This design comes from an exercise in tuning for small area and a short achievable clock period on the open sky130 flow, not from production work. RTL that was checked went through simulation tests only; none was proved equivalent to the original. The series may have gaps, and a smaller design here may also do less where the tests do not look. Only the layout flow was run in runs 2 to 5; the RTL was not checked for function there. No driver is modelled on the clock port, so clocking that relies on it looks cheaper here than on a real chip.

Figure 1. A small window of the routed layout (run 1).
Window x 189 to 209, y 110 to 130 um. Cells in grey, sequential cells in the stronger grey; small squares are vias.
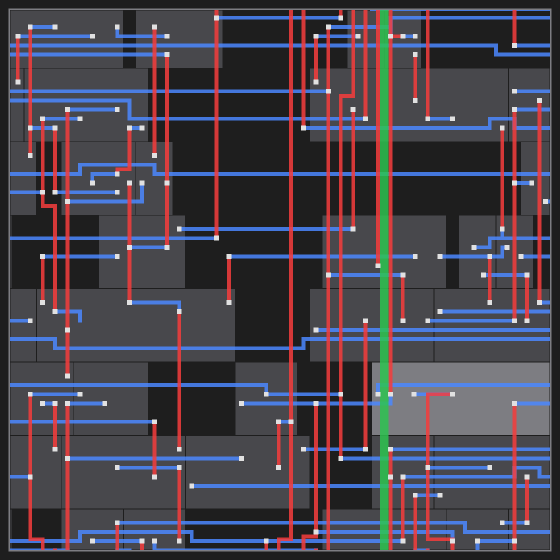
Figure 2. Placement by cell class (run 1).
Scale: 2 px per um.
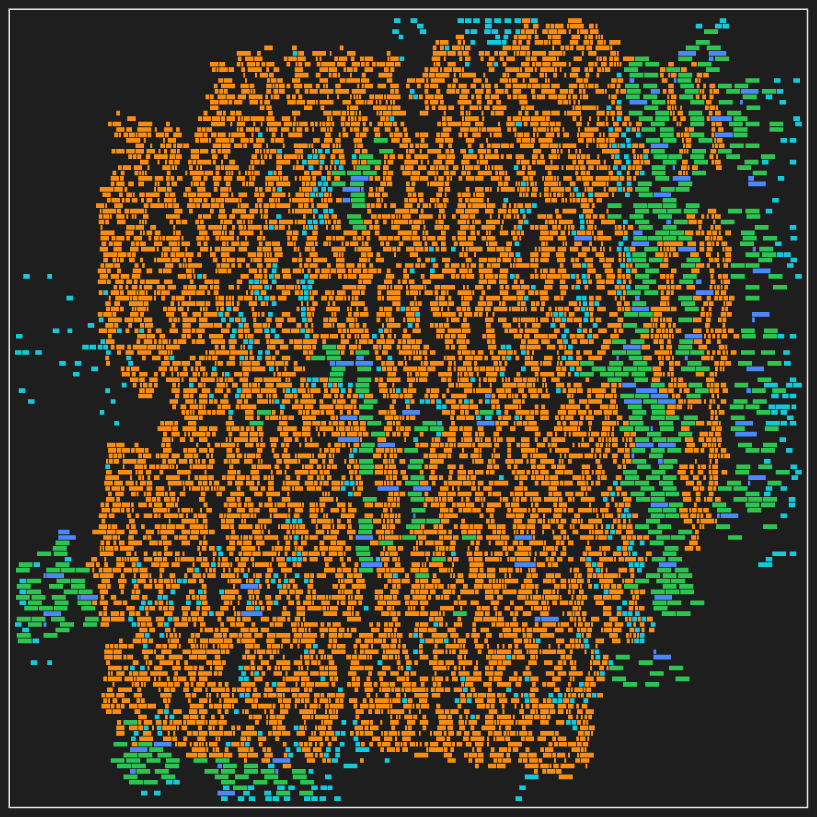
Figure 3. Clock tree after CTS (run 1).
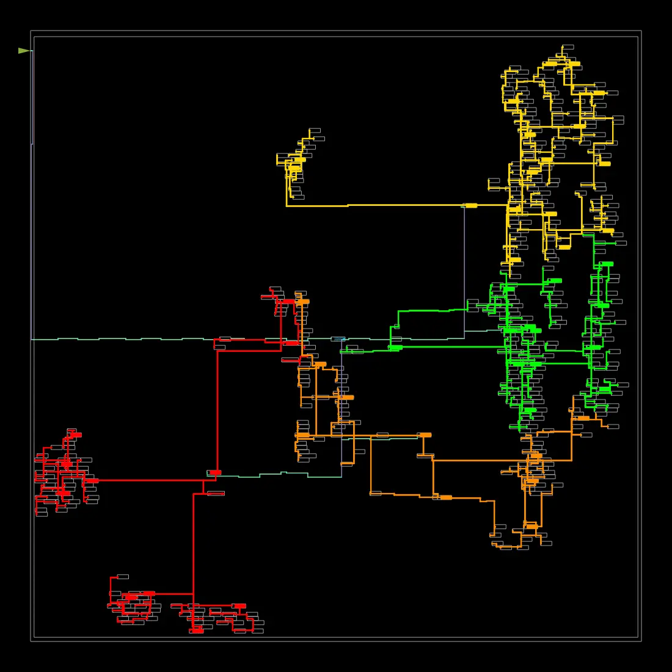
**flow/run.sh**
```bash
#!/bin/bash
# synth_recipe.tcl (not shown) runs the flow's synth.tcl, then flattens the netlist and writes it again
# the make line also repeats each setting of config.mk as NAME=value (left out here)
make -C /OpenROAD-flow-scripts/flow DESIGN_CONFIG=/design/flow/config.mk WORK_HOME=/design/flow/orfs CLKGATE_MAP_FILE= SYNTH_SCRIPT=/design/flow/synth_recipe.tcl finish
```
**flow/config.mk**
```make
export PLATFORM = sky130hd
export DESIGN_NAME = vedic_multiplier_32x32_pipelined
export DESIGN_NICKNAME = vedic_multiplier_32x32_pipelined
export VERILOG_FILES = /design/flow/design.v
export SDC_FILE = /design/flow/constraint.sdc
export NUM_CORES = 4
export LEC_CHECK = 0
export CAP_MARGIN = 20
export CORE_MARGIN = 2
export CORE_UTILIZATION = 40
export SLEW_MARGIN = 20
```
**flow/constraint.sdc**
```tcl
create_clock -name core_clock -period 11.5 [get_ports {clk}]
set_input_delay 2.3000 -clock core_clock [delete_from_list [all_inputs] [get_ports {clk}]]
set_output_delay 2.3000 -clock core_clock [all_outputs]
set_load 0.01 [all_outputs]
```
**flow/design.v**
```verilog
module half_adder(a, b, sum, carry);
	input a, b;
	output sum, carry;
	assign sum = a^b;
	assign carry = a&b;
endmodule
module add4b(a,b,sum);
	input [3:0] a,b;
	output [3:0] sum;
	wire [3:0] sum;
	assign sum = a + b;
endmodule
module add6b(a, b, sum);
	input [5:0] a,b;
	output [5:0] sum;
	wire [5:0] sum;
	assign sum = a + b;
endmodule
module add8b(a,b,sum);
	input [7:0] a,b;
	output [7:0] sum;
	wire [7:0] sum;
	assign sum = a + b;
endmodule
module add12b(a,b,sum);
	input [11:0] a,b;
	output [11:0] sum;
	wire [11:0] sum;
	assign sum = a + b;
endmodule
module add16b(a,b,sum);
	input [15:0] a,b;
	output [15:0] sum;
	wire [15:0] sum;
	assign sum = a + b;
endmodule
module add24b(a,b,sum);
	input [23:0] a,b;
	output [23:0] sum;
	wire [23:0] sum;
	assign sum = a + b;
endmodule
module add32b(a,b,sum);
	input [31:0] a,b;
	output [31:0] sum;
	wire [31:0] sum;
	assign sum = a + b;
endmodule
module add48b (
    input [47:0] a,
    input [47:0] b,
    output [47:0] sum
);
    assign sum = a + b;
endmodule
module vedic_multiplier_2x2(a, b, result_2x2);
	input[1:0] a, b;
	output[3:0] result_2x2;
	wire[3:0] temp;
	assign result_2x2[0] = a[0] & b[0];
	assign temp[0] = a[0] & b[1];
	assign temp[1] = a[1] & b[0];
	assign temp[2] = a[1] & b[1];
	half_adder h1(temp[0], temp[1], result_2x2[1], temp[3]);
	half_adder h2(temp[2], temp[3], result_2x2[2], result_2x2[3]);
endmodule
module vedic_multiplier_4x4(a, b, result_4x4);
	input[3:0] a, b;
	output[7:0] result_4x4;
	wire[3:0] q0, q1, q2, q3, w0, w1;
	wire[5:0] w2, w3, w4, w5, w6;
	vedic_multiplier_2x2 v2_0(a[1:0], b[1:0], q0[3:0]);
	vedic_multiplier_2x2 v2_1(a[1:0], b[3:2], q1[3:0]);
	vedic_multiplier_2x2 v2_2(a[3:2], b[1:0], q2[3:0]);
	vedic_multiplier_2x2 v2_3(a[3:2], b[3:2], q3[3:0]);
	assign w0[3:0] = {2'b0, q0[3:2]};
	add4b a4_0(w0[3:0], q1[3:0], w1[3:0]);
	assign w2 = {2'b0, q2[3:0]};
	assign w3 = {q3[3:0], 2'b0};
	add6b a6_0(w2, w3, w4);
	assign w5 = {2'b0, w1[3:0]};
	add6b a6_1(w4, w5, w6);
	assign result_4x4[7:2] = w6[5:0];
	assign result_4x4[1:0] = q0[1:0];
endmodule
module vedic_multiplier_8x8(a, b, result_8x8);
	input[7:0] a, b;
	output[15:0] result_8x8;
	wire[15:0] q0, q1, q2, q3;
	wire[7:0] w0, w1;
	wire[11:0] w2, w3, w4, w5, w6;
	vedic_multiplier_4x4 v4_0(a[3:0], b[3:0], q0[15:0]);
	vedic_multiplier_4x4 v4_1(a[3:0], b[7:4], q1[15:0]);
	vedic_multiplier_4x4 v4_2(a[7:4], b[3:0], q2[15:0]);
	vedic_multiplier_4x4 v4_3(a[7:4], b[7:4], q3[15:0]);
   assign w0[7:0] = {4'b0, q0[7:4]};
	add8b a8_0(w0, q1, w1);
	assign w2 = {4'b0, q2[7:0]};
	assign w3 = {q3[7:0], 4'b0};
	add12b a12_0(w2, w3, w4);
	assign w5 = {4'b0, w1[7:0]};
	add12b a12_1(w4, w5, w6);
	assign result_8x8[15:4] = w6[11:0];
	assign result_8x8[3:0] = q0[3:0];
endmodule
module vedic_multiplier_16x16(a, b, result_16x16);
	input[15:0] a, b;
	output[31:0] result_16x16;
	wire[15:0] q0, q1, q2, q3;
	wire[15:0] w0, w1;
	wire[23:0] w2, w3, w4, w5, w6;
	vedic_multiplier_8x8 v8_0(a[7:0], b[7:0], q0[15:0]);
	vedic_multiplier_8x8 v8_1(a[7:0], b[15:8], q1[15:0]);
	vedic_multiplier_8x8 v8_2(a[15:8], b[7:0], q2[15:0]);
	vedic_multiplier_8x8 v8_3(a[15:8], b[15:8], q3[15:0]);
   assign w0[15:0] = {8'b0, q0[15:8]};
	add16b a16_0(w0, q1, w1);
	assign w2 = {8'b0, q2[15:0]};
	assign w3 = {q3[15:0], 8'b0};
	add24b a24_0(w2, w3, w4);
	assign w5 = {8'b0, w1[15:0]};
	add24b a24_1(w4, w5, w6);
	assign result_16x16[31:8] = w6[23:0];
	assign result_16x16[7:0] = q0[7:0];
endmodule
module vedic_multiplier_32x32_pipelined(
    input clk,
    input [31:0] a, b,
    output reg [63:0] result_32x32
);
    wire [31:0] q0, q1, q2, q3;
    reg [31:0] q0_reg, q1_reg, q2_reg, q3_reg;
    reg [31:0] w1_reg;
    reg [47:0] w2, w3, w4_reg, w5_reg, w6_reg;
    reg [15:0] lo_d1, lo_d2, lo_d3;
    vedic_multiplier_16x16 v16_0(.a(a[15:0]), .b(b[15:0]), .result_16x16(q0));
    vedic_multiplier_16x16 v16_1(.a(a[15:0]), .b(b[31:16]), .result_16x16(q1));
    vedic_multiplier_16x16 v16_2(.a(a[31:16]), .b(b[15:0]), .result_16x16(q2));
    vedic_multiplier_16x16 v16_3(.a(a[31:16]), .b(b[31:16]), .result_16x16(q3));
    always @(posedge clk) begin
        q0_reg <= q0;
        q1_reg <= q1;
        q2_reg <= q2;
        q3_reg <= q3;
    end
    always @(posedge clk) begin
        w1_reg <= {16'b0, q0_reg[31:16]} + q1_reg;
    end
    always @(posedge clk) begin
        w2 <= {16'b0, q2_reg};
        w3 <= {q3_reg, 16'b0};
        w4_reg <= w2 + w3;
    end
    always @(posedge clk) begin
        w5_reg <= {16'b0, w1_reg};
        w6_reg <= w4_reg + w5_reg;
    end
    always @(posedge clk) begin
        lo_d1 <= q0_reg[15:0];
        lo_d2 <= lo_d1;
        lo_d3 <= lo_d2;
    end
	 always @(posedge clk) begin
	     result_32x32[63:16] <= w6_reg;
        result_32x32[15:0] <= lo_d3;
	 end 
endmodule
```
==> impl_metrics.ini, run 1 <==
[yosys]
synth_top_area_cell = ha_1
seq_area_frac_synth = 0.149
ys.warnings.count = 6
async_flop_share = 0
synth_top_flop_cell = dfxtp_1
syn-cell-area_mm2 = 0.0622
ys_seq_elements = 464
synth_nets = 8733
synth_edf_count = 0
synth_area_leaders = ha_1, dfxtp_1, fa_1
synth_cell_type_count = 75
syn_inst = 6801
syn_avg_cell_area_um2 = 9.15
synth_most_common_cell = ha_1
ys_top_cells_by_count = ha_1, and2_1, inv_1, xnor2_1, dfxtp_1
synth_top_area_share = 0.296

[layout]
final_util = 0.461
nFillCells = 14800
final_common_cell = ha_1
nNetsFinal = 9152
largest_reg_flops = 64
area_delta_synth_final_pct = 14.2
drive_gt1_frac = 0.0909
final_cell_mix = ha_1, and2_1, inv_1, xnor2_1, dfxtp_1

[cts]
postCtsHoldBufs = 0
cts_resized = 7
clk_pin_slew_ns = 0.06
cts-root-buf = clkbuf_16
numClockSinks = 464
cts_tree = yes
post_cts_buffers = 0
clkLatencyLatePin_ns = 0.66
ctsLongestPathBuffers = 3

[route]
drt-total-wl_um = 151000
vias_per_cell = 4.94
drt-initial-drc-count = 1739
vias = 46000
ant_nets = 0
drt-pass1-iter-count = 5
drc = 0
post_drt_wl_per_cell_um = 16.2

[timing]
setup_viol = 0
finalHoldViolations = 0
max_freq_ghz = 0.0901
tightest_slew_ns = 0.978
setup_ws_ns = 0.401
finalCriticalPeriod_ns = 11.10
fin_crit_sh = 0.965
relSlewSlack = 0.346
report.final.slew_viol_count = 0
finClkSkew_ns = 0.0432

[global_routing]
grt_pass1_vias = 47700
grt_max_degree = 33
grt_overflow = 0
met2_usage = 0.329
grt_pass1_wl_um = 245000
use_met1 = 0.255
busiest_layer = met2
grt_use_met3 = 0.0267
antenna_found_initial = 12
gr-usage-all-layers = 0.192

[worst_setup_path]
startpoint_type = input port
worstPathRequired_ns = 12.09
crit_type = in2reg
cp_slowest_cell = fa_2
arrival_ns = 11.69
endpoint_kind = flop
cp_common_cell = ha_1
cp_slowest_stage_delay_ns = 0.57
cp_max_fo = 5

[min_path]
min_path_type = reg2reg

[floorplan]
fp-row-count = 144
fp.dieW_um = 398
io_pins = 129
die_h_um = 398
core_mm2 = 0.154
start_util = 0.403
die-area_mm2 = 0.159

[placement]
portBuffers = 128
place_ws_ns = -0.950
place_congestion = 0.890
dp_hpwl_um = 125000

[run_status]
status = no timing/DRC/antenna violations

[run]
maxCapViolations = 0
About Figure 1:
[red] M2
[green] M4
[blue] M1
most frequent: ha_1 (10), and2_1 (6), inv_1 (4)
sequential cells in the window: 1
cells with their middle in the window: 30
netlist names of flops here include: `q2_reg` (1)

About Figure 2:
[orange] remaining logic cells | cells: 6136 | share of their area: 77%
[cyan] remaining buffers and delay cells | cells: 566 | share of their area: 6.8%
[blue] clock drivers and dummy loads | cells: 97 | share of their area: 2.6%
[green] sequential cells | cells: 464 | share of their area: 14%

About Figure 3:
H-tree Lvls: 2
Seq cells: 464
CTS buffer count: 52

run 1: critical path: cells and delay by family:
family / cells / cell delay [ns]
AND/OR/NAND/NOR: 9 / 1.23
AO/OA/AOI/OAI: 13 / 2.16
adder cells (fa/ha/maj): 12 / 4.14
buffers and inverters: 6 / 0.97
XOR/XNOR: 6 / 0.90
run 1: path summary, 6_finish.rpt:
| path | startpoint | to | slack [ns] | cells after the start |
|---|---|---|---|---|
| worst max register to register | q1_reg[1] | w1_reg[18] | 7.96 | 10 |
| worst max-delay path | a[1] | q1_reg[29] | 0.40 | 46 |
| worst min register to register | q3_reg[10] | w3[26] | 0.31 | 0 |
| worst min-delay path | q3_reg[10] | w3[26] | 0.31 | 0 |
run 1: layer usage:
metal | share of wire | up-vias
met5 | 0.00023 | -
met1 | 0.48 | 21800
met2 | 0.46 | 572
met3 | 0.044 | 157
li1 | - | 23400
met4 | 0.025 | 6
run 1: final cells by class:
cell class / instances / area, um^2 / share of cell area
inverters: 787 / 2950 / 0.0416
diodes: 1 / 2.50 / 0.0000352
clock buffers: 61 / 1360 / 0.0191
clock inverters: 36 / 459 / 0.00646
flip-flops and latches: 464 / 9290 / 0.131
multi-input cells: 5349 / 49800 / 0.700
repair buffers: 566 / 4690 / 0.0660
well taps: 2044 / 2560 / 0.0360
run 1: cell families (layout without fill, tap and decap cells):
logic type	Yosys count	count (layout)	share of synthesized area
xor+xnor	757	757	0.107
mux	4	4	0.000644
buf+inv	988	1450	0.0596
compound gates	1007	1007	0.106
other cells	0	1	0
flops	464	464	0.149
simple gates	1714	1714	0.154
fa+ha+maj	1867	1867	0.423
run 1: through the flow:
step	TNS, ns	cell area [um^2]	instances	hold WS [ns]
2_1_floorplan	0	62200	6801	0.310
3_3_place_gp	-16.20	68600	9202	0.310
3_5_place_dp	-21.61	68600	9202	0.312
4_1_cts	-0.0209	70500	9299	0.300
5_1_grt	-0.700	71100	9307	0.305
6_report	0	71100	9308	0.306
## Run 2: large edit since run 1, in outline
flow/design.v: 167 -> 4565 lines; modules unchanged: 0
  fa_m: new, 4 lines
  ha_m: new, 4 lines
  vedic_multiplier_32x32_pipelined: edited, 42 -> 4557 lines
  removed: half_adder, add4b, add6b, add8b, add12b, add16b, add24b, add32b, add48b, vedic_multiplier_2x2, vedic_multiplier_4x4, vedic_multiplier_8x8, vedic_multiplier_16x16
==> module fa_m as of run 2 <==
module fa_m(input x, input y, input z, output s, output c);
    assign s = x ^ y ^ z;
    assign c = (x & y) | (x & z) | (y & z);
endmodule
==> module ha_m as of run 2 <==
module ha_m(input x, input y, output s, output c);
    assign s = x ^ y;
    assign c = x & y;
endmodule
--- a/flow/config.mk
+++ b/flow/config.mk
@@ -6,6 +6,9 @@
 export NUM_CORES = 4
 export LEC_CHECK = 0
-export CAP_MARGIN = 20
+export ABC_AREA = 1
+export CAP_MARGIN = 50
 export CORE_MARGIN = 2
-export CORE_UTILIZATION = 40
-export SLEW_MARGIN = 20
+export CORE_UTILIZATION = 55
+export SLEW_MARGIN = 70
+export SYNTH_HIERARCHICAL = 1
+export SYNTH_MINIMUM_KEEP_SIZE = 0
Figure 4. Placement by cell class (run 2).
Scale: 3 px per um.
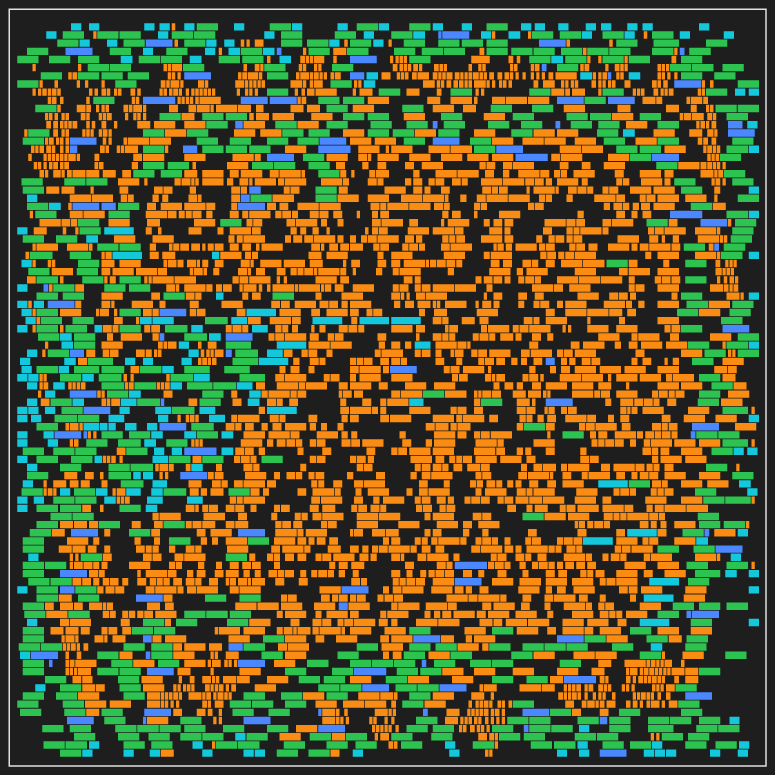
[blue] clock drivers and dummy loads | cells: 101 | share of their area: 5.1%
[orange] remaining logic cells | cells: 2428 | share of their area: 60%
[cyan] remaining buffers and delay cells | cells: 213 | share of their area: 6.8%
[green] sequential cells | cells: 516 | share of their area: 28%

Figure 5. A small window of the routed layout (run 2).
Window x 116 to 136, y 66 to 86 um. Cells in grey, sequential cells in the stronger grey; small squares are vias.
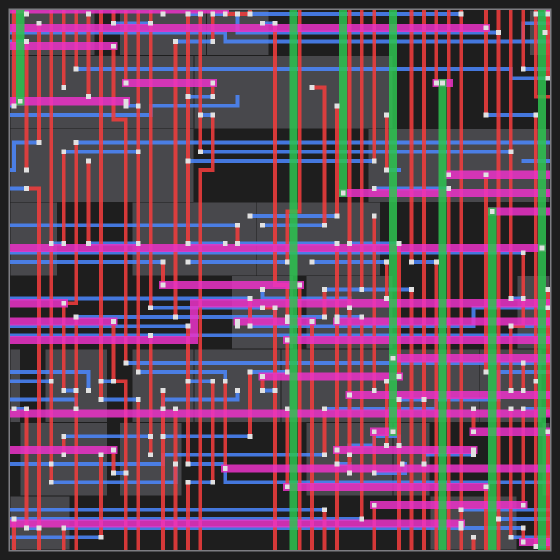
[green] M4
[blue] M1
[red] M2
[magenta] M3
cells with their middle in the window: 23
most frequent: xor2_1 (8), o22ai_1 (7), fa_1 (5)
sequential cells in the window: 0

Figure 6. Routed clock nets over the placement (run 2).
Scale: 2 px per um.
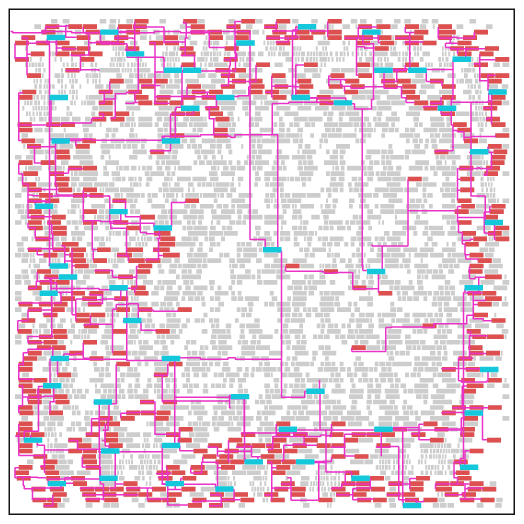
[cyan] clock-net drivers | count: 55
[magenta] clock wires | length: 6480 um
[red] flip-flops | count: 516
flops lie: all over the die

==> impl_metrics.ini, run 2 <==
[min_path]
hold_path_depth = 0
worstHoldEndpoint = p4[46]
min_path_type = reg2reg
hold_start = p3[46]

[worst_setup_path]
reg2reg_from = a_r[27]
cp_slowest_stage_delay_ns = 0.56
cp_slowest_cell = clkdlybuf4s50_1
critPathTopFamily = buffers and inverters
reg2regPathDepth = 7
cp_max_fo = 1
endpoint_kind = output pin
crit_type = reg2out
startpoint_type = flop
rrSetupSlack_ns = 7.89
arrival_ns = 1.51
worstPathCellList = clkdlybuf4s50_1
worstPathRequired_ns = 9.20
timing.rr.end = r2[106]
crit_buf_inv = 1

[cts]
postCtsHoldBufs = 0
cts_resized = 0
post_cts_buffers = 0
ctsLongestPathBuffers = 3
numClockSinks = 516
cts_buffers = 55
cts_tree = yes
clk_pin_slew_ns = 0.06
htree_levels = 2
cts-root-buf = clkbuf_16
clkLatencyLatePin_ns = 0.65

[timing]
finClkSkew_ns = 0.0563
fin_crit_sh = 0.331
finalHoldViolations = 0
tightest_slew_ns = 0.464
finalCriticalPeriod_ns = 3.81
max_freq_ghz = 0.262
setup_ws_ns = 7.69
rsz0062_at_grt = false
relSlewSlack = 0.691
setup_viol = 0
report.final.slew_viol_count = 0
fin_setup_tns_ns = 0

[yosys]
yosys.area_share.adder = 0.323
synth_most_common_cell = xor2_1
synth_cell_type_count = 33
synth_compound_area_frac = 0.107
synth.mux.area_fraction = 0
synth_nets = 3898
async_flop_share = 0
synth_top_family_by_area = adder cells
synth_top_area_share = 0.306
syn_inst = 3242
ys_seq_elements = 516
synth_top_area_cell = dfxtp_1
synth_top_flop_cell = dfxtp_1
ys_top_cells_by_count = xor2_1, dfxtp_1, o22ai_1, fa_1, nand2_1
seq_area_frac_synth = 0.306
synthSimpleGateAreaFrac = 0.0621
syn-cell-area_mm2 = 0.0338
synth_edf_count = 0
ys.warnings.count = 7
synth_area_leaders = dfxtp_1, fa_1, xor2_1
syn_avg_cell_area_um2 = 10.4
synth-xor-area-share = 0.146

[route]
drt-initial-drc-count = 2476
drt-pass1-iter-count = 6
vias = 24800
ant_nets = 0
vias_per_cell = 6.14
post_drt_wl_per_cell_um = 24.4
drc = 0
drt-total-wl_um = 98500

[global_routing]
grt_pass1_vias = 26500
gr-usage-all-layers = 0.313
grt_pass1_wl_um = 152000
grt_overflow = 0
grt_max_degree = 36
antenna_found_initial = 6

[run]
maxCapViolations = 0

[layout]
top_register = r2
area_delta_synth_final_pct = 12.7
final_cell_mix = xor2_1, o22ai_1, dfxtp_1, fa_1, nand2_1
drive_gt1_frac = 0.0773
nFillCells = 4838
largest_reg_flops = 243
nNetsFinal = 3870
final_util = 0.628
final_common_cell = xor2_1
diodes = 0

[floorplan]
fp.dieW_um = 252
die_h_um = 252
start_util = 0.557
core_mm2 = 0.0606
io_pins = 129
fp-row-count = 90
die-area_mm2 = 0.0634

[placement]
dp_hpwl_um = 64400
portBuffers = 128
place_ws_ns = 7.86
place_congestion = 0.888

[run_status]
status = no timing/DRC/antenna violations
run 2: worst max-delay path by stage:
| stage | start | endpoint | slack [ns] | cells after the start |
|---|---|---|---|---|
| finish | result_32x32[53] | result_32x32[53] | 7.69 | 1 |
| global route | result_32x32[5] | result_32x32[5] | 7.64 | 1 |
| CTS | result_32x32[4] | result_32x32[4] | 7.64 | 1 |
| detailed placement | a_r[27] | r2[106] | 7.86 | 7 |
| global placement | r2[20] | p3[33] | 7.67 | 14 |
| floorplan | neg1 | r2[114] | 8.32 | 7 |
run 2: routing by layer:
layer | share of wire | vias up | track usage | wire (um)
met3 | 0.11 | 338 | 0.0890 | 11100
met5 | 0.00066 | - | 0 | 65
met1 | 0.39 | 12200 | 0.408 | 38300
li1 | - | 10600 | - | -
met2 | 0.45 | 1652 | 0.492 | 44700
met4 | 0.043 | 10 | 0.126 | 4280
run 2: cells by family after synthesis:
| family | after synthesis |
|---|---|
| compound gates | 584 |
| fa+ha+maj | 591 |
| buf+inv | 480 |
| flops | 516 |
| simple gates | 508 |
| xor+xnor | 563 |
run 2: worst register-to-register path, delay by kind of cell, from the launching register on:
kind / cells / cell delay, ns
AO/OA/AOI/OAI: 1 / 0.18
adder cells (fa/ha/maj): 4 / 2.17
XOR/XNOR: 1 / 0.19
flip-flops: 1 / 0.49
buffers and inverters: 1 / 0.42
run 2: layout make-up:
cell class | count | area (um^2) | area share
Clock buffer | 69 | 1500 | 0.0394
Clock inverter | 32 | 390 | 0.0103
Inverter | 182 | 683 | 0.0179
Multi-Input combinational cell | 2246 | 21600 | 0.567
Sequential cell | 516 | 10400 | 0.273
Tap cell | 782 | 978 | 0.0257
Timing Repair Buffer | 213 | 2530 | 0.0664
run 2: Yosys stat by module (local to each module, per instance):
module	flops+latches	cells
fa_m	0	1
ha_m	0	1
vedic_multiplier_32x32_pipelined	516	2667
run 2: stage by stage:
stage	area, um^2	instances	hold slack, ns
floorplan	33800	3242	0.310
global placement	35400	3921	0.309
detailed placement	36100	3939	0.312
CTS	38000	4040	0.322
global route	38100	4040	0.331
finish	38100	4040	0.324
==> inputs of run 3 (changes only) <==
--- a/flow/config.mk
+++ b/flow/config.mk
@@ -6,9 +6,9 @@
 export NUM_CORES = 4
 export LEC_CHECK = 0
 export ABC_AREA = 1
-export CAP_MARGIN = 50
+export CAP_MARGIN = 20
 export CORE_MARGIN = 2
 export CORE_UTILIZATION = 55
-export SLEW_MARGIN = 70
+export SLEW_MARGIN = 20
 export SYNTH_HIERARCHICAL = 1
 export SYNTH_MINIMUM_KEEP_SIZE = 0
Figure 7. Routing congestion map (run 3).
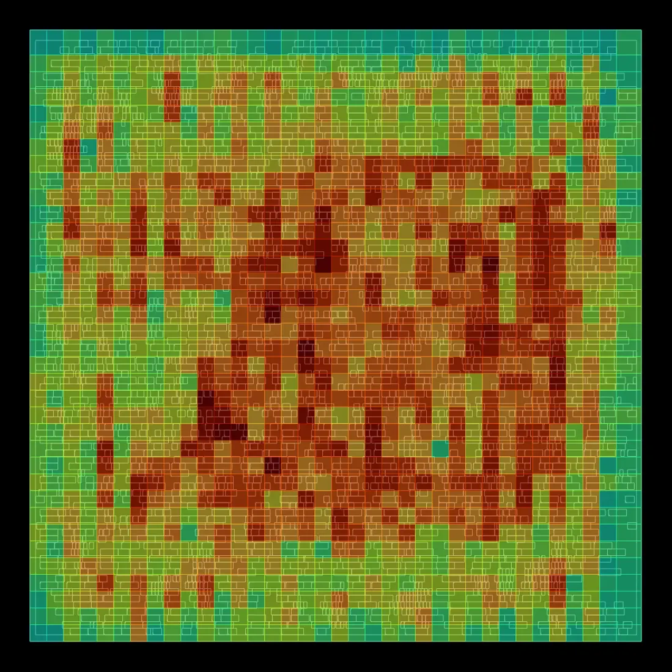
M2 GR Usage: 0.494
gr busiest metal: met2
met1 Use GR: 0.402
Util after Layout: 0.614

Figure 8. Placement by cell class (run 3).
Scale: 3 px per um.
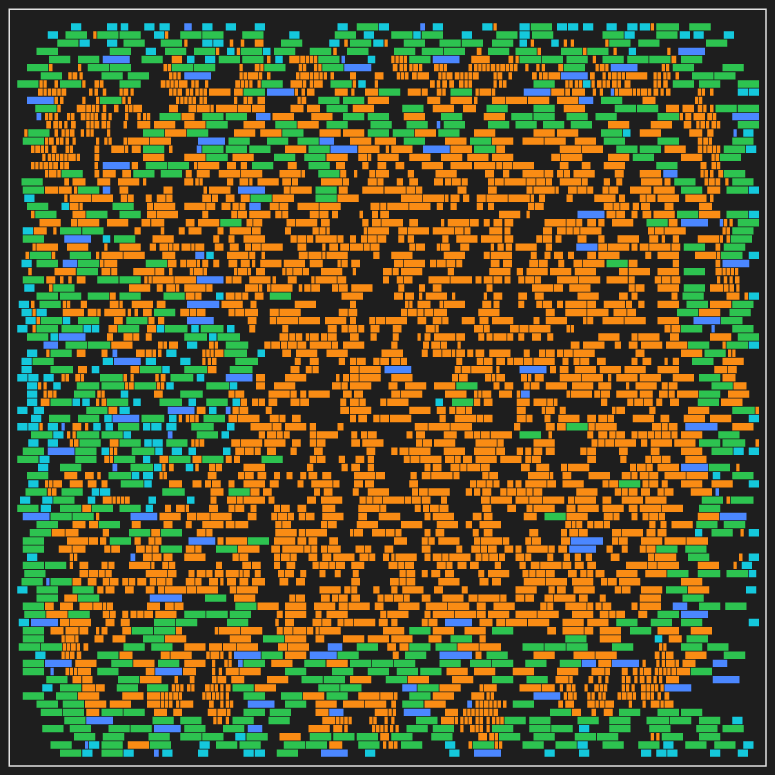
[cyan] remaining buffers and delay cells | cells: 195 | share of their area: 4.9%
[green] sequential cells | cells: 516 | share of their area: 29%
[orange] remaining logic cells | cells: 2428 | share of their area: 61%
[blue] clock drivers and dummy loads | cells: 100 | share of their area: 5.1%

==> impl_metrics.ini, run 3 <==
[yosys]
synth_nets = 3898
ys.warnings.count = 7
syn-cell-area_mm2 = 0.0338
seq_area_frac_synth = 0.306
synth_top_area_cell = dfxtp_1
synth_top_flop_cell = dfxtp_1
synth_edf_count = 0
ys_seq_elements = 516
synth_most_common_cell = xor2_1
ys_top_cells_by_count = xor2_1, dfxtp_1, o22ai_1, fa_1, nand2_1
syn_avg_cell_area_um2 = 10.4
synth_cell_type_count = 33
synth_top_area_share = 0.306
async_flop_share = 0
syn_inst = 3242
synth_area_leaders = dfxtp_1, fa_1, xor2_1

[timing]
max_freq_ghz = 0.256
setup_viol = 0
finalHoldViolations = 0
finalCriticalPeriod_ns = 3.91
fin_crit_sh = 0.340
fin_setup_tns_ns = 0
tightest_slew_ns = 1.09
whs_ns = 0.321
report.final.slew_viol_count = 0
rsz0062_at_grt = false
relSlewSlack = 0.272
finClkSkew_ns = 0.0207

[placement]
place_congestion = 0.888
dp_hpwl_um = 62000
portBuffers = 128

[worst_setup_path]
reg2regPathDepth = 12
cp.depth = 12
cp_common_cell = nand2_1
reg2reg_from = r2[20]
startpoint_type = flop
cp_slowest_cell = fa_1
crit_buf_inv = 0
endpoint_kind = flop
worstPathRequired_ns = 12.05
rrSetupSlack_ns = 7.59
critPathTopFamily = adder cells
startpoint = r2[20]
worstPathCellList = fa_1 > fa_1 > ha_1 > a21oi_1 > nand3_2 > nand2_1 > nand2_1 > nand2_1 > nand2_2 > ha_1 > nor2_1 > xnor2_1
cp_max_fo = 31
crit_type = reg2reg
cp_slowest_stage_delay_ns = 0.57
timing.rr.end = p3[33]
arrival_ns = 4.46
crit_end = p3[33]

[cts]
cts-root-buf = clkbuf_16
numClockSinks = 516
clk_pin_slew_ns = 0.06
cts_buffers = 54
postCtsHoldBufs = 0
cts_tree = yes
ctsLongestPathBuffers = 3
post_cts_buffers = 0
cts_resized = 0
htree_levels = 2
clkLatencyLatePin_ns = 0.63

[route]
vias_per_cell = 6.12
routed.top_layer = met5
ant_nets = 0
drt-initial-drc-count = 2328
wl_met2_um = 44800
met1Wirelength_um = 37900
post_drt_wl_per_cell_um = 24.3
drc = 0
drt-total-wl_um = 97800
route.met3.wl_um = 11000
vias = 24600
drt-pass1-iter-count = 6

[min_path]
min_path_type = reg2reg

[floorplan]
die_h_um = 252
start_util = 0.557
io_pins = 129
die-area_mm2 = 0.0634
fp-row-count = 90
fp.dieW_um = 252
core_mm2 = 0.0606

[global_routing]
grt_pass1_wl_um = 151000
grt_max_degree = 36
gr-usage-all-layers = 0.310
grt_pass1_vias = 26300
grt_overflow = 0
antenna_found_initial = 4

[layout]
diodes = 0
drive_gt1_frac = 0.0698
multi_input_area_mm2 = 0.0216
regArea_mm2 = 0.0104
nNetsFinal = 3851
final_cell_mix = xor2_1, o22ai_1, dfxtp_1, fa_1, nand2_1
largest_reg_flops = 243
final_common_cell = xor2_1
nFillCells = 4933
area_delta_synth_final_pct = 10.2
top_register = r2

[run]
maxCapViolations = 0

[run_status]
status = no timing/DRC/antenna violations
Figure 9. Cell sizes after repair (run 3).
Scale: 2 px per um.
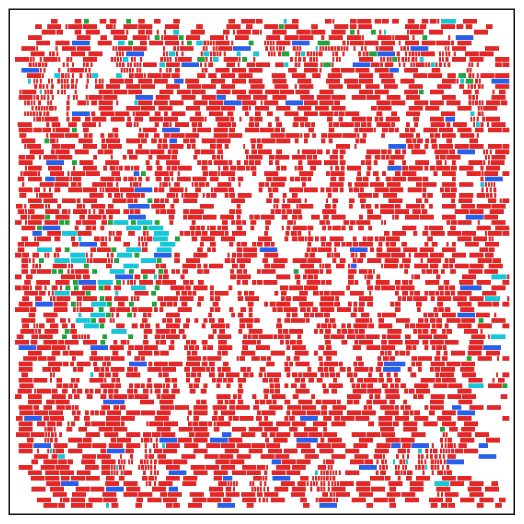
[green] x3 and x4 | cells: 76 | share: 2.3%
[red] x1 and smaller | cells: 3013 | share: 93%
[blue] x6 and larger | cells: 76 | share: 2.3%
[cyan] x2 | cells: 74 | share: 2.3%

run 3: cells by family (layout without fill, tap and decap cells):
| family | after synthesis | count (layout) | share of synthesized area |
|---|---|---|---|
| flops | 516 | 516 | 0.306 |
| compound gates | 584 | 584 | 0.107 |
| fa+ha+maj | 591 | 591 | 0.323 |
| xor+xnor | 563 | 563 | 0.146 |
| simple gates | 508 | 508 | 0.0621 |
| buf+inv | 480 | 477 | 0.0558 |
run 3: per-layer routing:
metal	up-vias	track usage
met5	-	0
met4	8	0.131
met3	332	0.0825
met2	1539	0.494
met1	12200	0.402
li1	10500	-
run 3: worst min path at each step:
stage,from,endpoint,cells past startpoint
6_report,p4[19],result_32x32[19],0
5_1_grt,p4[31],result_32x32[31],0
4_1_cts,p4[19],result_32x32[19],0
3_5_place_dp,p4[16],result_32x32[16],0
3_3_place_gp,p3[12],p4[12],0
2_1_floorplan,r2[0],p3[0],0
run 3: stage by stage:
step / setup WS (ns) / cell area [um^2] / cells
floorplan: 8.32 / 33800 / 3242
global placement: 7.67 / 35400 / 3921
detailed placement: 7.59 / 35400 / 3921
CTS: 7.54 / 37200 / 4021
global route: 7.27 / 37200 / 4021
finish: 7.59 / 37200 / 4021
run 3: layout make-up:
class,instances,area share
multi-input cells,2246,0.579
inverters,182,0.0184
flip-flops and latches,516,0.279
well taps,782,0.0263
repair buffers,195,0.0479
clock inverters,22,0.00723
clock buffers,78,0.0422
run 3: modules after synthesis (local to each module, per instance):
module,cell area (um^2),cells inside
vedic_multiplier_32x32_pipelined,23000,2667
fa_m,20.0,1
ha_m,12.5,1
==> inputs of run 4 (changes only) <==
--- a/flow/config.mk
+++ b/flow/config.mk
@@ -6,9 +6,11 @@
 export NUM_CORES = 4
 export LEC_CHECK = 0
 export ABC_AREA = 1
-export CAP_MARGIN = 20
+export CAP_MARGIN = 50
 export CORE_MARGIN = 2
 export CORE_UTILIZATION = 55
-export SLEW_MARGIN = 20
+export CTS_CLUSTER_DIAMETER = 60
+export CTS_CLUSTER_SIZE = 30
+export SLEW_MARGIN = 70
 export SYNTH_HIERARCHICAL = 1
 export SYNTH_MINIMUM_KEEP_SIZE = 0
==> impl_metrics.ini, run 4 <==
[yosys]
ys.warnings.count = 7
synth_top_area_share = 0.306
syn_inst = 3242
synth_cell_type_count = 33
synth_most_common_cell = xor2_1
synth_top_area_cell = dfxtp_1
synth_area_leaders = dfxtp_1, fa_1, xor2_1
synth_top_flop_cell = dfxtp_1
async_flop_share = 0
syn_avg_cell_area_um2 = 10.4
synth_edf_count = 0
ys_seq_elements = 516
seq_area_frac_synth = 0.306
ys_top_cells_by_count = xor2_1, dfxtp_1, o22ai_1, fa_1, nand2_1
synth_nets = 3898
syn-cell-area_mm2 = 0.0338

[placement]
dp.cells = 3939
place_congestion = 0.888
place_ws_ns = 7.86
portBuffers = 128
dp_hpwl_um = 64400

[global_routing]
grt_pass1_wl_um = 151000
grt_overflow = 0
grt_pass1_vias = 26500
antenna_found_initial = 6
grt_max_degree = 36
gr-usage-all-layers = 0.311

[route]
drc = 0
ant_nets = 0
drt-pass1-iter-count = 6
drt-initial-drc-count = 2531
vias_per_cell = 6.17
drt-total-wl_um = 97900
vias = 24800

[worst_setup_path]
startpoint_type = flop
cp_max_fo = 1
crit_type = reg2out
cp_slowest_stage_delay_ns = 0.57
arrival_ns = 1.49
critPathTopFamily = buffers and inverters
crit_buf_inv = 1
worstPathCellList = clkdlybuf4s50_1
endpoint_kind = output pin
cp_slowest_cell = clkdlybuf4s50_1
worstPathRequired_ns = 9.20

[timing]
rsz0062_at_grt = false
finClkSkew_ns = 0.0326
report.final.slew_viol_count = 0
setup_ws_ns = 7.71
max_freq_ghz = 0.264
fin_crit_sh = 0.329
fin_setup_tns_ns = 0
tightest_slew_ns = 0.458
finalHoldViolations = 0
finalCriticalPeriod_ns = 3.79
relSlewSlack = 0.694
whs_ns = 0.326
setup_viol = 0

[layout]
area_delta_synth_final_pct = 11.8
multi_input_area_mm2 = 0.0216
top_register = r2
diodes = 0
final_cells = 4017
drive_gt1_frac = 0.0730
regArea_mm2 = 0.0104
final_cell_mix = xor2_1, o22ai_1, dfxtp_1, fa_1, nand2_1
nFillCells = 4847
largest_reg_flops = 243
final_common_cell = xor2_1
nNetsFinal = 3858

[floorplan]
die_h_um = 252
io_pins = 129
die-area_mm2 = 0.0634
fp.dieW_um = 252
start_util = 0.557
core_mm2 = 0.0606
fp-row-count = 90

[run]
maxCapViolations = 0

[cts]
htree_levels = 2
ctsLongestPathBuffers = 3
cts-root-buf = clkbuf_16
clkLatencyLatePin_ns = 0.60
cts_buffers = 41
post_cts_buffers = 0
clk_pin_slew_ns = 0.08
postCtsHoldBufs = 0
numClockSinks = 516
cts_tree = yes
cts_resized = 0

[min_path]
min_path_type = reg2reg

[run_status]
status = no timing/DRC/antenna violations
## run 4: cell count changes in the layout (fill, tap and decap cells not counted), sizes merged
| cell | delta |
|---|---|
| clkbuf | -30 |
| buf | +17 |
| inv | +10 |
| clkinv | -3 |
| clkinvlp | +2 |
## run 4: path summary, 6_finish.rpt
kind                                        from                to  slack (ns)  cells after the start
worst min register to register            p4[60]  result_32x32[60]        0.33                      0
worst max register to register           a_r[29]           r2[118]        7.86                      7
worst min-delay path                      p4[60]  result_32x32[60]        0.33                      0
worst max-delay path            result_32x32[53]  result_32x32[53]        7.71                      1
## run 4: layer usage
| layer | track usage | vias up | part of all wire | routed length, um |
|---|---|---|---|---|
| li1 | - | 10600 | - | - |
| met1 | 0.408 | 12300 | 0.39 | 38400 |
| met2 | 0.490 | 1585 | 0.45 | 44500 |
| met3 | 0.0854 | 314 | 0.11 | 10900 |
| met4 | 0.122 | 10 | 0.041 | 4060 |
| met5 | 0 | - | 0.00066 | 65 |
## run 4: kinds of logic after synthesis
family,after synthesis,share of synthesized area
AO/OA/AOI/OAI,584,0.107
XOR/XNOR,563,0.146
adder cells (fa/ha/maj),591,0.323
buffers and inverters,480,0.0558
flip-flops,516,0.306
AND/OR/NAND/NOR,508,0.0621
## run 4: per-module statistics from Yosys (local to each module, per instance)
module / flops+latches / cells inside / area [um^2] / times used
vedic_multiplier_32x32_pipelined: 516 / 2667 / 23000 / 1
ha_m: 0 / 1 / 12.5 / 105
fa_m: 0 / 1 / 20.0 / 470
## run 4: layout make-up
type,instances,area share
Clock buffer,45,0.0292
Clock inverter,31,0.0113
Timing Repair Buffer,215,0.0685
Multi-Input combinational cell,2246,0.571
Sequential cell,516,0.276
Tap cell,782,0.0259
Inverter,182,0.0181
## run 4: through the flow
stage                     instance area [um^2]  utilization
final                                    37800        0.623
after global routing                     37800        0.623
after CTS                                37700        0.622
after detailed placement                 36100        0.597
after global placement                   35400        0.584
after floorplan                          33800            -
Figure 10. Routing congestion map (run 4).
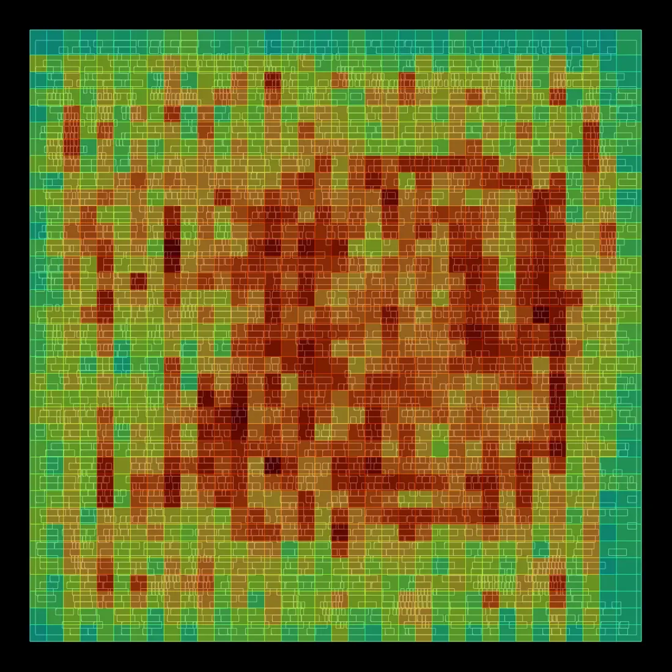
met1 Use GR: 0.408
M2 GR Usage: 0.490
WL per Instance: 24.4 um
GR Util met3: 0.0854

Figure 11. Cell sizes after repair (run 4).
Scale: 2 px per um.
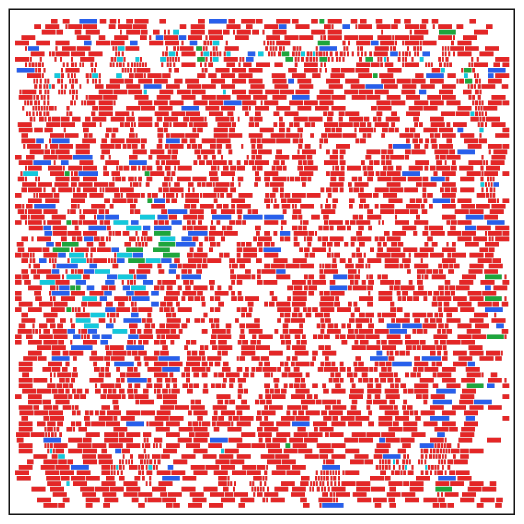
[red] x1 and smaller | cells: 2999 | share: 93%
[cyan] x2 | cells: 54 | share: 1.7%
[green] x3 and x4 | cells: 33 | share: 1.0%
[blue] x6 and larger | cells: 149 | share: 4.6%

Figure 12. Routed clock nets over the placement (run 4).
Scale: 2 px per um.
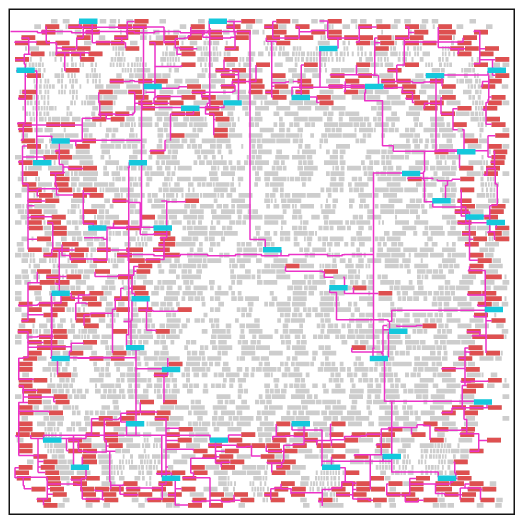
[red] flip-flops | count: 516
[magenta] clock wires | length: 5960 um
[cyan] clock-net drivers | count: 41
flops lie: all over the die

==> inputs of run 5 (changes only) <==
==> flow/flow/run.sh (new file) <==
#!/bin/bash
# Own layout flow: the standard ORFS flow (standard.sh, unchanged synthesis),
# with the I/O port buffers made of sky130_fd_sc_hd__buf_2 cells instead of the
# delay-cell buffer that buffer_ports picks by default.
# make's full output goes to standard_flow.log here; ORFS keeps each step's log
# under orfs/logs/.
set -euo pipefail
bash standard.sh "BUFFER_PORTS_ARGS=-buffer_cell sky130_fd_sc_hd__buf_2" finish > standard_flow.log 2>&1
==> flow/standard.sh (new file) <==
#!/bin/bash
# synth_recipe.tcl (not shown) runs the flow's synth.tcl, then flattens the netlist and writes it again
# the make line also repeats each setting of config.mk as NAME=value (left out here)
make -C /OpenROAD-flow-scripts/flow DESIGN_CONFIG=/design/flow/config.mk WORK_HOME=/design/flow/orfs CLKGATE_MAP_FILE= SYNTH_SCRIPT=/design/flow/synth_recipe.tcl "${@:-finish}"
--- a/flow/config.mk
+++ b/flow/config.mk
@@ -9,8 +9,6 @@
 export CAP_MARGIN = 50
 export CORE_MARGIN = 2
 export CORE_UTILIZATION = 55
-export CTS_CLUSTER_DIAMETER = 60
-export CTS_CLUSTER_SIZE = 30
 export SLEW_MARGIN = 70
 export SYNTH_HIERARCHICAL = 1
 export SYNTH_MINIMUM_KEEP_SIZE = 0
removed: flow/run.sh
Figure 13. Placement by cell class (run 5).
Scale: 3 px per um.
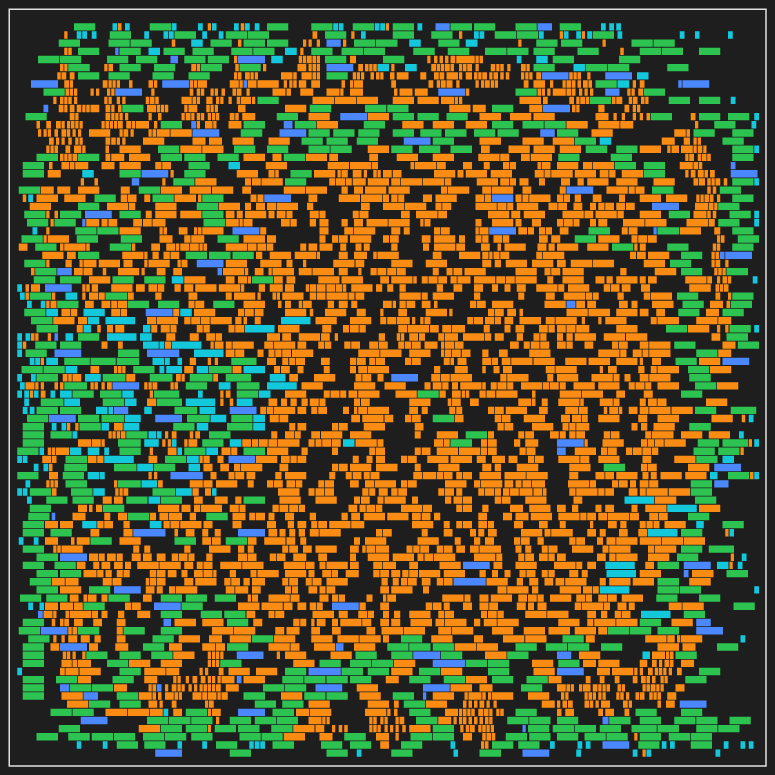
row count: 90
core area: 0.0606 mm^2
Seq area share: 0.277

Figure 14. Routed clock nets over the placement (run 5).
Scale: 2 px per um.
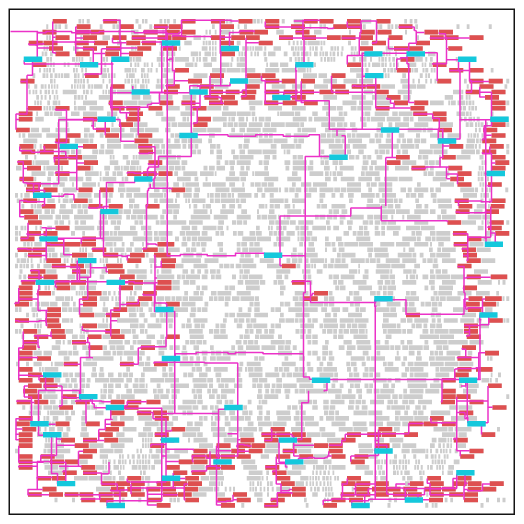
[cyan] clock-net drivers | count: 55
[magenta] clock wires | length: 6540 um
[red] flip-flops | count: 516
routed clock nets: 56

Figure 15. A small window of the routed layout (run 5).
Window x 116 to 136, y 66 to 86 um. Cells in grey, sequential cells in the stronger grey; small squares are vias.
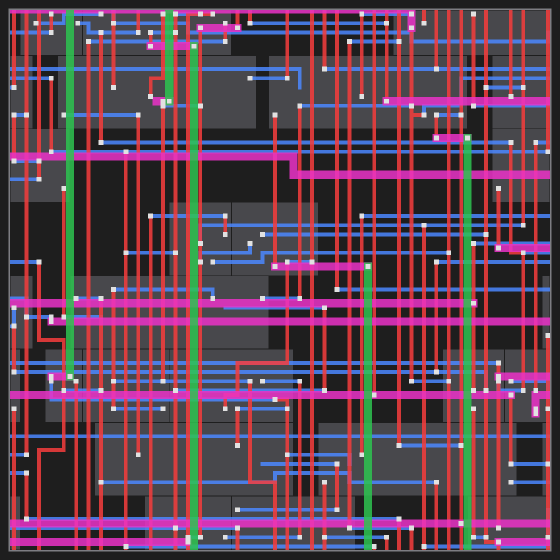
[blue] M1
[red] M2
[magenta] M3
[green] M4
most frequent: xor2_1 (6), fa_1 (6), o22ai_1 (5)
cells with their middle in the window: 20
sequential cells in the window: 0

==> impl_metrics.ini, run 5 <==
[run_status]
status = no timing/DRC/antenna violations

[cts]
ctsLongestPathBuffers = 3
postCtsHoldBufs = 0
htree_levels = 2
clk_pin_slew_ns = 0.06
cts_resized = 0
numClockSinks = 516
clkLatencyLatePin_ns = 0.63
cts_buffers = 55
cts_tree = yes
post_cts_buffers = 0
cts-root-buf = clkbuf_16

[yosys]
async_flop_share = 0
ys_seq_elements = 516
syn-cell-area_mm2 = 0.0338
ys.warnings.count = 7
ys_top_cells_by_count = xor2_1, dfxtp_1, o22ai_1, fa_1, nand2_1
seq_area_frac_synth = 0.306
synth_cell_type_count = 33
synth_top_flop_cell = dfxtp_1
synth_nets = 3898
synth_top_area_share = 0.306
synth_area_leaders = dfxtp_1, fa_1, xor2_1
syn_inst = 3242
synth_edf_count = 0
syn_avg_cell_area_um2 = 10.4
synth_top_area_cell = dfxtp_1
synth_most_common_cell = xor2_1

[run]
maxCapViolations = 0

[worst_setup_path]
arrival_ns = 4.11
cp_max_fo = 27
endpoint_kind = flop
startpoint_type = flop
crit_type = reg2reg
worstPathRequired_ns = 11.97

[global_routing]
use_met1 = 0.396
antenna_found_initial = 8
grt_max_degree = 36
grt_pass1_vias = 26500
grt_overflow = 0
gr-usage-all-layers = 0.306
met2_usage = 0.482
grt_use_met3 = 0.0934
grt_pass1_wl_um = 150000
busiest_layer = met2

[placement]
dp.cells = 3940
dp_hpwl_um = 62500
portBuffers = 128
place_ws_ns = 7.97
place_area_mm2 = 0.0354
place_congestion = 0.891

[layout]
largest_reg_flops = 243
nNetsFinal = 3874
drive_gt1_frac = 0.116
top_register = r2
final_area_mm2 = 0.0375
final_common_cell = xor2_1
area_delta_synth_final_pct = 11.1
final_cell_mix = xor2_1, o22ai_1, dfxtp_1, fa_1, nand2_1
final_cells = 4048

[timing]
setup_viol = 0
relSlewSlack = 0.695
setup_ws_ns = 7.87
report.final.slew_viol_count = 0
max_freq_ghz = 0.275
rsz0062_at_grt = false
tightest_slew_ns = 0.458
finClkSkew_ns = 0.0243
fin_setup_tns_ns = 0
fin_crit_sh = 0.316
finalCriticalPeriod_ns = 3.63
finalHoldViolations = 0

[route]
drt-total-wl_um = 96600
vias = 24900
drt-initial-drc-count = 2790
drt-pass1-iter-count = 5
post_drt_wl_per_cell_um = 23.9
vias_per_cell = 6.15
ant_nets = 0
drc = 0

[floorplan]
die_h_um = 252
start_util = 0.557
io_pins = 129
fp.dieW_um = 252
die-area_mm2 = 0.0634

[min_path]
min_path_type = reg2reg
run 5: cell types whose count changed in the layout (fill, tap and decap cells not counted), sizes merged:
cell | previous run | this run
buf | 84 | 215
clkdlybuf4s50 | 128 | 0
clkbuf | 48 | 79
inv | 196 | 188
diode | 0 | 3
bufinv | 4 | 5
clkinv | 9 | 10
run 5: kinds of logic (layout without fill, tap and decap cells):
| group | count (synthesis) | in the layout | synth area share |
|---|---|---|---|
| other cells | 0 | 3 | 0 |
| fa+ha+maj | 591 | 591 | 0.323 |
| xor+xnor | 563 | 563 | 0.146 |
| simple gates | 508 | 508 | 0.0621 |
| buf+inv | 480 | 501 | 0.0558 |
| compound gates | 584 | 584 | 0.107 |
| flops | 516 | 516 | 0.306 |
run 5: stage by stage:
stage	hold slack [ns]	utilization
finish	0.319	0.619
global route	0.329	0.619
CTS	0.321	0.617
detailed placement	0.312	0.585
global placement	0.310	0.574
floorplan	0.310	-
run 5: area by class of cell:
class | count | area (um^2)
Clock inverter | 25 | 317
Tap cell | 782 | 978
Timing Repair Buffer | 217 | 1940
Multi-Input combinational cell | 2246 | 21600
Antenna cell | 3 | 7.51
Inverter | 182 | 683
Clock buffer | 77 | 1610
Fill cell | 4951 | 23100
Sequential cell | 516 | 10400
run 5: worst max-delay path, cell delays in order, from the launching register on:
cell and delay [ns]:
dfxtp_1 0.49, buf_4 0.41, o22ai_1 0.17, xor2_1 0.19
fa_1 0.52, fa_1 0.63, fa_1 0.51, fa_1 0.53
run 5: worst paths after layout:
check / start / endpoint / slack [ns] / cells after the start
max: a_r[29] / r2[114] / 7.87 / 7
min: p4[39] / result_32x32[39] / 0.32 / 0
max reg2reg: a_r[29] / r2[114] / 7.87 / 7
min reg2reg: p4[39] / result_32x32[39] / 0.32 / 0
run 5: per-layer routing:
layer  share of wire  vias up
li1                -    10600
met3            0.12      315
met5         0.00071        -
met2            0.45     1639
met4           0.039       10
met1            0.39    12300
run 5: modules after synthesis, one instance, submodules excluded:
| module | cells inside | flip-flops and latches | copies in the design |
|---|---|---|---|
| ha_m | 1 | 0 | 105 |
| fa_m | 1 | 0 | 470 |
| vedic_multiplier_32x32_pipelined | 2667 | 516 | 1 |
--- run 6: outline of the changes from run 5 ---
flow/design.v: 4565 -> 4327 lines; modules unchanged: 2
  vedic_multiplier_32x32_pipelined: edited, 4557 -> 4319 lines
--- a/flow/config.mk
+++ b/flow/config.mk
@@ -10,4 +10,6 @@
 export CORE_MARGIN = 2
 export CORE_UTILIZATION = 55
+export CTS_CLUSTER_DIAMETER = 120
+export CTS_CLUSTER_SIZE = 26
 export SLEW_MARGIN = 70
 export SYNTH_HIERARCHICAL = 1
Figure 16. Routing congestion map (run 6).
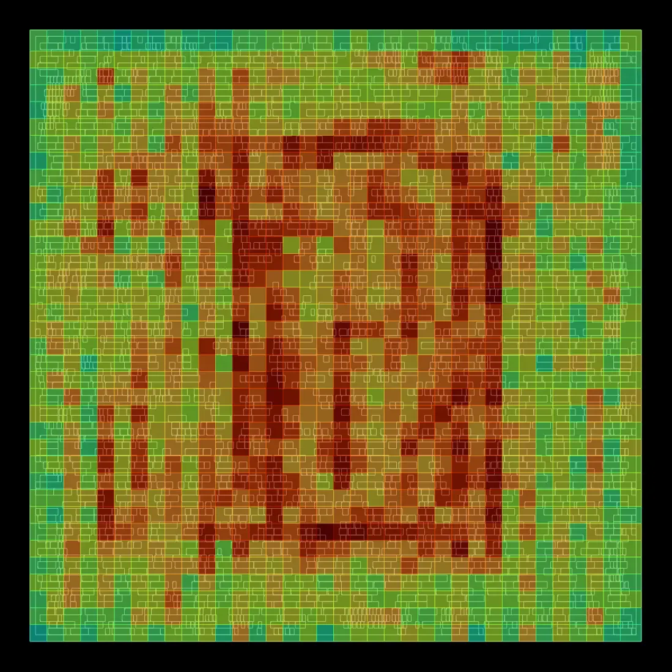
M2 GR Usage: 0.464
GR Util met3: 0.0845
WL per Instance: 25.7 um
met1 Use GR: 0.443
Util after Layout: 0.591

Figure 17. Cell sizes after repair (run 6).
Scale: 2 px per um.
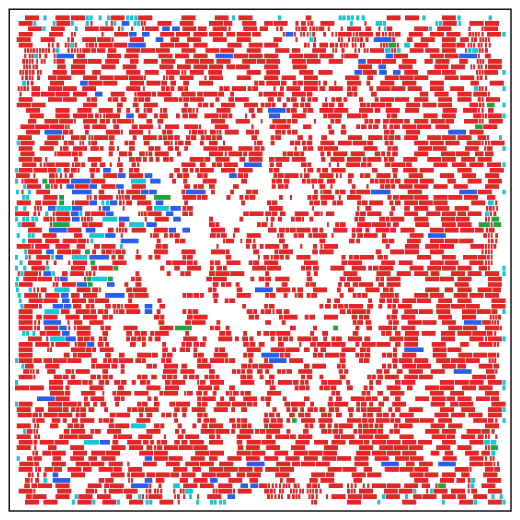
area grow syn2layout: 6.67%
design area: 0.0355 mm^2
Non-clk bufs: 214
Setup WS post-layout: 8.14 ns

Figure 18. A small window of the routed layout (run 6).
Window x 115 to 135, y 65 to 85 um. Cells in grey, sequential cells in the stronger grey; small squares are vias.
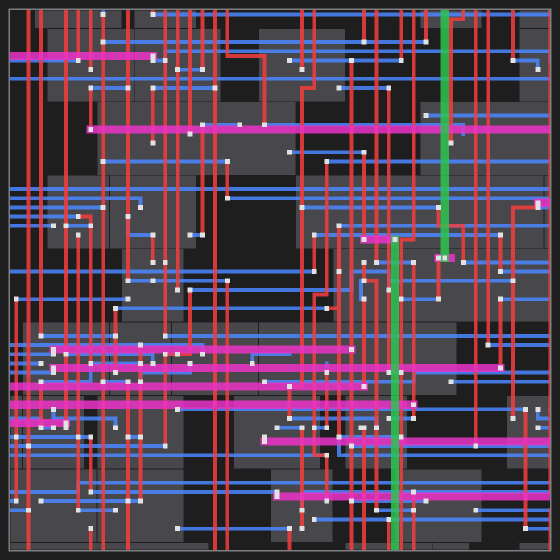
[red] M2
[blue] M1
[magenta] M3
[green] M4
sequential cells in the window: 0
most frequent: xor2_1 (11), o22ai_1 (8), fa_1 (3)
cells with their middle in the window: 24

==> impl_metrics.ini, run 6 <==
[yosys]
yosys.area_share.adder = 0.330
synth_edf_count = 0
seq_area_frac_synth = 0.317
synth_most_common_cell = xor2_1
synth_top_area_cell = dfxtp_1
syn-cell-area_mm2 = 0.0333
synth_top_area_share = 0.317
synth_top_family_by_area = adder cells
synth.mux.area_fraction = 0
syn_avg_cell_area_um2 = 10.8
synthSimpleGateAreaFrac = 0.0446
syn_inst = 3071
synth_area_leaders = dfxtp_1, fa_1, xor2_1
synth_nets = 3734
async_flop_share = 0
ys_top_cells_by_count = xor2_1, dfxtp_1, o22ai_1, fa_1, clkbuf_1
ys.warnings.count = 7
synth-xor-area-share = 0.150
synth_top_flop_cell = dfxtp_1
synth_compound_area_frac = 0.106

[worst_setup_path]
worstPathCellList = buf_2
cp_slowest_cell = dfxtp_1
crit_type = reg2out
startpoint_type = flop
arrival_ns = 1.06
cp_max_fo = 1
worstPathRequired_ns = 9.20
cp_slowest_stage_delay_ns = 0.33
critPathTopFamily = flip-flops

[cts]
cts-root-buf = clkbuf_16
clkLatencyLatePin_ns = 0.61
postCtsHoldBufs = 0
cts_buffers = 24
cts_tree = yes
htree_levels = 1
cts_resized = 0
clk_pin_slew_ns = 0.10
ctsLongestPathBuffers = 3
post_cts_buffers = 0
numClockSinks = 527

[global_routing]
grt_pass1_vias = 24300
grt_pass1_wl_um = 149000
gr-usage-all-layers = 0.312
grt_overflow = 0
grt_max_degree = 35

[timing]
fin_crit_sh = 0.292
report.final.slew_viol_count = 0
whs_ns = 0.319
finClkSkew_ns = 0.0391
finalCriticalPeriod_ns = 3.36
max_freq_ghz = 0.298
relSlewSlack = 0.697
rsz0062_at_grt = false
finalHoldViolations = 0
setup_viol = 0

[layout]
final_common_cell = xor2_1
drive_gt1_frac = 0.0960
top_register = r2
largest_reg_flops = 214
final_cell_mix = xor2_1, dfxtp_1, o22ai_1, fa_1, nand2_1
nNetsFinal = 3682
nFillCells = 4978

[route]
vias_per_cell = 6.13
vias = 23300
ant_nets = 0
drt-total-wl_um = 97600
drc = 0
drt-initial-drc-count = 2488

[floorplan]
die_h_um = 250
fp-row-count = 90
fp.dieW_um = 250
start_util = 0.554

[placement]
place_congestion = 0.888
portBuffers = 128
dp_hpwl_um = 63300

[min_path]
min_path_type = reg2reg

[run]
maxCapViolations = 0

[run_status]
status = no timing/DRC/antenna violations
## run 6: cell types whose count changed in the layout (fill, tap and decap cells not counted), moves of 9 or more
cell,before,now
a21oi_1,67,51
nor3_1,14,1
clkinv_2,9,0
buf_6,47,56
clkbuf_16,57,25
buf_16,16,7
clkbuf_8,13,1
nand3_1,49,26
nor2_1,150,131
dfxtp_1,489,511
nand2_1,271,171
inv_1,174,157
## run 6: final timing paths
check | from | end | slack (ns) | depth (start not counted)
min | p3[1] | result_32x32[1] | 0.32 | 0
max reg2reg | neg8 | r2[176] | 8.34 | 8
max | result_32x32[3] | result_32x32[3] | 8.14 | 1
min reg2reg | p3[1] | result_32x32[1] | 0.32 | 0
## run 6: metrics by stage
stage / area (um^2) / instances
2_1_floorplan: 33300 / 3071
3_3_place_gp: 34400 / 3768
3_5_place_dp: 34800 / 3774
4_1_cts: 35500 / 3803
5_1_grt: 35500 / 3805
6_report: 35500 / 3805
## run 6: per-layer routing
layer | global-route usage | part of all wire | vias up
met1 | 0.443 | 0.42 | 11700
li1 | - | - | 9965
met5 | 0.00232 | 0.00033 | -
met3 | 0.0845 | 0.11 | 272
met2 | 0.464 | 0.43 | 1409
met4 | 0.106 | 0.035 | 6
## run 6: cells by family (layout without fill, tap and decap cells)
| family | after synthesis | after routing |
|---|---|---|
| fa+ha+maj | 598 | 598 |
| xor+xnor | 569 | 569 |
| compound gates | 568 | 568 |
| flops | 527 | 527 |
| buf+inv | 453 | 404 |
| simple gates | 356 | 356 |
| other cells | 0 | 1 |
## run 6: layout make-up
| cell class | count | area (um^2) | share of cell area |
|---|---|---|---|
| multi-input cells | 2091 | 21000 | 0.591 |
| flip-flops and latches | 527 | 10600 | 0.298 |
| repair buffers | 214 | 1720 | 0.0483 |
| well taps | 782 | 978 | 0.0275 |
| clock buffers | 27 | 633 | 0.0178 |
| inverters | 161 | 604 | 0.0170 |
| clock inverters | 2 | 25.0 | 0.000704 |
| diodes | 1 | 2.50 | 0.0000704 |
Figure 19. Routed clock nets over the placement (run 6).
Scale: 2 px per um.
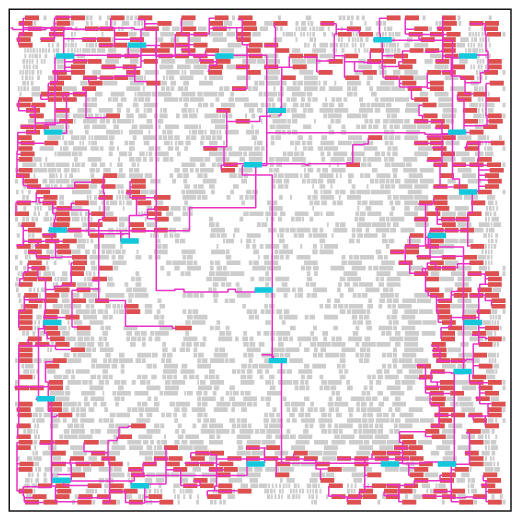

==> inputs of run 7 (changes only) <==
--- a/flow/config.mk
+++ b/flow/config.mk
@@ -9,8 +9,6 @@
 export CAP_MARGIN = 50
 export CORE_MARGIN = 2
 export CORE_UTILIZATION = 55
-export CTS_CLUSTER_DIAMETER = 120
-export CTS_CLUSTER_SIZE = 26
 export SLEW_MARGIN = 70
 export SYNTH_HIERARCHICAL = 1
 export SYNTH_MINIMUM_KEEP_SIZE = 0
Figure 20. Routed clock nets over the placement (run 7).
Scale: 2 px per um.
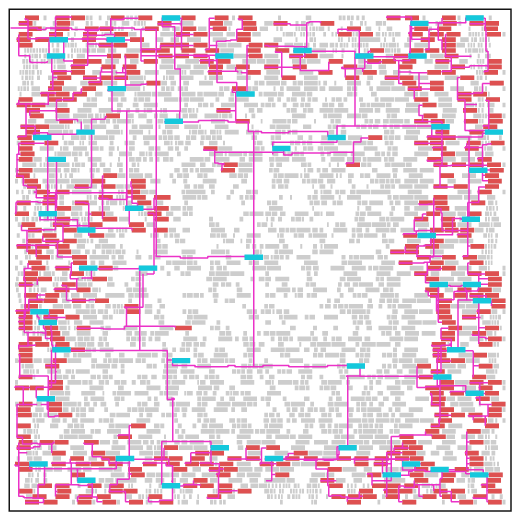
skew final: 0.0326 ns

Figure 21. A small window of the routed layout (run 7).
Window x 115 to 135, y 65 to 85 um. Cells in grey, sequential cells in the stronger grey; small squares are vias.
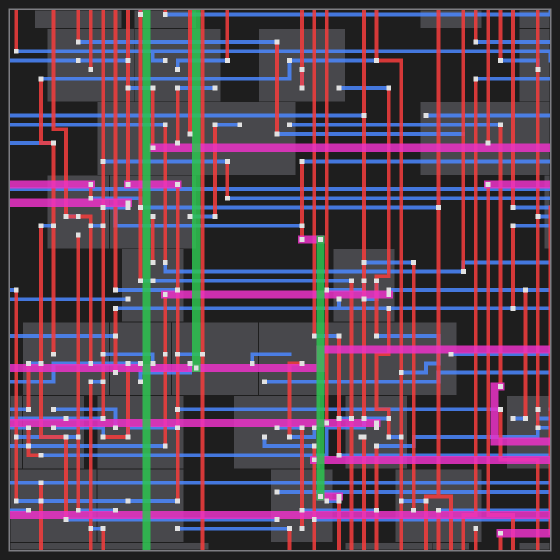
[blue] M1
[magenta] M3
[red] M2
[green] M4
most frequent: xor2_1 (11), o22ai_1 (8), fa_1 (3)
cells with their middle in the window: 22
sequential cells in the window: 0

==> impl_metrics.ini, run 7 <==
[route]
drt-pass1-iter-count = 8
vias = 23500
drt-initial-drc-count = 2606
drc = 0
drt-total-wl_um = 98600
vias_per_cell = 6.08
ant_nets = 0

[timing]
setup_viol = 0
finalHoldViolations = 0
finalCriticalPeriod_ns = 3.36
setup_ws_ns = 8.14
max_freq_ghz = 0.298
fin_setup_tns_ns = 0
fin_crit_sh = 0.292
relSlewSlack = 0.695
whs_ns = 0.322
tightest_slew_ns = 0.457
rsz0062_at_grt = false
report.final.slew_viol_count = 0

[placement]
dp.cells = 3774
dp_hpwl_um = 63300
place_ws_ns = 8.37
portBuffers = 128
place_congestion = 0.888

[global_routing]
antenna_found_initial = 4
grt_pass1_vias = 24700
grt_pass1_wl_um = 150000
grt_max_degree = 35
grt_overflow = 0

[worst_setup_path]
crit_buf_inv = 1
startpoint_type = flop
endpoint_kind = output pin
crit_type = reg2out
cp_max_fo = 1
critPathTopFamily = flip-flops
rrSetupSlack_ns = 8.31
reg2reg_from = neg6
worstPathCellList = buf_2
cp_slowest_stage_delay_ns = 0.32
cp.depth = 1
reg2regPathDepth = 8
arrival_ns = 1.06
timing.rr.end = r2[173]
worstPathRequired_ns = 9.20
cp_slowest_cell = dfxtp_1

[layout]
largest_reg_flops = 214
top_register = r2
area_delta_synth_final_pct = 9.93
final_cells = 3869
nNetsFinal = 3709
nFillCells = 4864
final_common_cell = xor2_1
drive_gt1_frac = 0.113
final_cell_mix = xor2_1, dfxtp_1, o22ai_1, fa_1, nand2_1

[cts]
postCtsHoldBufs = 0
post_cts_buffers = 0
clk_pin_slew_ns = 0.07
numClockSinks = 527
cts_resized = 0
ctsLongestPathBuffers = 3
cts_tree = yes
clkLatencyLatePin_ns = 0.62
cts-root-buf = clkbuf_16
htree_levels = 2
cts_buffers = 52

[min_path]
hold_path_depth = 0
worstHoldEndpoint = p3[16]
min_path_type = reg2reg
hold_start = r3[16]

[run]
maxCapViolations = 0

[yosys]
syn_inst = 3071
synth_top_flop_cell = dfxtp_1
ys_top_cells_by_count = xor2_1, dfxtp_1, o22ai_1, fa_1, clkbuf_1
synth_edf_count = 0
synthSimpleGateAreaFrac = 0.0446
yosys.area_share.adder = 0.330
synth_top_area_share = 0.317
ys_seq_elements = 527
synth.mux.area_fraction = 0
synth-xor-area-share = 0.150
synth_cell_type_count = 31
synth_area_leaders = dfxtp_1, fa_1, xor2_1
synth_most_common_cell = xor2_1
synth_nets = 3734
syn-cell-area_mm2 = 0.0333
syn_avg_cell_area_um2 = 10.8
synth_top_area_cell = dfxtp_1
async_flop_share = 0
seq_area_frac_synth = 0.317
ys.warnings.count = 7
synth_compound_area_frac = 0.106
synth_top_family_by_area = adder cells

[floorplan]
fp-row-count = 90
die-area_mm2 = 0.0626
die_h_um = 250
fp.dieW_um = 250
io_pins = 129
core_mm2 = 0.0601
start_util = 0.554

[run_status]
status = no timing/DRC/antenna violations
Figure 22. Routing congestion map (run 7).
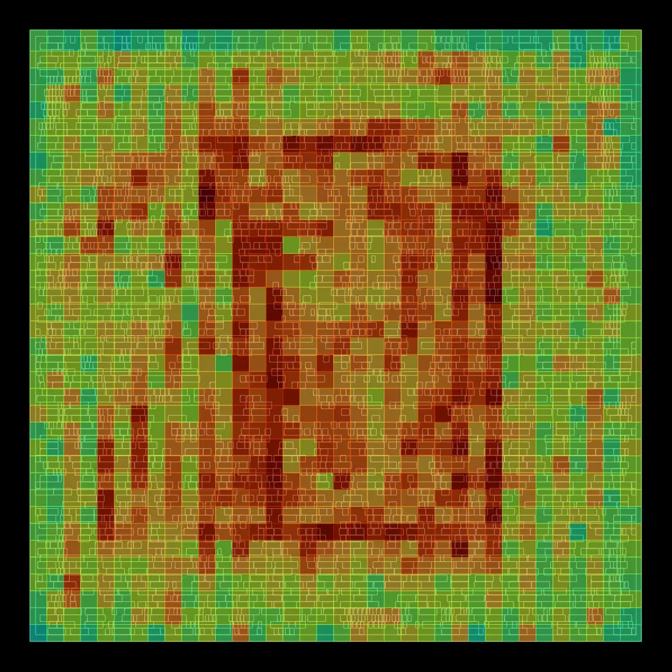
M2 GR Usage: 0.467
Util after Layout: 0.609
GRT Total Usage: 0.316
GR Util met3: 0.100
WL per Instance: 25.5 um

[run 7: worst max-delay path by stage]
stage	startpoint	endpoint	slack, ns
after global routing	result_32x32[1]	result_32x32[1]	8.10
after global placement	neg10	r2[192]	8.03
after CTS	result_32x32[17]	result_32x32[17]	8.12
final	result_32x32[3]	result_32x32[3]	8.14
after floorplan	a_r[26]	r2[165]	8.56
after detailed placement	neg6	r2[173]	8.37
[run 7: Yosys stat by module, one instance, submodules excluded]
module | cells | copies in the design
ha_m | 1 | 104
fa_m | 1 | 469
vedic_multiplier_32x32_pipelined | 2498 | 1
[run 7: metal layers]
| layer | GRT usage | vias up | routed length (um) |
|---|---|---|---|
| met5 | 0 | - | 34 |
| met4 | 0.107 | 6 | 3370 |
| met3 | 0.100 | 278 | 11900 |
| met2 | 0.467 | 1489 | 42300 |
| met1 | 0.441 | 11700 | 41000 |
| li1 | - | 10100 | - |
[run 7: area by class of cell]
cell class / instances / area [um^2] / share of cell area
Antenna cell: 1 / 2.50 / 0.0000683
Clock buffer: 68 / 1460 / 0.0399
Clock inverter: 26 / 310 / 0.00847
Inverter: 161 / 604 / 0.0165
Multi-Input combinational cell: 2091 / 21000 / 0.573
Sequential cell: 527 / 10600 / 0.289
Tap cell: 782 / 978 / 0.0267
Timing Repair Buffer: 213 / 1690 / 0.0462
[run 7: stage by stage]
stage	instance area (um^2)	utilization
final	36600	0.609
after global routing	36600	0.609
after CTS	36600	0.609
after detailed placement	34800	0.579
after global placement	34400	0.572
after floorplan	33300	-
[run 7: cell families (layout without fill, tap and decap cells)]
logic type                 after synthesis  count (layout)
and+or+nand+nor                        356             356
adders and majority gates              598             598
other                                    0               1
buffers and inverters                  453             468
AOI/OAI and AO/OA                      568             568
xor gates and xnor gates               569             569
DFF                                    527             527
## Run 8: large edit since run 7, in outline
flow/design.v: 4327 -> 4217 lines; modules unchanged: 2
  vedic_multiplier_32x32_pipelined: edited, 4319 -> 4209 lines
--- a/flow/config.mk
+++ b/flow/config.mk
@@ -10,4 +10,6 @@
 export CORE_MARGIN = 2
 export CORE_UTILIZATION = 55
+export CTS_CLUSTER_DIAMETER = 120
+export CTS_CLUSTER_SIZE = 26
 export SLEW_MARGIN = 70
 export SYNTH_HIERARCHICAL = 1
Figure 23. Clock tree after CTS (run 8).
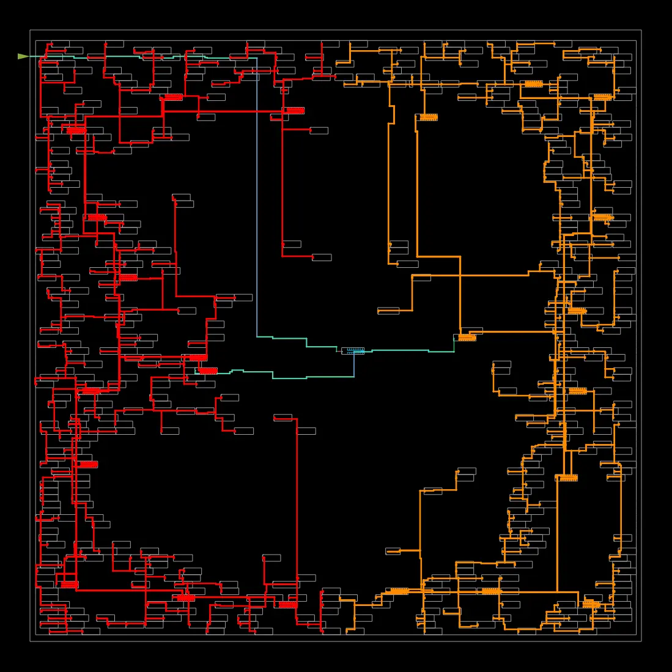
CTS Root Cell: clkbuf_16
CTS buffer count: 24
Seq cells: 519
clk sink count: 519
H-tree Lvls: 1

Figure 24. A small window of the routed layout (run 8).
Window x 115 to 135, y 65 to 85 um. Cells in grey, sequential cells in the stronger grey; small squares are vias.
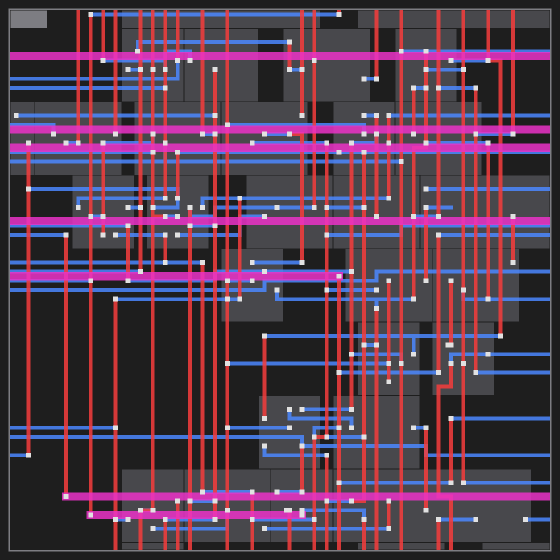
[magenta] M3
[red] M2
[blue] M1
most frequent: o22ai_1 (11), xor2_1 (11), fa_1 (2)
cells with their middle in the window: 25
sequential cells in the window: 0

==> impl_metrics.ini, run 8 <==
[run_status]
status = no timing/DRC/antenna violations

[layout]
drive_gt1_frac = 0.105
final_cell_mix = xor2_1, dfxtp_1, o22ai_1, fa_1, ha_1
final_util = 0.595
final_common_cell = xor2_1
nNetsFinal = 3616
top_register = r2
nFillCells = 4907
largest_reg_flops = 214

[worst_setup_path]
startpoint_type = flop
critPathTopFamily = flip-flops
cp_max_fo = 1
crit_type = reg2out
cp_slowest_stage_delay_ns = 0.33
cp.depth = 1
arrival_ns = 1.05
endpoint_kind = output pin
worstPathCellList = buf_2
reg2regPathDepth = 10
rrSetupSlack_ns = 8.20
cp_slowest_cell = dfxtp_1
worstPathRequired_ns = 9.20
crit_buf_inv = 1

[placement]
place_congestion = 0.889
dp_hpwl_um = 63700
place_area_mm2 = 0.0344
portBuffers = 128

[global_routing]
antenna_found_initial = 5
gr-usage-all-layers = 0.302
met2_usage = 0.454
grt_max_degree = 36
grt_pass1_wl_um = 144000
grt_overflow = 0
grt_use_met3 = 0.0681
busiest_layer = met2
grt_pass1_vias = 23700
use_met1 = 0.444

[yosys]
synth_cell_type_count = 37
synth_area_leaders = dfxtp_1, fa_1, xor2_1
ys_top_cells_by_count = xor2_1, dfxtp_1, o22ai_1, fa_1, clkbuf_1
ys.warnings.count = 7
syn_inst = 2991
synth_top_flop_cell = dfxtp_1
synth_top_area_cell = dfxtp_1
synth_edf_count = 0
synth_top_area_share = 0.314
ys_seq_elements = 519
syn-cell-area_mm2 = 0.0330
synth_nets = 3665
seq_area_frac_synth = 0.314
async_flop_share = 0
syn_avg_cell_area_um2 = 11.0
synth_most_common_cell = xor2_1

[route]
ant_nets = 0
drt-initial-drc-count = 2131
post_drt_wl_per_cell_um = 25.2
vias = 22600
vias_per_cell = 6.06
drt-pass1-iter-count = 6
drt-total-wl_um = 93700
drc = 0

[floorplan]
io_pins = 129
die-area_mm2 = 0.0621
start_util = 0.558
fp-row-count = 89
fp.dieW_um = 249
die_h_um = 249
core_mm2 = 0.0592

[timing]
fin_crit_sh = 0.291
report.final.slew_viol_count = 0
finalCriticalPeriod_ns = 3.35
rsz0062_at_grt = false
setup_viol = 0
relSlewSlack = 0.692
finClkSkew_ns = 0.0218
max_freq_ghz = 0.299
tightest_slew_ns = 0.461
finalHoldViolations = 0
fin_setup_tns_ns = 0

[cts]
cts_tree = yes
cts_resized = 0
clk_pin_slew_ns = 0.11
postCtsHoldBufs = 0
ctsLongestPathBuffers = 3
clkLatencyLatePin_ns = 0.60
post_cts_buffers = 0

[run]
maxCapViolations = 0

[min_path]
min_path_type = reg2reg
hold_path_depth = 0
Figure 25. Cell sizes after repair (run 8).
Scale: 2 px per um.
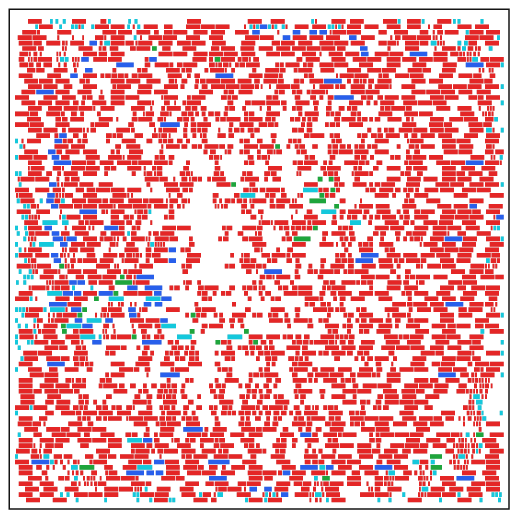
Setup WS post-layout: 8.15 ns
Non-clk bufs: 217
design area: 0.0353 mm^2
area grow syn2layout: 6.74%

run 8: cell count changes after synthesis, sizes merged, moves of 3 or more:
cell / change
nand2: -62
inv: -25
a21oi: -14
ha: +11
nand3: +9
xor2: -9
dfxtp: -8
nand4: +7
xnor2: +7
o21ai: +4
a21o: +3
a31o: +3
nor2: -3
o21bai: -3
run 8: final cells by class:
class                   instances  area, um^2  share of cell area
diodes                          1        2.50           0.0000709
multi-input cells            2046       21000               0.595
clock inverters                 3        55.1             0.00156
clock buffers                  29         641              0.0182
well taps                     773         967              0.0274
flip-flops and latches        519       10400               0.296
repair buffers                217        1690              0.0479
inverters                     134         503              0.0143
run 8: stage by stage:
| stage | hold WS, ns | cells | worst slack (ns) |
|---|---|---|---|
| after floorplan | 0.310 | 2991 | 8.42 |
| after detailed placement | 0.312 | 3683 | 8.19 |
| after global routing | 0.328 | 3721 | 7.94 |
| after global placement | 0.310 | 3681 | 8.25 |
| after CTS | 0.318 | 3715 | 8.12 |
| final | 0.321 | 3722 | 8.15 |
run 8: logic make-up (layout without fill, tap and decap cells):
logic type	count (synthesis)	in the layout	synth area share
buffers and inverters	426	383	0.0507
other	0	1	0
flip-flops	519	519	0.314
AND/OR/NAND/NOR	308	308	0.0417
adder cells (fa/ha/maj)	609	609	0.337
XOR/XNOR	567	567	0.150
AO/OA/AOI/OAI	562	562	0.106
run 8: path summary, 6_finish.rpt:
check                        start          endpoint
setup / recovery  result_32x32[57]  result_32x32[57]
setup reg to reg            r2[74]            r3[32]
hold / removal               r2[0]             r3[0]
hold reg to reg              r2[0]             r3[0]
run 8: per-layer routing:
metal  part of all wire  up-vias
met5            0.00047        -
met4              0.022        8
met3              0.098      146
met2               0.44     1197
met1               0.44    11400
li1                   -     9788
run 8: per-module statistics from Yosys, one instance, submodules excluded:
| module | cell area (um^2) | cells inside |
|---|---|---|
| vedic_multiplier_32x32_pipelined | 22400 | 2418 |
| fa_m | 20.0 | 1 |
| ha_m | 12.5 | 1 |
==> inputs of run 9 (changes only) <==
--- a/flow/config.mk
+++ b/flow/config.mk
@@ -8,7 +8,7 @@
 export ABC_AREA = 1
 export CAP_MARGIN = 50
 export CORE_MARGIN = 2
-export CORE_UTILIZATION = 55
+export CORE_UTILIZATION = 65
 export CTS_CLUSTER_DIAMETER = 120
 export CTS_CLUSTER_SIZE = 26
 export SLEW_MARGIN = 70
Figure 26. Placement by cell class (run 9).
Scale: 3 px per um.
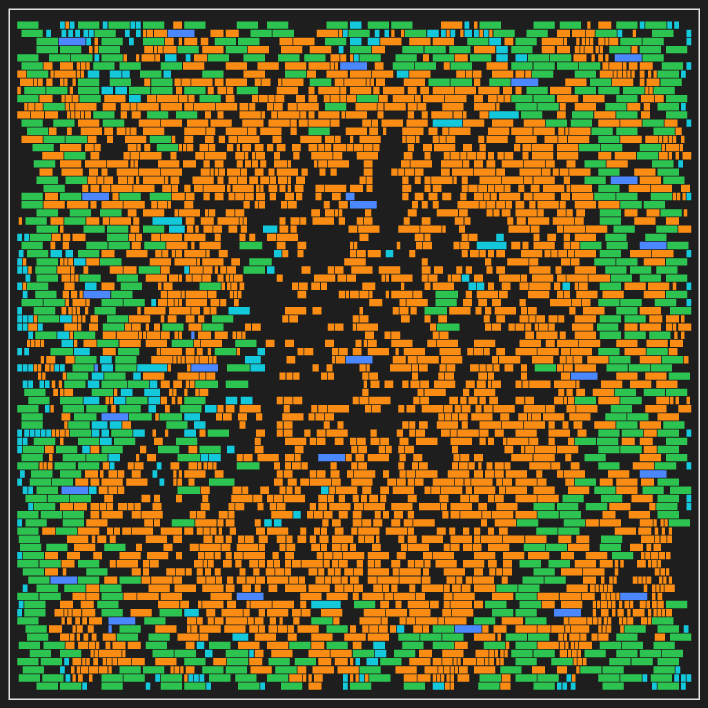
design area: 0.0350 mm^2
core area: 0.0502 mm^2
row count: 82
Seq area share: 0.298
Util after Layout: 0.698

Figure 27. Routed clock nets over the placement (run 9).
Scale: 2 px per um.
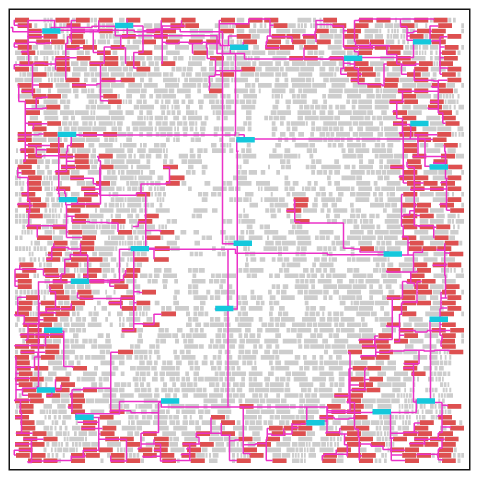
[magenta] clock wires | length: 5300 um
[red] flip-flops | count: 519
[cyan] clock-net drivers | count: 23
flops lie: all over the die
routed clock nets: 24

Figure 28. Clock tree after CTS (run 9).
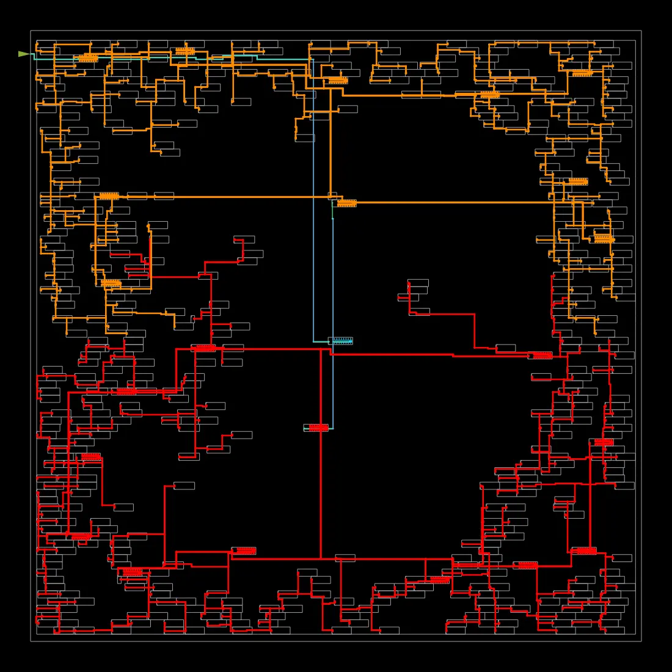
CTS buffer count: 23

==> impl_metrics.ini, run 9 <==
[run_status]
status = no timing/DRC/antenna violations

[worst_setup_path]
crit_type = reg2out
crit_buf_inv = 1
cp_max_fo = 1
worstPathCellList = buf_2
critPathTopFamily = flip-flops
cp_slowest_cell = dfxtp_1
startpoint_type = flop
endpoint_kind = output pin
arrival_ns = 1.10
cp_slowest_stage_delay_ns = 0.34
worstPathRequired_ns = 9.20

[timing]
rsz0062_at_grt = false
report.final.slew_viol_count = 0
tightest_slew_ns = 0.471
relSlewSlack = 0.686
finalHoldViolations = 0
finClkSkew_ns = 0.0353
finalCriticalPeriod_ns = 3.40
fin_setup_tns_ns = 0
max_freq_ghz = 0.295
setup_ws_ns = 8.10
fin_crit_sh = 0.295
setup_viol = 0

[placement]
place_congestion = 0.897
dp_hpwl_um = 61900
portBuffers = 128
place_ws_ns = 8.16

[yosys]
synth_most_common_cell = xor2_1
ys_top_cells_by_count = xor2_1, dfxtp_1, o22ai_1, fa_1, clkbuf_1
synth_top_area_share = 0.314
syn_avg_cell_area_um2 = 11.0
synth_top_flop_cell = dfxtp_1
synth_cell_type_count = 37
ys_seq_elements = 519
syn-cell-area_mm2 = 0.0330
syn_inst = 2991
seq_area_frac_synth = 0.314
synth_nets = 3665
synth_top_area_cell = dfxtp_1
async_flop_share = 0
synth_area_leaders = dfxtp_1, fa_1, xor2_1
ys.warnings.count = 7
synth_edf_count = 0

[route]
drc = 0
ant_nets = 0
vias_per_cell = 6.36
vias = 23000
post_drt_wl_per_cell_um = 25.3
drt-total-wl_um = 91300
drt-initial-drc-count = 2549
drt-pass1-iter-count = 8

[global_routing]
antenna_found_initial = 4
grt_overflow = 0
gr-usage-all-layers = 0.351
grt_pass1_vias = 24500
grt_max_degree = 36
grt_pass1_wl_um = 142000

[layout]
area_delta_synth_final_pct = 6.01
final_cell_mix = xor2_1, dfxtp_1, o22ai_1, fa_1, ha_1
largest_reg_flops = 214
top_register = r2
nNetsFinal = 3615
drive_gt1_frac = 0.104
final_common_cell = xor2_1

[cts]
htree_levels = 1
post_cts_buffers = 0
postCtsHoldBufs = 0
cts_tree = yes
cts_resized = 0
clk_pin_slew_ns = 0.11
ctsLongestPathBuffers = 3
numClockSinks = 519
cts-root-buf = clkbuf_16
clkLatencyLatePin_ns = 0.61

[floorplan]
die_h_um = 229
io_pins = 129
fp.dieW_um = 229
start_util = 0.659
die-area_mm2 = 0.0527

[min_path]
min_path_type = reg2reg

[run]
maxCapViolations = 0
run 9: cell counts after synthesis:
No cell type changed its count.
run 9: final timing paths:
check | startpoint | to | slack (ns) | cells past startpoint
worst max-delay path | result_32x32[60] | result_32x32[60] | 8.10 | 1
worst min-delay path | p3[60] | result_32x32[60] | 0.32 | 0
worst max register to register | r2[74] | r3[32] | 8.18 | 10
worst min register to register | p3[60] | result_32x32[60] | 0.32 | 0
run 9: metrics by stage:
stage               std cells  instance area (um^2)  hold WS, ns
floorplan                2991                 33000        0.310
global placement         3579                 34000        0.310
detailed placement       3585                 34300        0.312
CTS                      3612                 34900        0.321
global route             3616                 35000        0.326
finish                   3617                 35000        0.321
run 9: layout make-up:
type / count / area (um^2)
tap: 672 / 841
sequential: 519 / 10400
clock inverter: 1 / 8.76
inverter: 134 / 503
fill: 3659 / 15100
antenna: 2 / 5.00
clock buffer: 26 / 587
multi-input combinational: 2046 / 21000
timing repair buffer: 217 / 1680
run 9: cell families (layout without fill, tap and decap cells):
family | after synthesis | after routing | share of synthesized area
compound gates | 562 | 562 | 0.106
xor+xnor | 567 | 567 | 0.150
fa+ha+maj | 609 | 609 | 0.337
buf+inv | 426 | 378 | 0.0507
flops | 519 | 519 | 0.314
other cells | 0 | 2 | 0
simple gates | 308 | 308 | 0.0417
run 9: modules after synthesis (local to each module, per instance):
| module | cells | copies in the design |
|---|---|---|
| ha_m | 1 | 104 |
| fa_m | 1 | 469 |
| vedic_multiplier_32x32_pipelined | 2418 | 1 |
run 9: layer usage:
layer	global-route usage	share of wire
met1	0.492	0.40
met2	0.533	0.44
met3	0.0986	0.12
met4	0.108	0.030
met5	0	0.00023
==> inputs of run 10 (changes only) <==
--- a/flow/config.mk
+++ b/flow/config.mk
@@ -6,11 +6,11 @@
 export NUM_CORES = 4
 export LEC_CHECK = 0
 export ABC_AREA = 1
-export CAP_MARGIN = 50
+export CAP_MARGIN = 60
 export CORE_MARGIN = 2
-export CORE_UTILIZATION = 65
+export CORE_UTILIZATION = 55
 export CTS_CLUSTER_DIAMETER = 120
 export CTS_CLUSTER_SIZE = 26
-export SLEW_MARGIN = 70
+export SLEW_MARGIN = 85
 export SYNTH_HIERARCHICAL = 1
 export SYNTH_MINIMUM_KEEP_SIZE = 0
Figure 29. Routed clock nets over the placement (run 10).
Scale: 2 px per um.
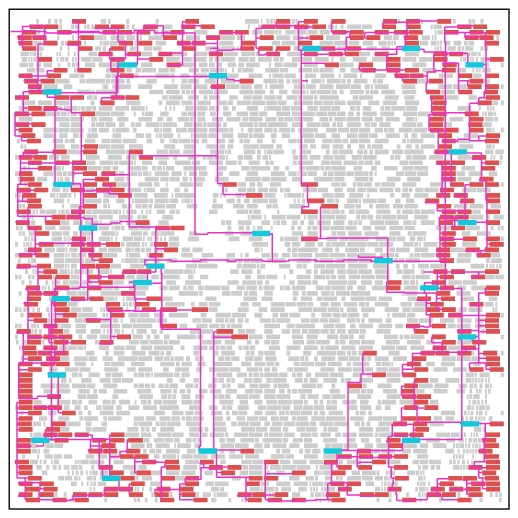
[magenta] clock wires | length: 5520 um
[cyan] clock-net drivers | count: 24
[red] flip-flops | count: 519
flops lie: all over the die
routed clock nets: 25

Figure 30. Cell sizes after repair (run 10).
Scale: 2 px per um.
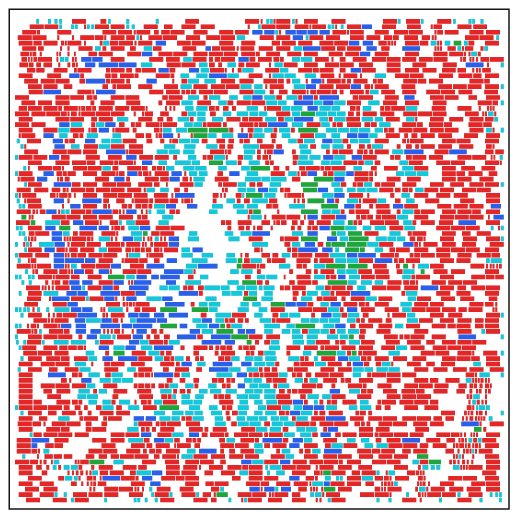
design area: 0.0418 mm^2
Setup WS post-layout: 8.14 ns
area grow syn2layout: 26.6%
Non-clk bufs: 365

==> impl_metrics.ini, run 10 <==
[run_status]
status = no timing/DRC/antenna violations

[worst_setup_path]
worstPathCellList = buf_2
cp_max_fo = 1
cp_slowest_stage_delay_ns = 0.34
startpoint_type = flop
rrSetupSlack_ns = 8.19
crit_buf_inv = 1
endpoint_kind = output pin
crit_type = reg2out
worstPathRequired_ns = 9.20

[yosys]
synth_top_flop_cell = dfxtp_1
synth_nets = 3665
ys.warnings.count = 7
synth_cell_type_count = 37
syn-cell-area_mm2 = 0.0330
ys_seq_elements = 519
seq_area_frac_synth = 0.314
synth_edf_count = 0
synth_area_leaders = dfxtp_1, fa_1, xor2_1
synth_top_area_cell = dfxtp_1
ys_top_cells_by_count = xor2_1, dfxtp_1, o22ai_1, fa_1, clkbuf_1
syn_inst = 2991
synth_top_area_share = 0.314
syn_avg_cell_area_um2 = 11.0
async_flop_share = 0
synth_most_common_cell = xor2_1

[global_routing]
busiest_layer = met2
grt_max_degree = 28
grt_overflow = 0
grt_pass1_wl_um = 149000
grt_pass1_vias = 24600
met2_usage = 0.465
antenna_found_initial = 4

[cts]
cts_buffers = 24
clkLatencyLatePin_ns = 0.60
cts-root-buf = clkbuf_16
cts_tree = yes
post_cts_buffers = 0
numClockSinks = 519
ctsLongestPathBuffers = 3
htree_levels = 1
cts_resized = 0

[placement]
place_congestion = 0.889
dp_hpwl_um = 74100
dp.cells = 3825
portBuffers = 128

[layout]
nFillCells = 4083
largest_reg_flops = 214
top_register = r2
final_cells = 3870
final_common_cell = dfxtp_1
nNetsFinal = 3764
drive_gt1_frac = 0.321
final_cell_mix = dfxtp_1, fa_1, xor2_1, o22ai_1, o22ai_2

[route]
drc = 0
drt-initial-drc-count = 2150
drt-pass1-iter-count = 7
vias = 23400
drt-total-wl_um = 97800
ant_nets = 0
vias_per_cell = 6.05

[timing]
setup_viol = 0
max_freq_ghz = 0.297
fin_setup_tns_ns = 0
whs_ns = 0.324
fin_crit_sh = 0.292
tightest_slew_ns = 0.250
report.final.slew_viol_count = 0
finalHoldViolations = 0
rsz0062_at_grt = false
relSlewSlack = 0.834

[floorplan]
io_pins = 129
start_util = 0.558
core_mm2 = 0.0592
die_h_um = 249
fp-row-count = 89
fp.dieW_um = 249

[run]
maxCapViolations = 0

[min_path]
min_path_type = reg2reg
Figure 31. Routing congestion map (run 10).
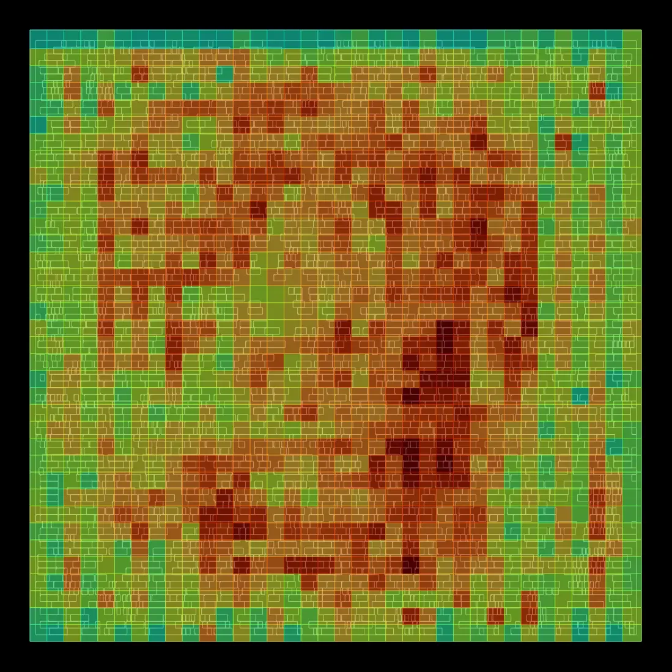
GRT Total Usage: 0.311
WL per Instance: 25.3 um
Util after Layout: 0.706
met1 Use GR: 0.460
GR Util met3: 0.0698

run 10: cell counts after synthesis:
No cell type changed its count.
run 10: path summary, 6_finish.rpt:
| kind | startpoint | end | depth (start not counted) |
|---|---|---|---|
| hold / removal | p3[9] | result_32x32[9] | 0 |
| setup reg to reg | neg5 | r2[144] | 10 |
| setup / recovery | result_32x32[57] | result_32x32[57] | 1 |
| hold reg to reg | p3[9] | result_32x32[9] | 0 |
run 10: area by class of cell:
cell class                      instances  area [um^2]  share of cell area
Multi-Input combinational cell       2046        24800               0.592
Sequential cell                       519        10400               0.250
Timing Repair Buffer                  365         4480               0.107
Tap cell                              773          967              0.0231
Clock buffer                           28          637              0.0152
Inverter                              134          503              0.0120
Clock inverter                          4         32.5            0.000778
Antenna cell                            1         2.50           0.0000598
run 10: per-layer routing:
| metal | share of wire | wire length, um | vias to the layer above |
|---|---|---|---|
| li1 | - | - | 9876 |
| met1 | 0.42 | 41400 | 12000 |
| met2 | 0.44 | 43400 | 1350 |
| met3 | 0.10 | 10100 | 220 |
| met4 | 0.029 | 2790 | 6 |
| met5 | 0.00039 | 38 | - |
run 10: kinds of logic after synthesis:
| logic type | count (synthesis) | synth area share |
|---|---|---|
| compound gates | 562 | 0.106 |
| xor+xnor | 567 | 0.150 |
| buf+inv | 426 | 0.0507 |
| flops | 519 | 0.314 |
| simple gates | 308 | 0.0417 |
| fa+ha+maj | 609 | 0.337 |
run 10: modules after synthesis, one instance, submodules excluded:
module / cells inside / area (um^2) / copies in the design / flip-flops and latches
fa_m: 1 / 20.0 / 469 / 0
ha_m: 1 / 12.5 / 104 / 0
vedic_multiplier_32x32_pipelined: 2418 / 22400 / 1 / 519
run 10: metrics by stage:
stage | area (um^2) | setup slack [ns] | util
2_1_floorplan | 33000 | 8.42 | -
3_3_place_gp | 34100 | 8.25 | 0.576
3_5_place_dp | 38300 | 8.15 | 0.647
4_1_cts | 39000 | 8.09 | 0.659
5_1_grt | 41800 | 8.01 | 0.706
6_report | 41800 | 8.14 | 0.706
==> inputs of run 11 (changes only) <==
--- a/flow/config.mk
+++ b/flow/config.mk
@@ -6,11 +6,11 @@
 export NUM_CORES = 4
 export LEC_CHECK = 0
 export ABC_AREA = 1
-export CAP_MARGIN = 60
+export CAP_MARGIN = 30
 export CORE_MARGIN = 2
 export CORE_UTILIZATION = 55
 export CTS_CLUSTER_DIAMETER = 120
 export CTS_CLUSTER_SIZE = 26
-export SLEW_MARGIN = 85
+export SLEW_MARGIN = 50
 export SYNTH_HIERARCHICAL = 1
 export SYNTH_MINIMUM_KEEP_SIZE = 0
Figure 32. Cell sizes after repair (run 11).
Scale: 2 px per um.
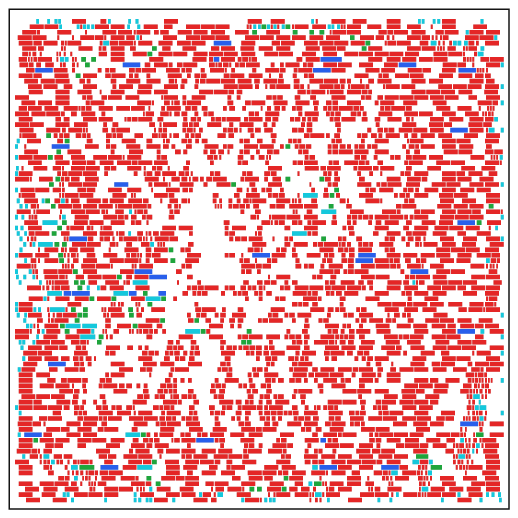
area grow syn2layout: 5.40%
design area: 0.0348 mm^2
Setup WS post-layout: 8.14 ns
Non-clk bufs: 210

Figure 33. Placement by cell class (run 11).
Scale: 3 px per um.
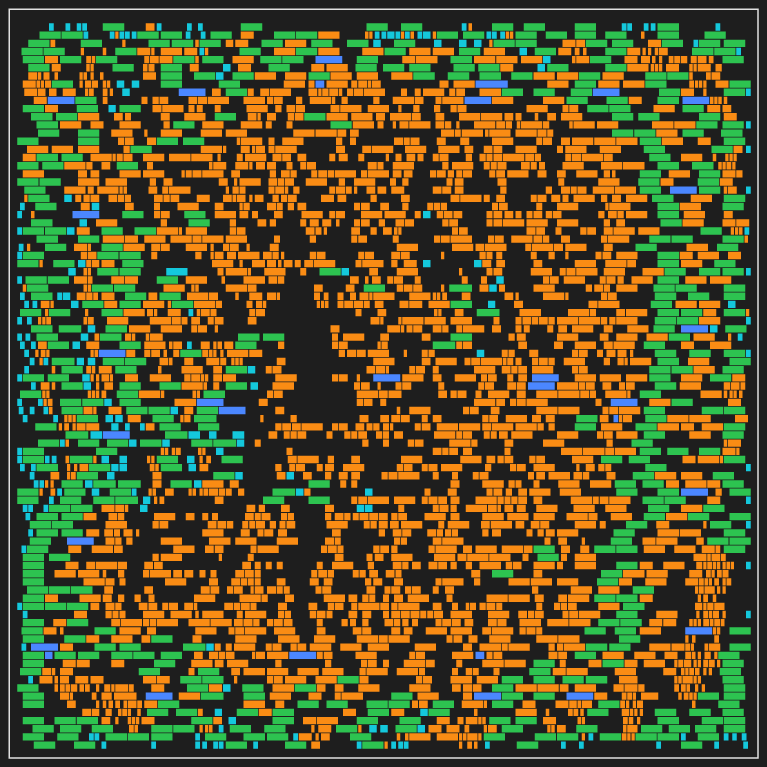
[orange] remaining logic cells | cells: 2180 | share of their area: 63%
[cyan] remaining buffers and delay cells | cells: 210 | share of their area: 3.8%
[green] sequential cells | cells: 519 | share of their area: 31%
[blue] clock drivers and dummy loads | cells: 30 | share of their area: 2.0%

Figure 34. Routed clock nets over the placement (run 11).
Scale: 2 px per um.
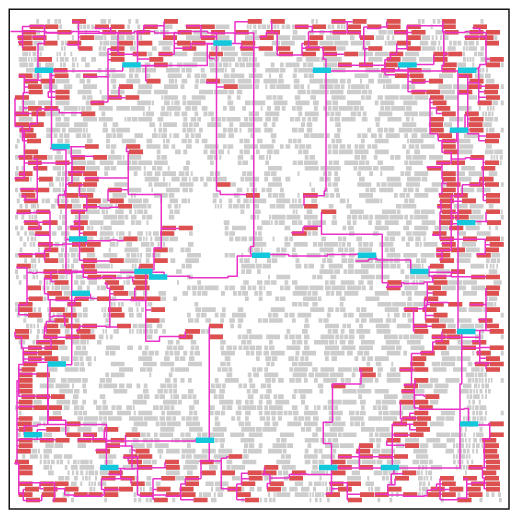
[red] flip-flops | count: 519
[cyan] clock-net drivers | count: 24
[magenta] clock wires | length: 5400 um
routed clock nets: 25
flops lie: all over the die

==> impl_metrics.ini, run 11 <==
[run_status]
status = no timing/DRC/antenna violations

[timing]
fin_setup_tns_ns = 0
finalHoldViolations = 0
finClkSkew_ns = 0.0333
max_freq_ghz = 0.297
setup_viol = 0
fin_crit_sh = 0.292
relSlewSlack = 0.493
rsz0062_at_grt = false
finalCriticalPeriod_ns = 3.36
report.final.slew_viol_count = 0
tightest_slew_ns = 0.760

[cts]
clk_pin_slew_ns = 0.10
post_cts_buffers = 0
cts-root-buf = clkbuf_16
ctsLongestPathBuffers = 3
htree_levels = 1
cts_resized = 0
cts_buffers = 24
postCtsHoldBufs = 0
numClockSinks = 519
cts_tree = yes
clkLatencyLatePin_ns = 0.59

[global_routing]
grt_pass1_vias = 23800
gr-usage-all-layers = 0.303
antenna_found_initial = 3
grt_max_degree = 36
grt_pass1_wl_um = 144000
grt_overflow = 0

[layout]
top_register = r2
nFillCells = 4946
nNetsFinal = 3609
final_cells = 3713
largest_reg_flops = 214
final_common_cell = xor2_1
final_cell_mix = xor2_1, dfxtp_1, o22ai_1, fa_1, ha_1
drive_gt1_frac = 0.102

[route]
drt-pass1-iter-count = 7
met1Wirelength_um = 41600
vias_per_cell = 6.04
drt-initial-drc-count = 2035
routed.top_layer = met5
post_drt_wl_per_cell_um = 25.2
vias = 22400
drt-total-wl_um = 93700
drc = 0
ant_nets = 0
wl_met2_um = 40200
route.met3.wl_um = 9470

[yosys]
ys_top_cells_by_count = xor2_1, dfxtp_1, o22ai_1, fa_1, clkbuf_1
synth_top_flop_cell = dfxtp_1
ys.warnings.count = 7
synth_most_common_cell = xor2_1
synth_top_area_share = 0.314
syn_avg_cell_area_um2 = 11.0
syn_inst = 2991
synth_area_leaders = dfxtp_1, fa_1, xor2_1
ys_seq_elements = 519
synth_edf_count = 0
syn-cell-area_mm2 = 0.0330
seq_area_frac_synth = 0.314
synth_nets = 3665
synth_top_area_cell = dfxtp_1
synth_cell_type_count = 37
async_flop_share = 0

[worst_setup_path]
endpoint_kind = output pin
worstPathCellList = buf_2
worstPathRequired_ns = 9.20
cp_slowest_cell = dfxtp_1
crit_type = reg2out
cp_slowest_stage_delay_ns = 0.34
arrival_ns = 1.06
critPathTopFamily = flip-flops
cp_max_fo = 1
crit_buf_inv = 1
startpoint_type = flop

[floorplan]
start_util = 0.558
fp-row-count = 89
die_h_um = 249
die-area_mm2 = 0.0621
io_pins = 129
fp.dieW_um = 249
core_mm2 = 0.0592

[placement]
portBuffers = 128
dp.cells = 3681
dp_hpwl_um = 63500
place_congestion = 0.889

[min_path]
min_path_type = reg2reg

[run]
maxCapViolations = 0
-- run 11: cell types whose count changed in the layout (fill, tap and decap cells not counted), sizes merged --
cell	before	now
buf	362	210
clkbuf	31	25
inv	138	136
bufinv	0	1
clkinv	0	1
clkinvlp	0	1
-- run 11: final timing paths --
kind	startpoint	endpoint	slack, ns	cells past startpoint
max reg2reg	two4	r2[43]	8.18	7
min	p3[11]	result_32x32[11]	0.32	0
max	result_32x32[57]	result_32x32[57]	8.14	1
min reg2reg	p3[11]	result_32x32[11]	0.32	0
-- run 11: cells by family after synthesis --
| kind of cell | Yosys count | synth area share |
|---|---|---|
| AO/OA/AOI/OAI | 562 | 0.106 |
| XOR/XNOR | 567 | 0.150 |
| adder cells (fa/ha/maj) | 609 | 0.337 |
| buffers and inverters | 426 | 0.0507 |
| flip-flops | 519 | 0.314 |
| AND/OR/NAND/NOR | 308 | 0.0417 |
-- run 11: per-stage QoR --
stage,area (um^2),worst slack [ns],hold WS (ns),util
after floorplan,33000,8.42,0.310,-
after global placement,34100,8.25,0.310,0.576
after detailed placement,34100,8.19,0.312,0.576
after CTS,34800,8.10,0.323,0.587
after global routing,34800,8.04,0.326,0.588
final,34800,8.14,0.319,0.588
-- run 11: cell type report --
cell class / count / area, um^2 / area share
antenna: 1 / 2.50 / 0.0000719
timing repair buffer: 210 / 1280 / 0.0368
multi-input combinational: 2046 / 21000 / 0.602
clock buffer: 25 / 626 / 0.0180
clock inverter: 5 / 60.1 / 0.00172
sequential: 519 / 10400 / 0.299
tap: 773 / 967 / 0.0278
inverter: 134 / 503 / 0.0144
-- run 11: routing by layer --
layer / track usage / vias up
met5: 0 / -
met4: 0.0821 / 6
met3: 0.0751 / 182
met2: 0.447 / 1146
met1: 0.444 / 11300
li1: - / 9772
-- run 11: modules after synthesis (local to each module, per instance) --
module                            flops+latches  times used  area (um^2)  cells inside
fa_m                                          0         469         20.0             1
ha_m                                          0         104         12.5             1
vedic_multiplier_32x32_pipelined            519           1        22400          2418
==> inputs of run 12 (changes only) <==
==> flow/flow/run.sh (replaced) <==
#!/bin/bash
# Own layout flow: the standard ORFS flow (standard.sh, unchanged synthesis)
# with two changes:
#  - the I/O port buffers are sky130_fd_sc_hd__buf_2 cells instead of the
#    delay-cell buffer that buffer_ports picks by default;
#  - after CTS, post_cts.tcl drops the clock tree's root buffer when it only
#    feeds the few first-level clock buffers (one stage less for every register).
# make's full output goes to standard_flow.log here; ORFS keeps each step's log
# under orfs/logs/.
set -euo pipefail
here=$(pwd)
bash standard.sh "BUFFER_PORTS_ARGS=-buffer_cell sky130_fd_sc_hd__buf_2" \
  "POST_CTS_TCL=$here/flow/post_cts.tcl" finish > standard_flow.log 2>&1
==> flow/flow/post_cts.tcl (new file) <==
set block [ord::get_db_block]
set clknet [[$block findBTerm clk] getNet]
set loads {}
foreach it [$clknet getITerms] { lappend loads $it }
if {[llength $loads] == 1} {
  set root [[lindex $loads 0] getInst]
  set master [[$root getMaster] getName]
  set out [$root findITerm X]
  if {[string match "sky130_fd_sc_hd__clkbuf_*" $master] && $out ne "NULL"} {
    set onet [$out getNet]
    set sinks {}
    foreach it [$onet getITerms] {
      if {[$it getInst] ne $root} { lappend sinks $it }
    }
    set ok [expr {[llength $sinks] <= 4 && [llength [$onet getBTerms]] == 0}]
    foreach it $sinks {
      if {![string match "sky130_fd_sc_hd__clkbuf_*" [[[$it getInst] getMaster] getName]]} { set ok 0 }
    }
    if {$ok} {
      puts "post_cts: removing root clock buffer [$root getName] ($master), port clk now feeds [llength $sinks] buffers"
      foreach it $sinks { $it disconnect; $it connect $clknet }
      [lindex $loads 0] disconnect
      odb::dbInst_destroy $root
      odb::dbNet_destroy $onet
    } else {
      puts "post_cts: root clock buffer kept"
    }
  }
}
--- a/flow/config.mk
+++ b/flow/config.mk
@@ -6,11 +6,11 @@
 export NUM_CORES = 4
 export LEC_CHECK = 0
 export ABC_AREA = 1
-export CAP_MARGIN = 30
+export CAP_MARGIN = 50
 export CORE_MARGIN = 2
 export CORE_UTILIZATION = 55
 export CTS_CLUSTER_DIAMETER = 120
 export CTS_CLUSTER_SIZE = 26
-export SLEW_MARGIN = 50
+export SLEW_MARGIN = 70
 export SYNTH_HIERARCHICAL = 1
 export SYNTH_MINIMUM_KEEP_SIZE = 0
==> impl_metrics.ini, run 12 <==
[run_status]
status = no timing/DRC/antenna violations

[yosys]
syn_avg_cell_area_um2 = 11.0
synth_most_common_cell = xor2_1
synth_edf_count = 0
synth_top_area_cell = dfxtp_1
async_flop_share = 0
seq_area_frac_synth = 0.314
ys_top_cells_by_count = xor2_1, dfxtp_1, o22ai_1, fa_1, clkbuf_1
syn-cell-area_mm2 = 0.0330
synth_area_leaders = dfxtp_1, fa_1, xor2_1
synth_top_area_share = 0.314
synth_nets = 3665
ys.warnings.count = 7
syn_inst = 2991
ys_seq_elements = 519
synth_top_flop_cell = dfxtp_1
synth_cell_type_count = 37

[route]
drt-pass1-iter-count = 8
vias = 22500
post_drt_wl_per_cell_um = 25.2
drc = 0
ant_nets = 0
drt-total-wl_um = 93700
vias_per_cell = 6.05
drt-initial-drc-count = 2057

[layout]
largest_reg_flops = 214
nNetsFinal = 3614
final_common_cell = xor2_1
drive_gt1_frac = 0.105
final_area_mm2 = 0.0352
final_cells = 3720
final_cell_mix = xor2_1, dfxtp_1, o22ai_1, fa_1, ha_1
area_delta_synth_final_pct = 6.59
top_register = r2

[worst_setup_path]
crit_type = reg2reg
critPathTopFamily = adder cells
cp_slowest_cell = fa_1
crit_buf_inv = 0
endpoint_kind = flop
worstPathRequired_ns = 11.83
worstPathCellList = fa_1 > fa_1 > fa_1 > ha_1 > a21oi_1 > o21bai_1 > a21oi_1 > o2111ai_1 > ha_1 > or2_2
cp_common_cell = fa_1
startpoint_type = flop
cp_slowest_stage_delay_ns = 0.54
arrival_ns = 3.63
cp_max_fo = 4

[placement]
dp.cells = 3683
place_congestion = 0.889
dp_hpwl_um = 63700
place_ws_ns = 8.19
place_area_mm2 = 0.0344
portBuffers = 128

[global_routing]
grt_overflow = 0
antenna_found_initial = 5
grt_pass1_vias = 23700
grt_max_degree = 36
grt_pass1_wl_um = 144000

[floorplan]
core_mm2 = 0.0592
fp.dieW_um = 249
die-area_mm2 = 0.0621
start_util = 0.558
die_h_um = 249
fp-row-count = 89
io_pins = 129

[timing]
setup_viol = 0
setup_ws_ns = 8.20
whs_ns = 0.321
max_freq_ghz = 0.303
report.final.slew_viol_count = 0
finalHoldViolations = 0
fin_setup_tns_ns = 0
relSlewSlack = 0.681
finalCriticalPeriod_ns = 3.30
finClkSkew_ns = 0.0212
tightest_slew_ns = 0.478
rsz0062_at_grt = false
fin_crit_sh = 0.287

[cts]
numClockSinks = 519
cts_tree = yes
clk_pin_slew_ns = 0.11
clkLatencyLatePin_ns = 0.45

[min_path]
min_path_type = reg2reg

[run]
maxCapViolations = 0
## run 12: logic make-up after synthesis
logic type,share of synthesized area
AO/OA/AOI/OAI,0.106
XOR/XNOR,0.150
adder cells (fa/ha/maj),0.337
buffers and inverters,0.0507
flip-flops,0.314
AND/OR/NAND/NOR,0.0417
## run 12: cell type report
| cell class | count | area [um^2] |
|---|---|---|
| sequential | 519 | 10400 |
| multi-input combinational | 2046 | 21000 |
| clock inverter | 3 | 55.1 |
| antenna | 1 | 2.50 |
| clock buffer | 28 | 616 |
| tap | 773 | 967 |
| inverter | 134 | 503 |
| timing repair buffer | 216 | 1660 |
| fill | 4912 | 24000 |
## run 12: layer usage
layer  share of wire  vias up  global-route usage
met1            0.44    11400               0.442
met2            0.43     1185               0.453
li1                -     9782                   -
met3            0.10      148              0.0695
met5         0.00049        -                   0
met4           0.024        8              0.0771
## run 12: final timing paths
| kind | cells after the start | start | to | slack (ns) |
|---|---|---|---|---|
| worst max-delay path | 10 | r2[74] | r3[32] | 8.20 |
| worst min-delay path | 0 | r2[0] | r3[0] | 0.32 |
| worst max register to register | 10 | r2[74] | r3[32] | 8.20 |
| worst min register to register | 0 | r2[0] | r3[0] | 0.32 |
## run 12: worst reg2reg max path: cells and delay by family, from the launching register on
family | cells | cell delay (ns)
fa+ha+maj | 5 | 1.96
flops | 1 | 0.33
compound gates | 4 | 0.62
simple gates | 1 | 0.29
## run 12: per-module statistics from Yosys (local to each module, per instance)
module                            area [um^2]  times used  cells inside  flops+latches
ha_m                                     12.5         104             1              0
vedic_multiplier_32x32_pipelined        22400           1          2418            519
fa_m                                     20.0         469             1              0
## run 12: per-stage QoR
stage / util
6_report: 0.594
5_1_grt: 0.594
3_5_place_dp: 0.580
3_3_place_gp: 0.576
2_1_floorplan: -
Figure 35. Routing congestion map (run 12).
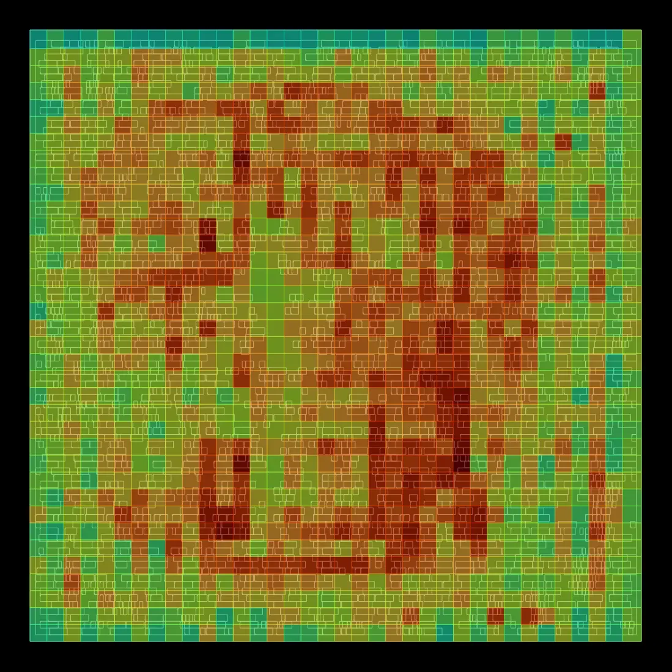
GR Util met3: 0.0695
GRT Total Usage: 0.301
Util after Layout: 0.594

Figure 36. Placement by cell class (run 12).
Scale: 3 px per um.
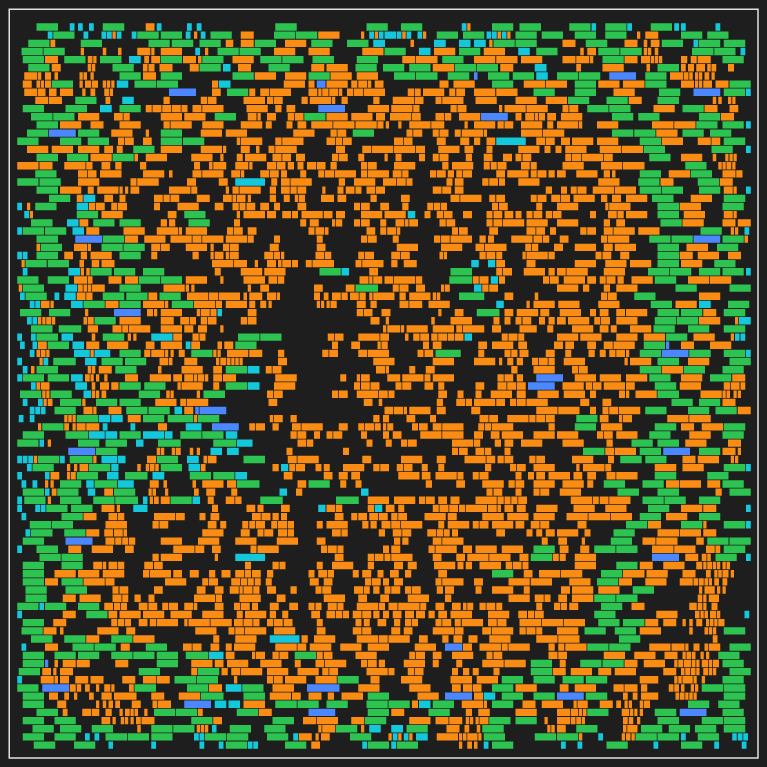
[cyan] remaining buffers and delay cells | cells: 216 | share of their area: 4.9%
[blue] clock drivers and dummy loads | cells: 31 | share of their area: 2.0%
[green] sequential cells | cells: 519 | share of their area: 30%
[orange] remaining logic cells | cells: 2180 | share of their area: 63%

Figure 37. Routed clock nets over the placement (run 12).
Scale: 2 px per um.
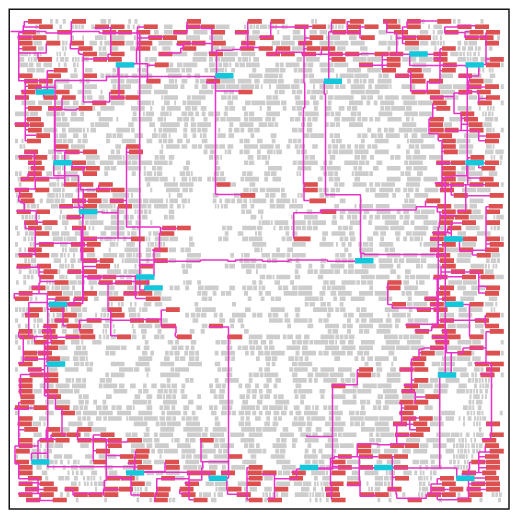
[magenta] clock wires | length: 5470 um
[red] flip-flops | count: 519
[cyan] clock-net drivers | count: 23
routed clock nets: 24


## Gallery

Cell sizes after repair.
Scale: 2 px per um.
picture 1
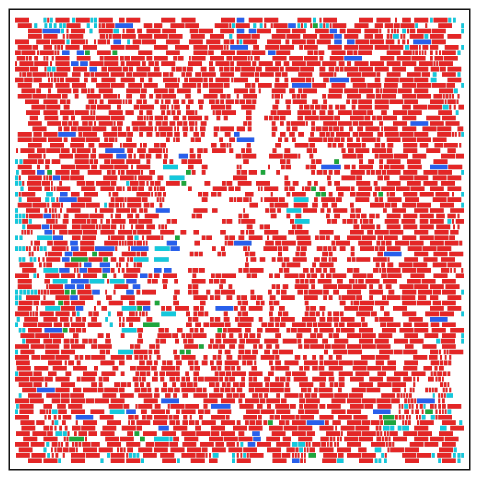
picture 2
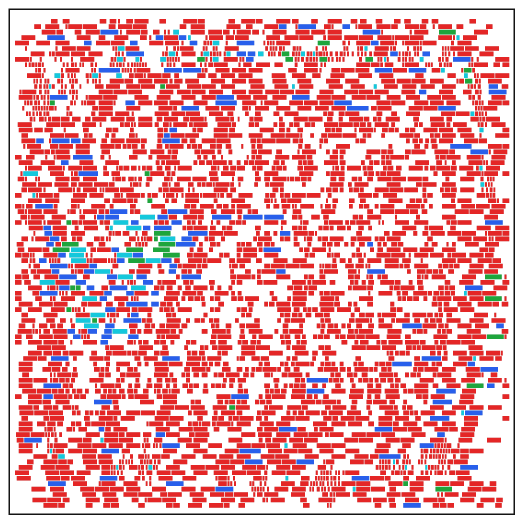
picture 3
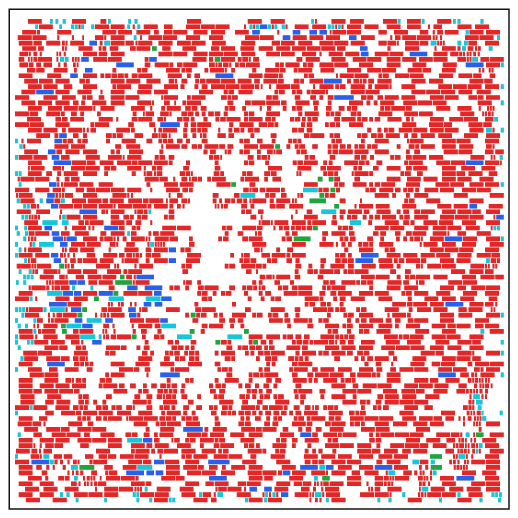
picture 4
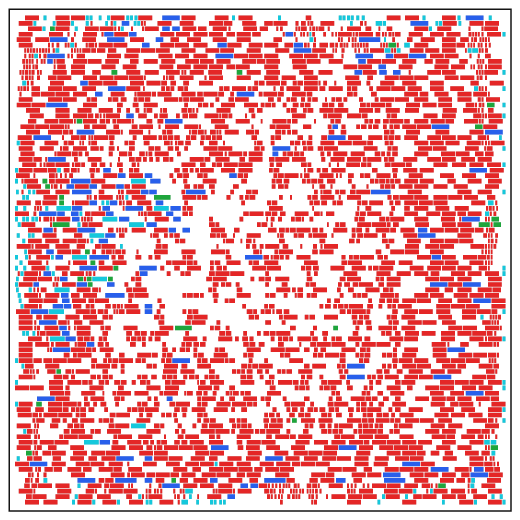
- run 7 = picture 4
- run 12 = picture 3
- run 9 = picture 1
- run 2 = picture 2
Of these, smallest die: picture 1

what the ideal ports hide:
No port has a modelled driver above. Below, the same layouts with a new extraction and two added sets of constraints.
Step 1 assumes that a clkbuf_16 drives the clock port and a buf_2 every other input.
Step 2 times the ports against the registers' clock, not the clock port: input delays grow and output delays shrink by t, the midpoint of the rising clock arrivals with the driver on.
Slacks: ideal / step 1 / step 2; pairs: ideal / step 1.
run	t (ns)	setup WS [ns]	hold WS [ns]	worst setup path at the end	cell pins on the clock port's net
run 1	0.716	0.401 / 0.430 / -0.287	0.306 / 0.306 / 0.306	input to register	1
run 2	0.682	7.689 / 7.628 / 7.885	0.324 / 0.324 / 0.324	register to register	1
run 3	0.685	7.588 / 7.588 / 7.588	0.321 / 0.321 / 0.321	register to register	1
run 4	0.645	7.715 / 7.653 / 7.861	0.326 / 0.326 / 0.326	register to register	1
run 5	0.682	7.869 / 7.869 / 7.869	0.319 / 0.319 / 0.319	register to register	1
run 6	0.659	8.145 / 8.076 / 8.340	0.319 / 0.319 / 0.319	register to register	1
run 7	0.663	8.142 / 8.077 / 8.313	0.322 / 0.322 / 0.322	register to register	1
run 8	0.649	8.155 / 8.090 / 8.197	0.321 / 0.321 / 0.321	register to register	1
run 9	0.655	8.105 / 8.043 / 8.176	0.321 / 0.321 / 0.321	register to register	1
run 10	0.645	8.138 / 8.076 / 8.188	0.324 / 0.324 / 0.324	register to register	1
run 11	0.636	8.138 / 8.076 / 8.178	0.319 / 0.319 / 0.319	register to register	1
run 12	0.526	8.200 / 8.200 / 8.200	0.321 / 0.321 / 0.321	register to register	2
Met with ideal ports but missed after step 2: setup timing in run 1. The setup slack of run 1, which loses most, moves by +0.029 ns with the drivers and by -0.688 ns with both steps.
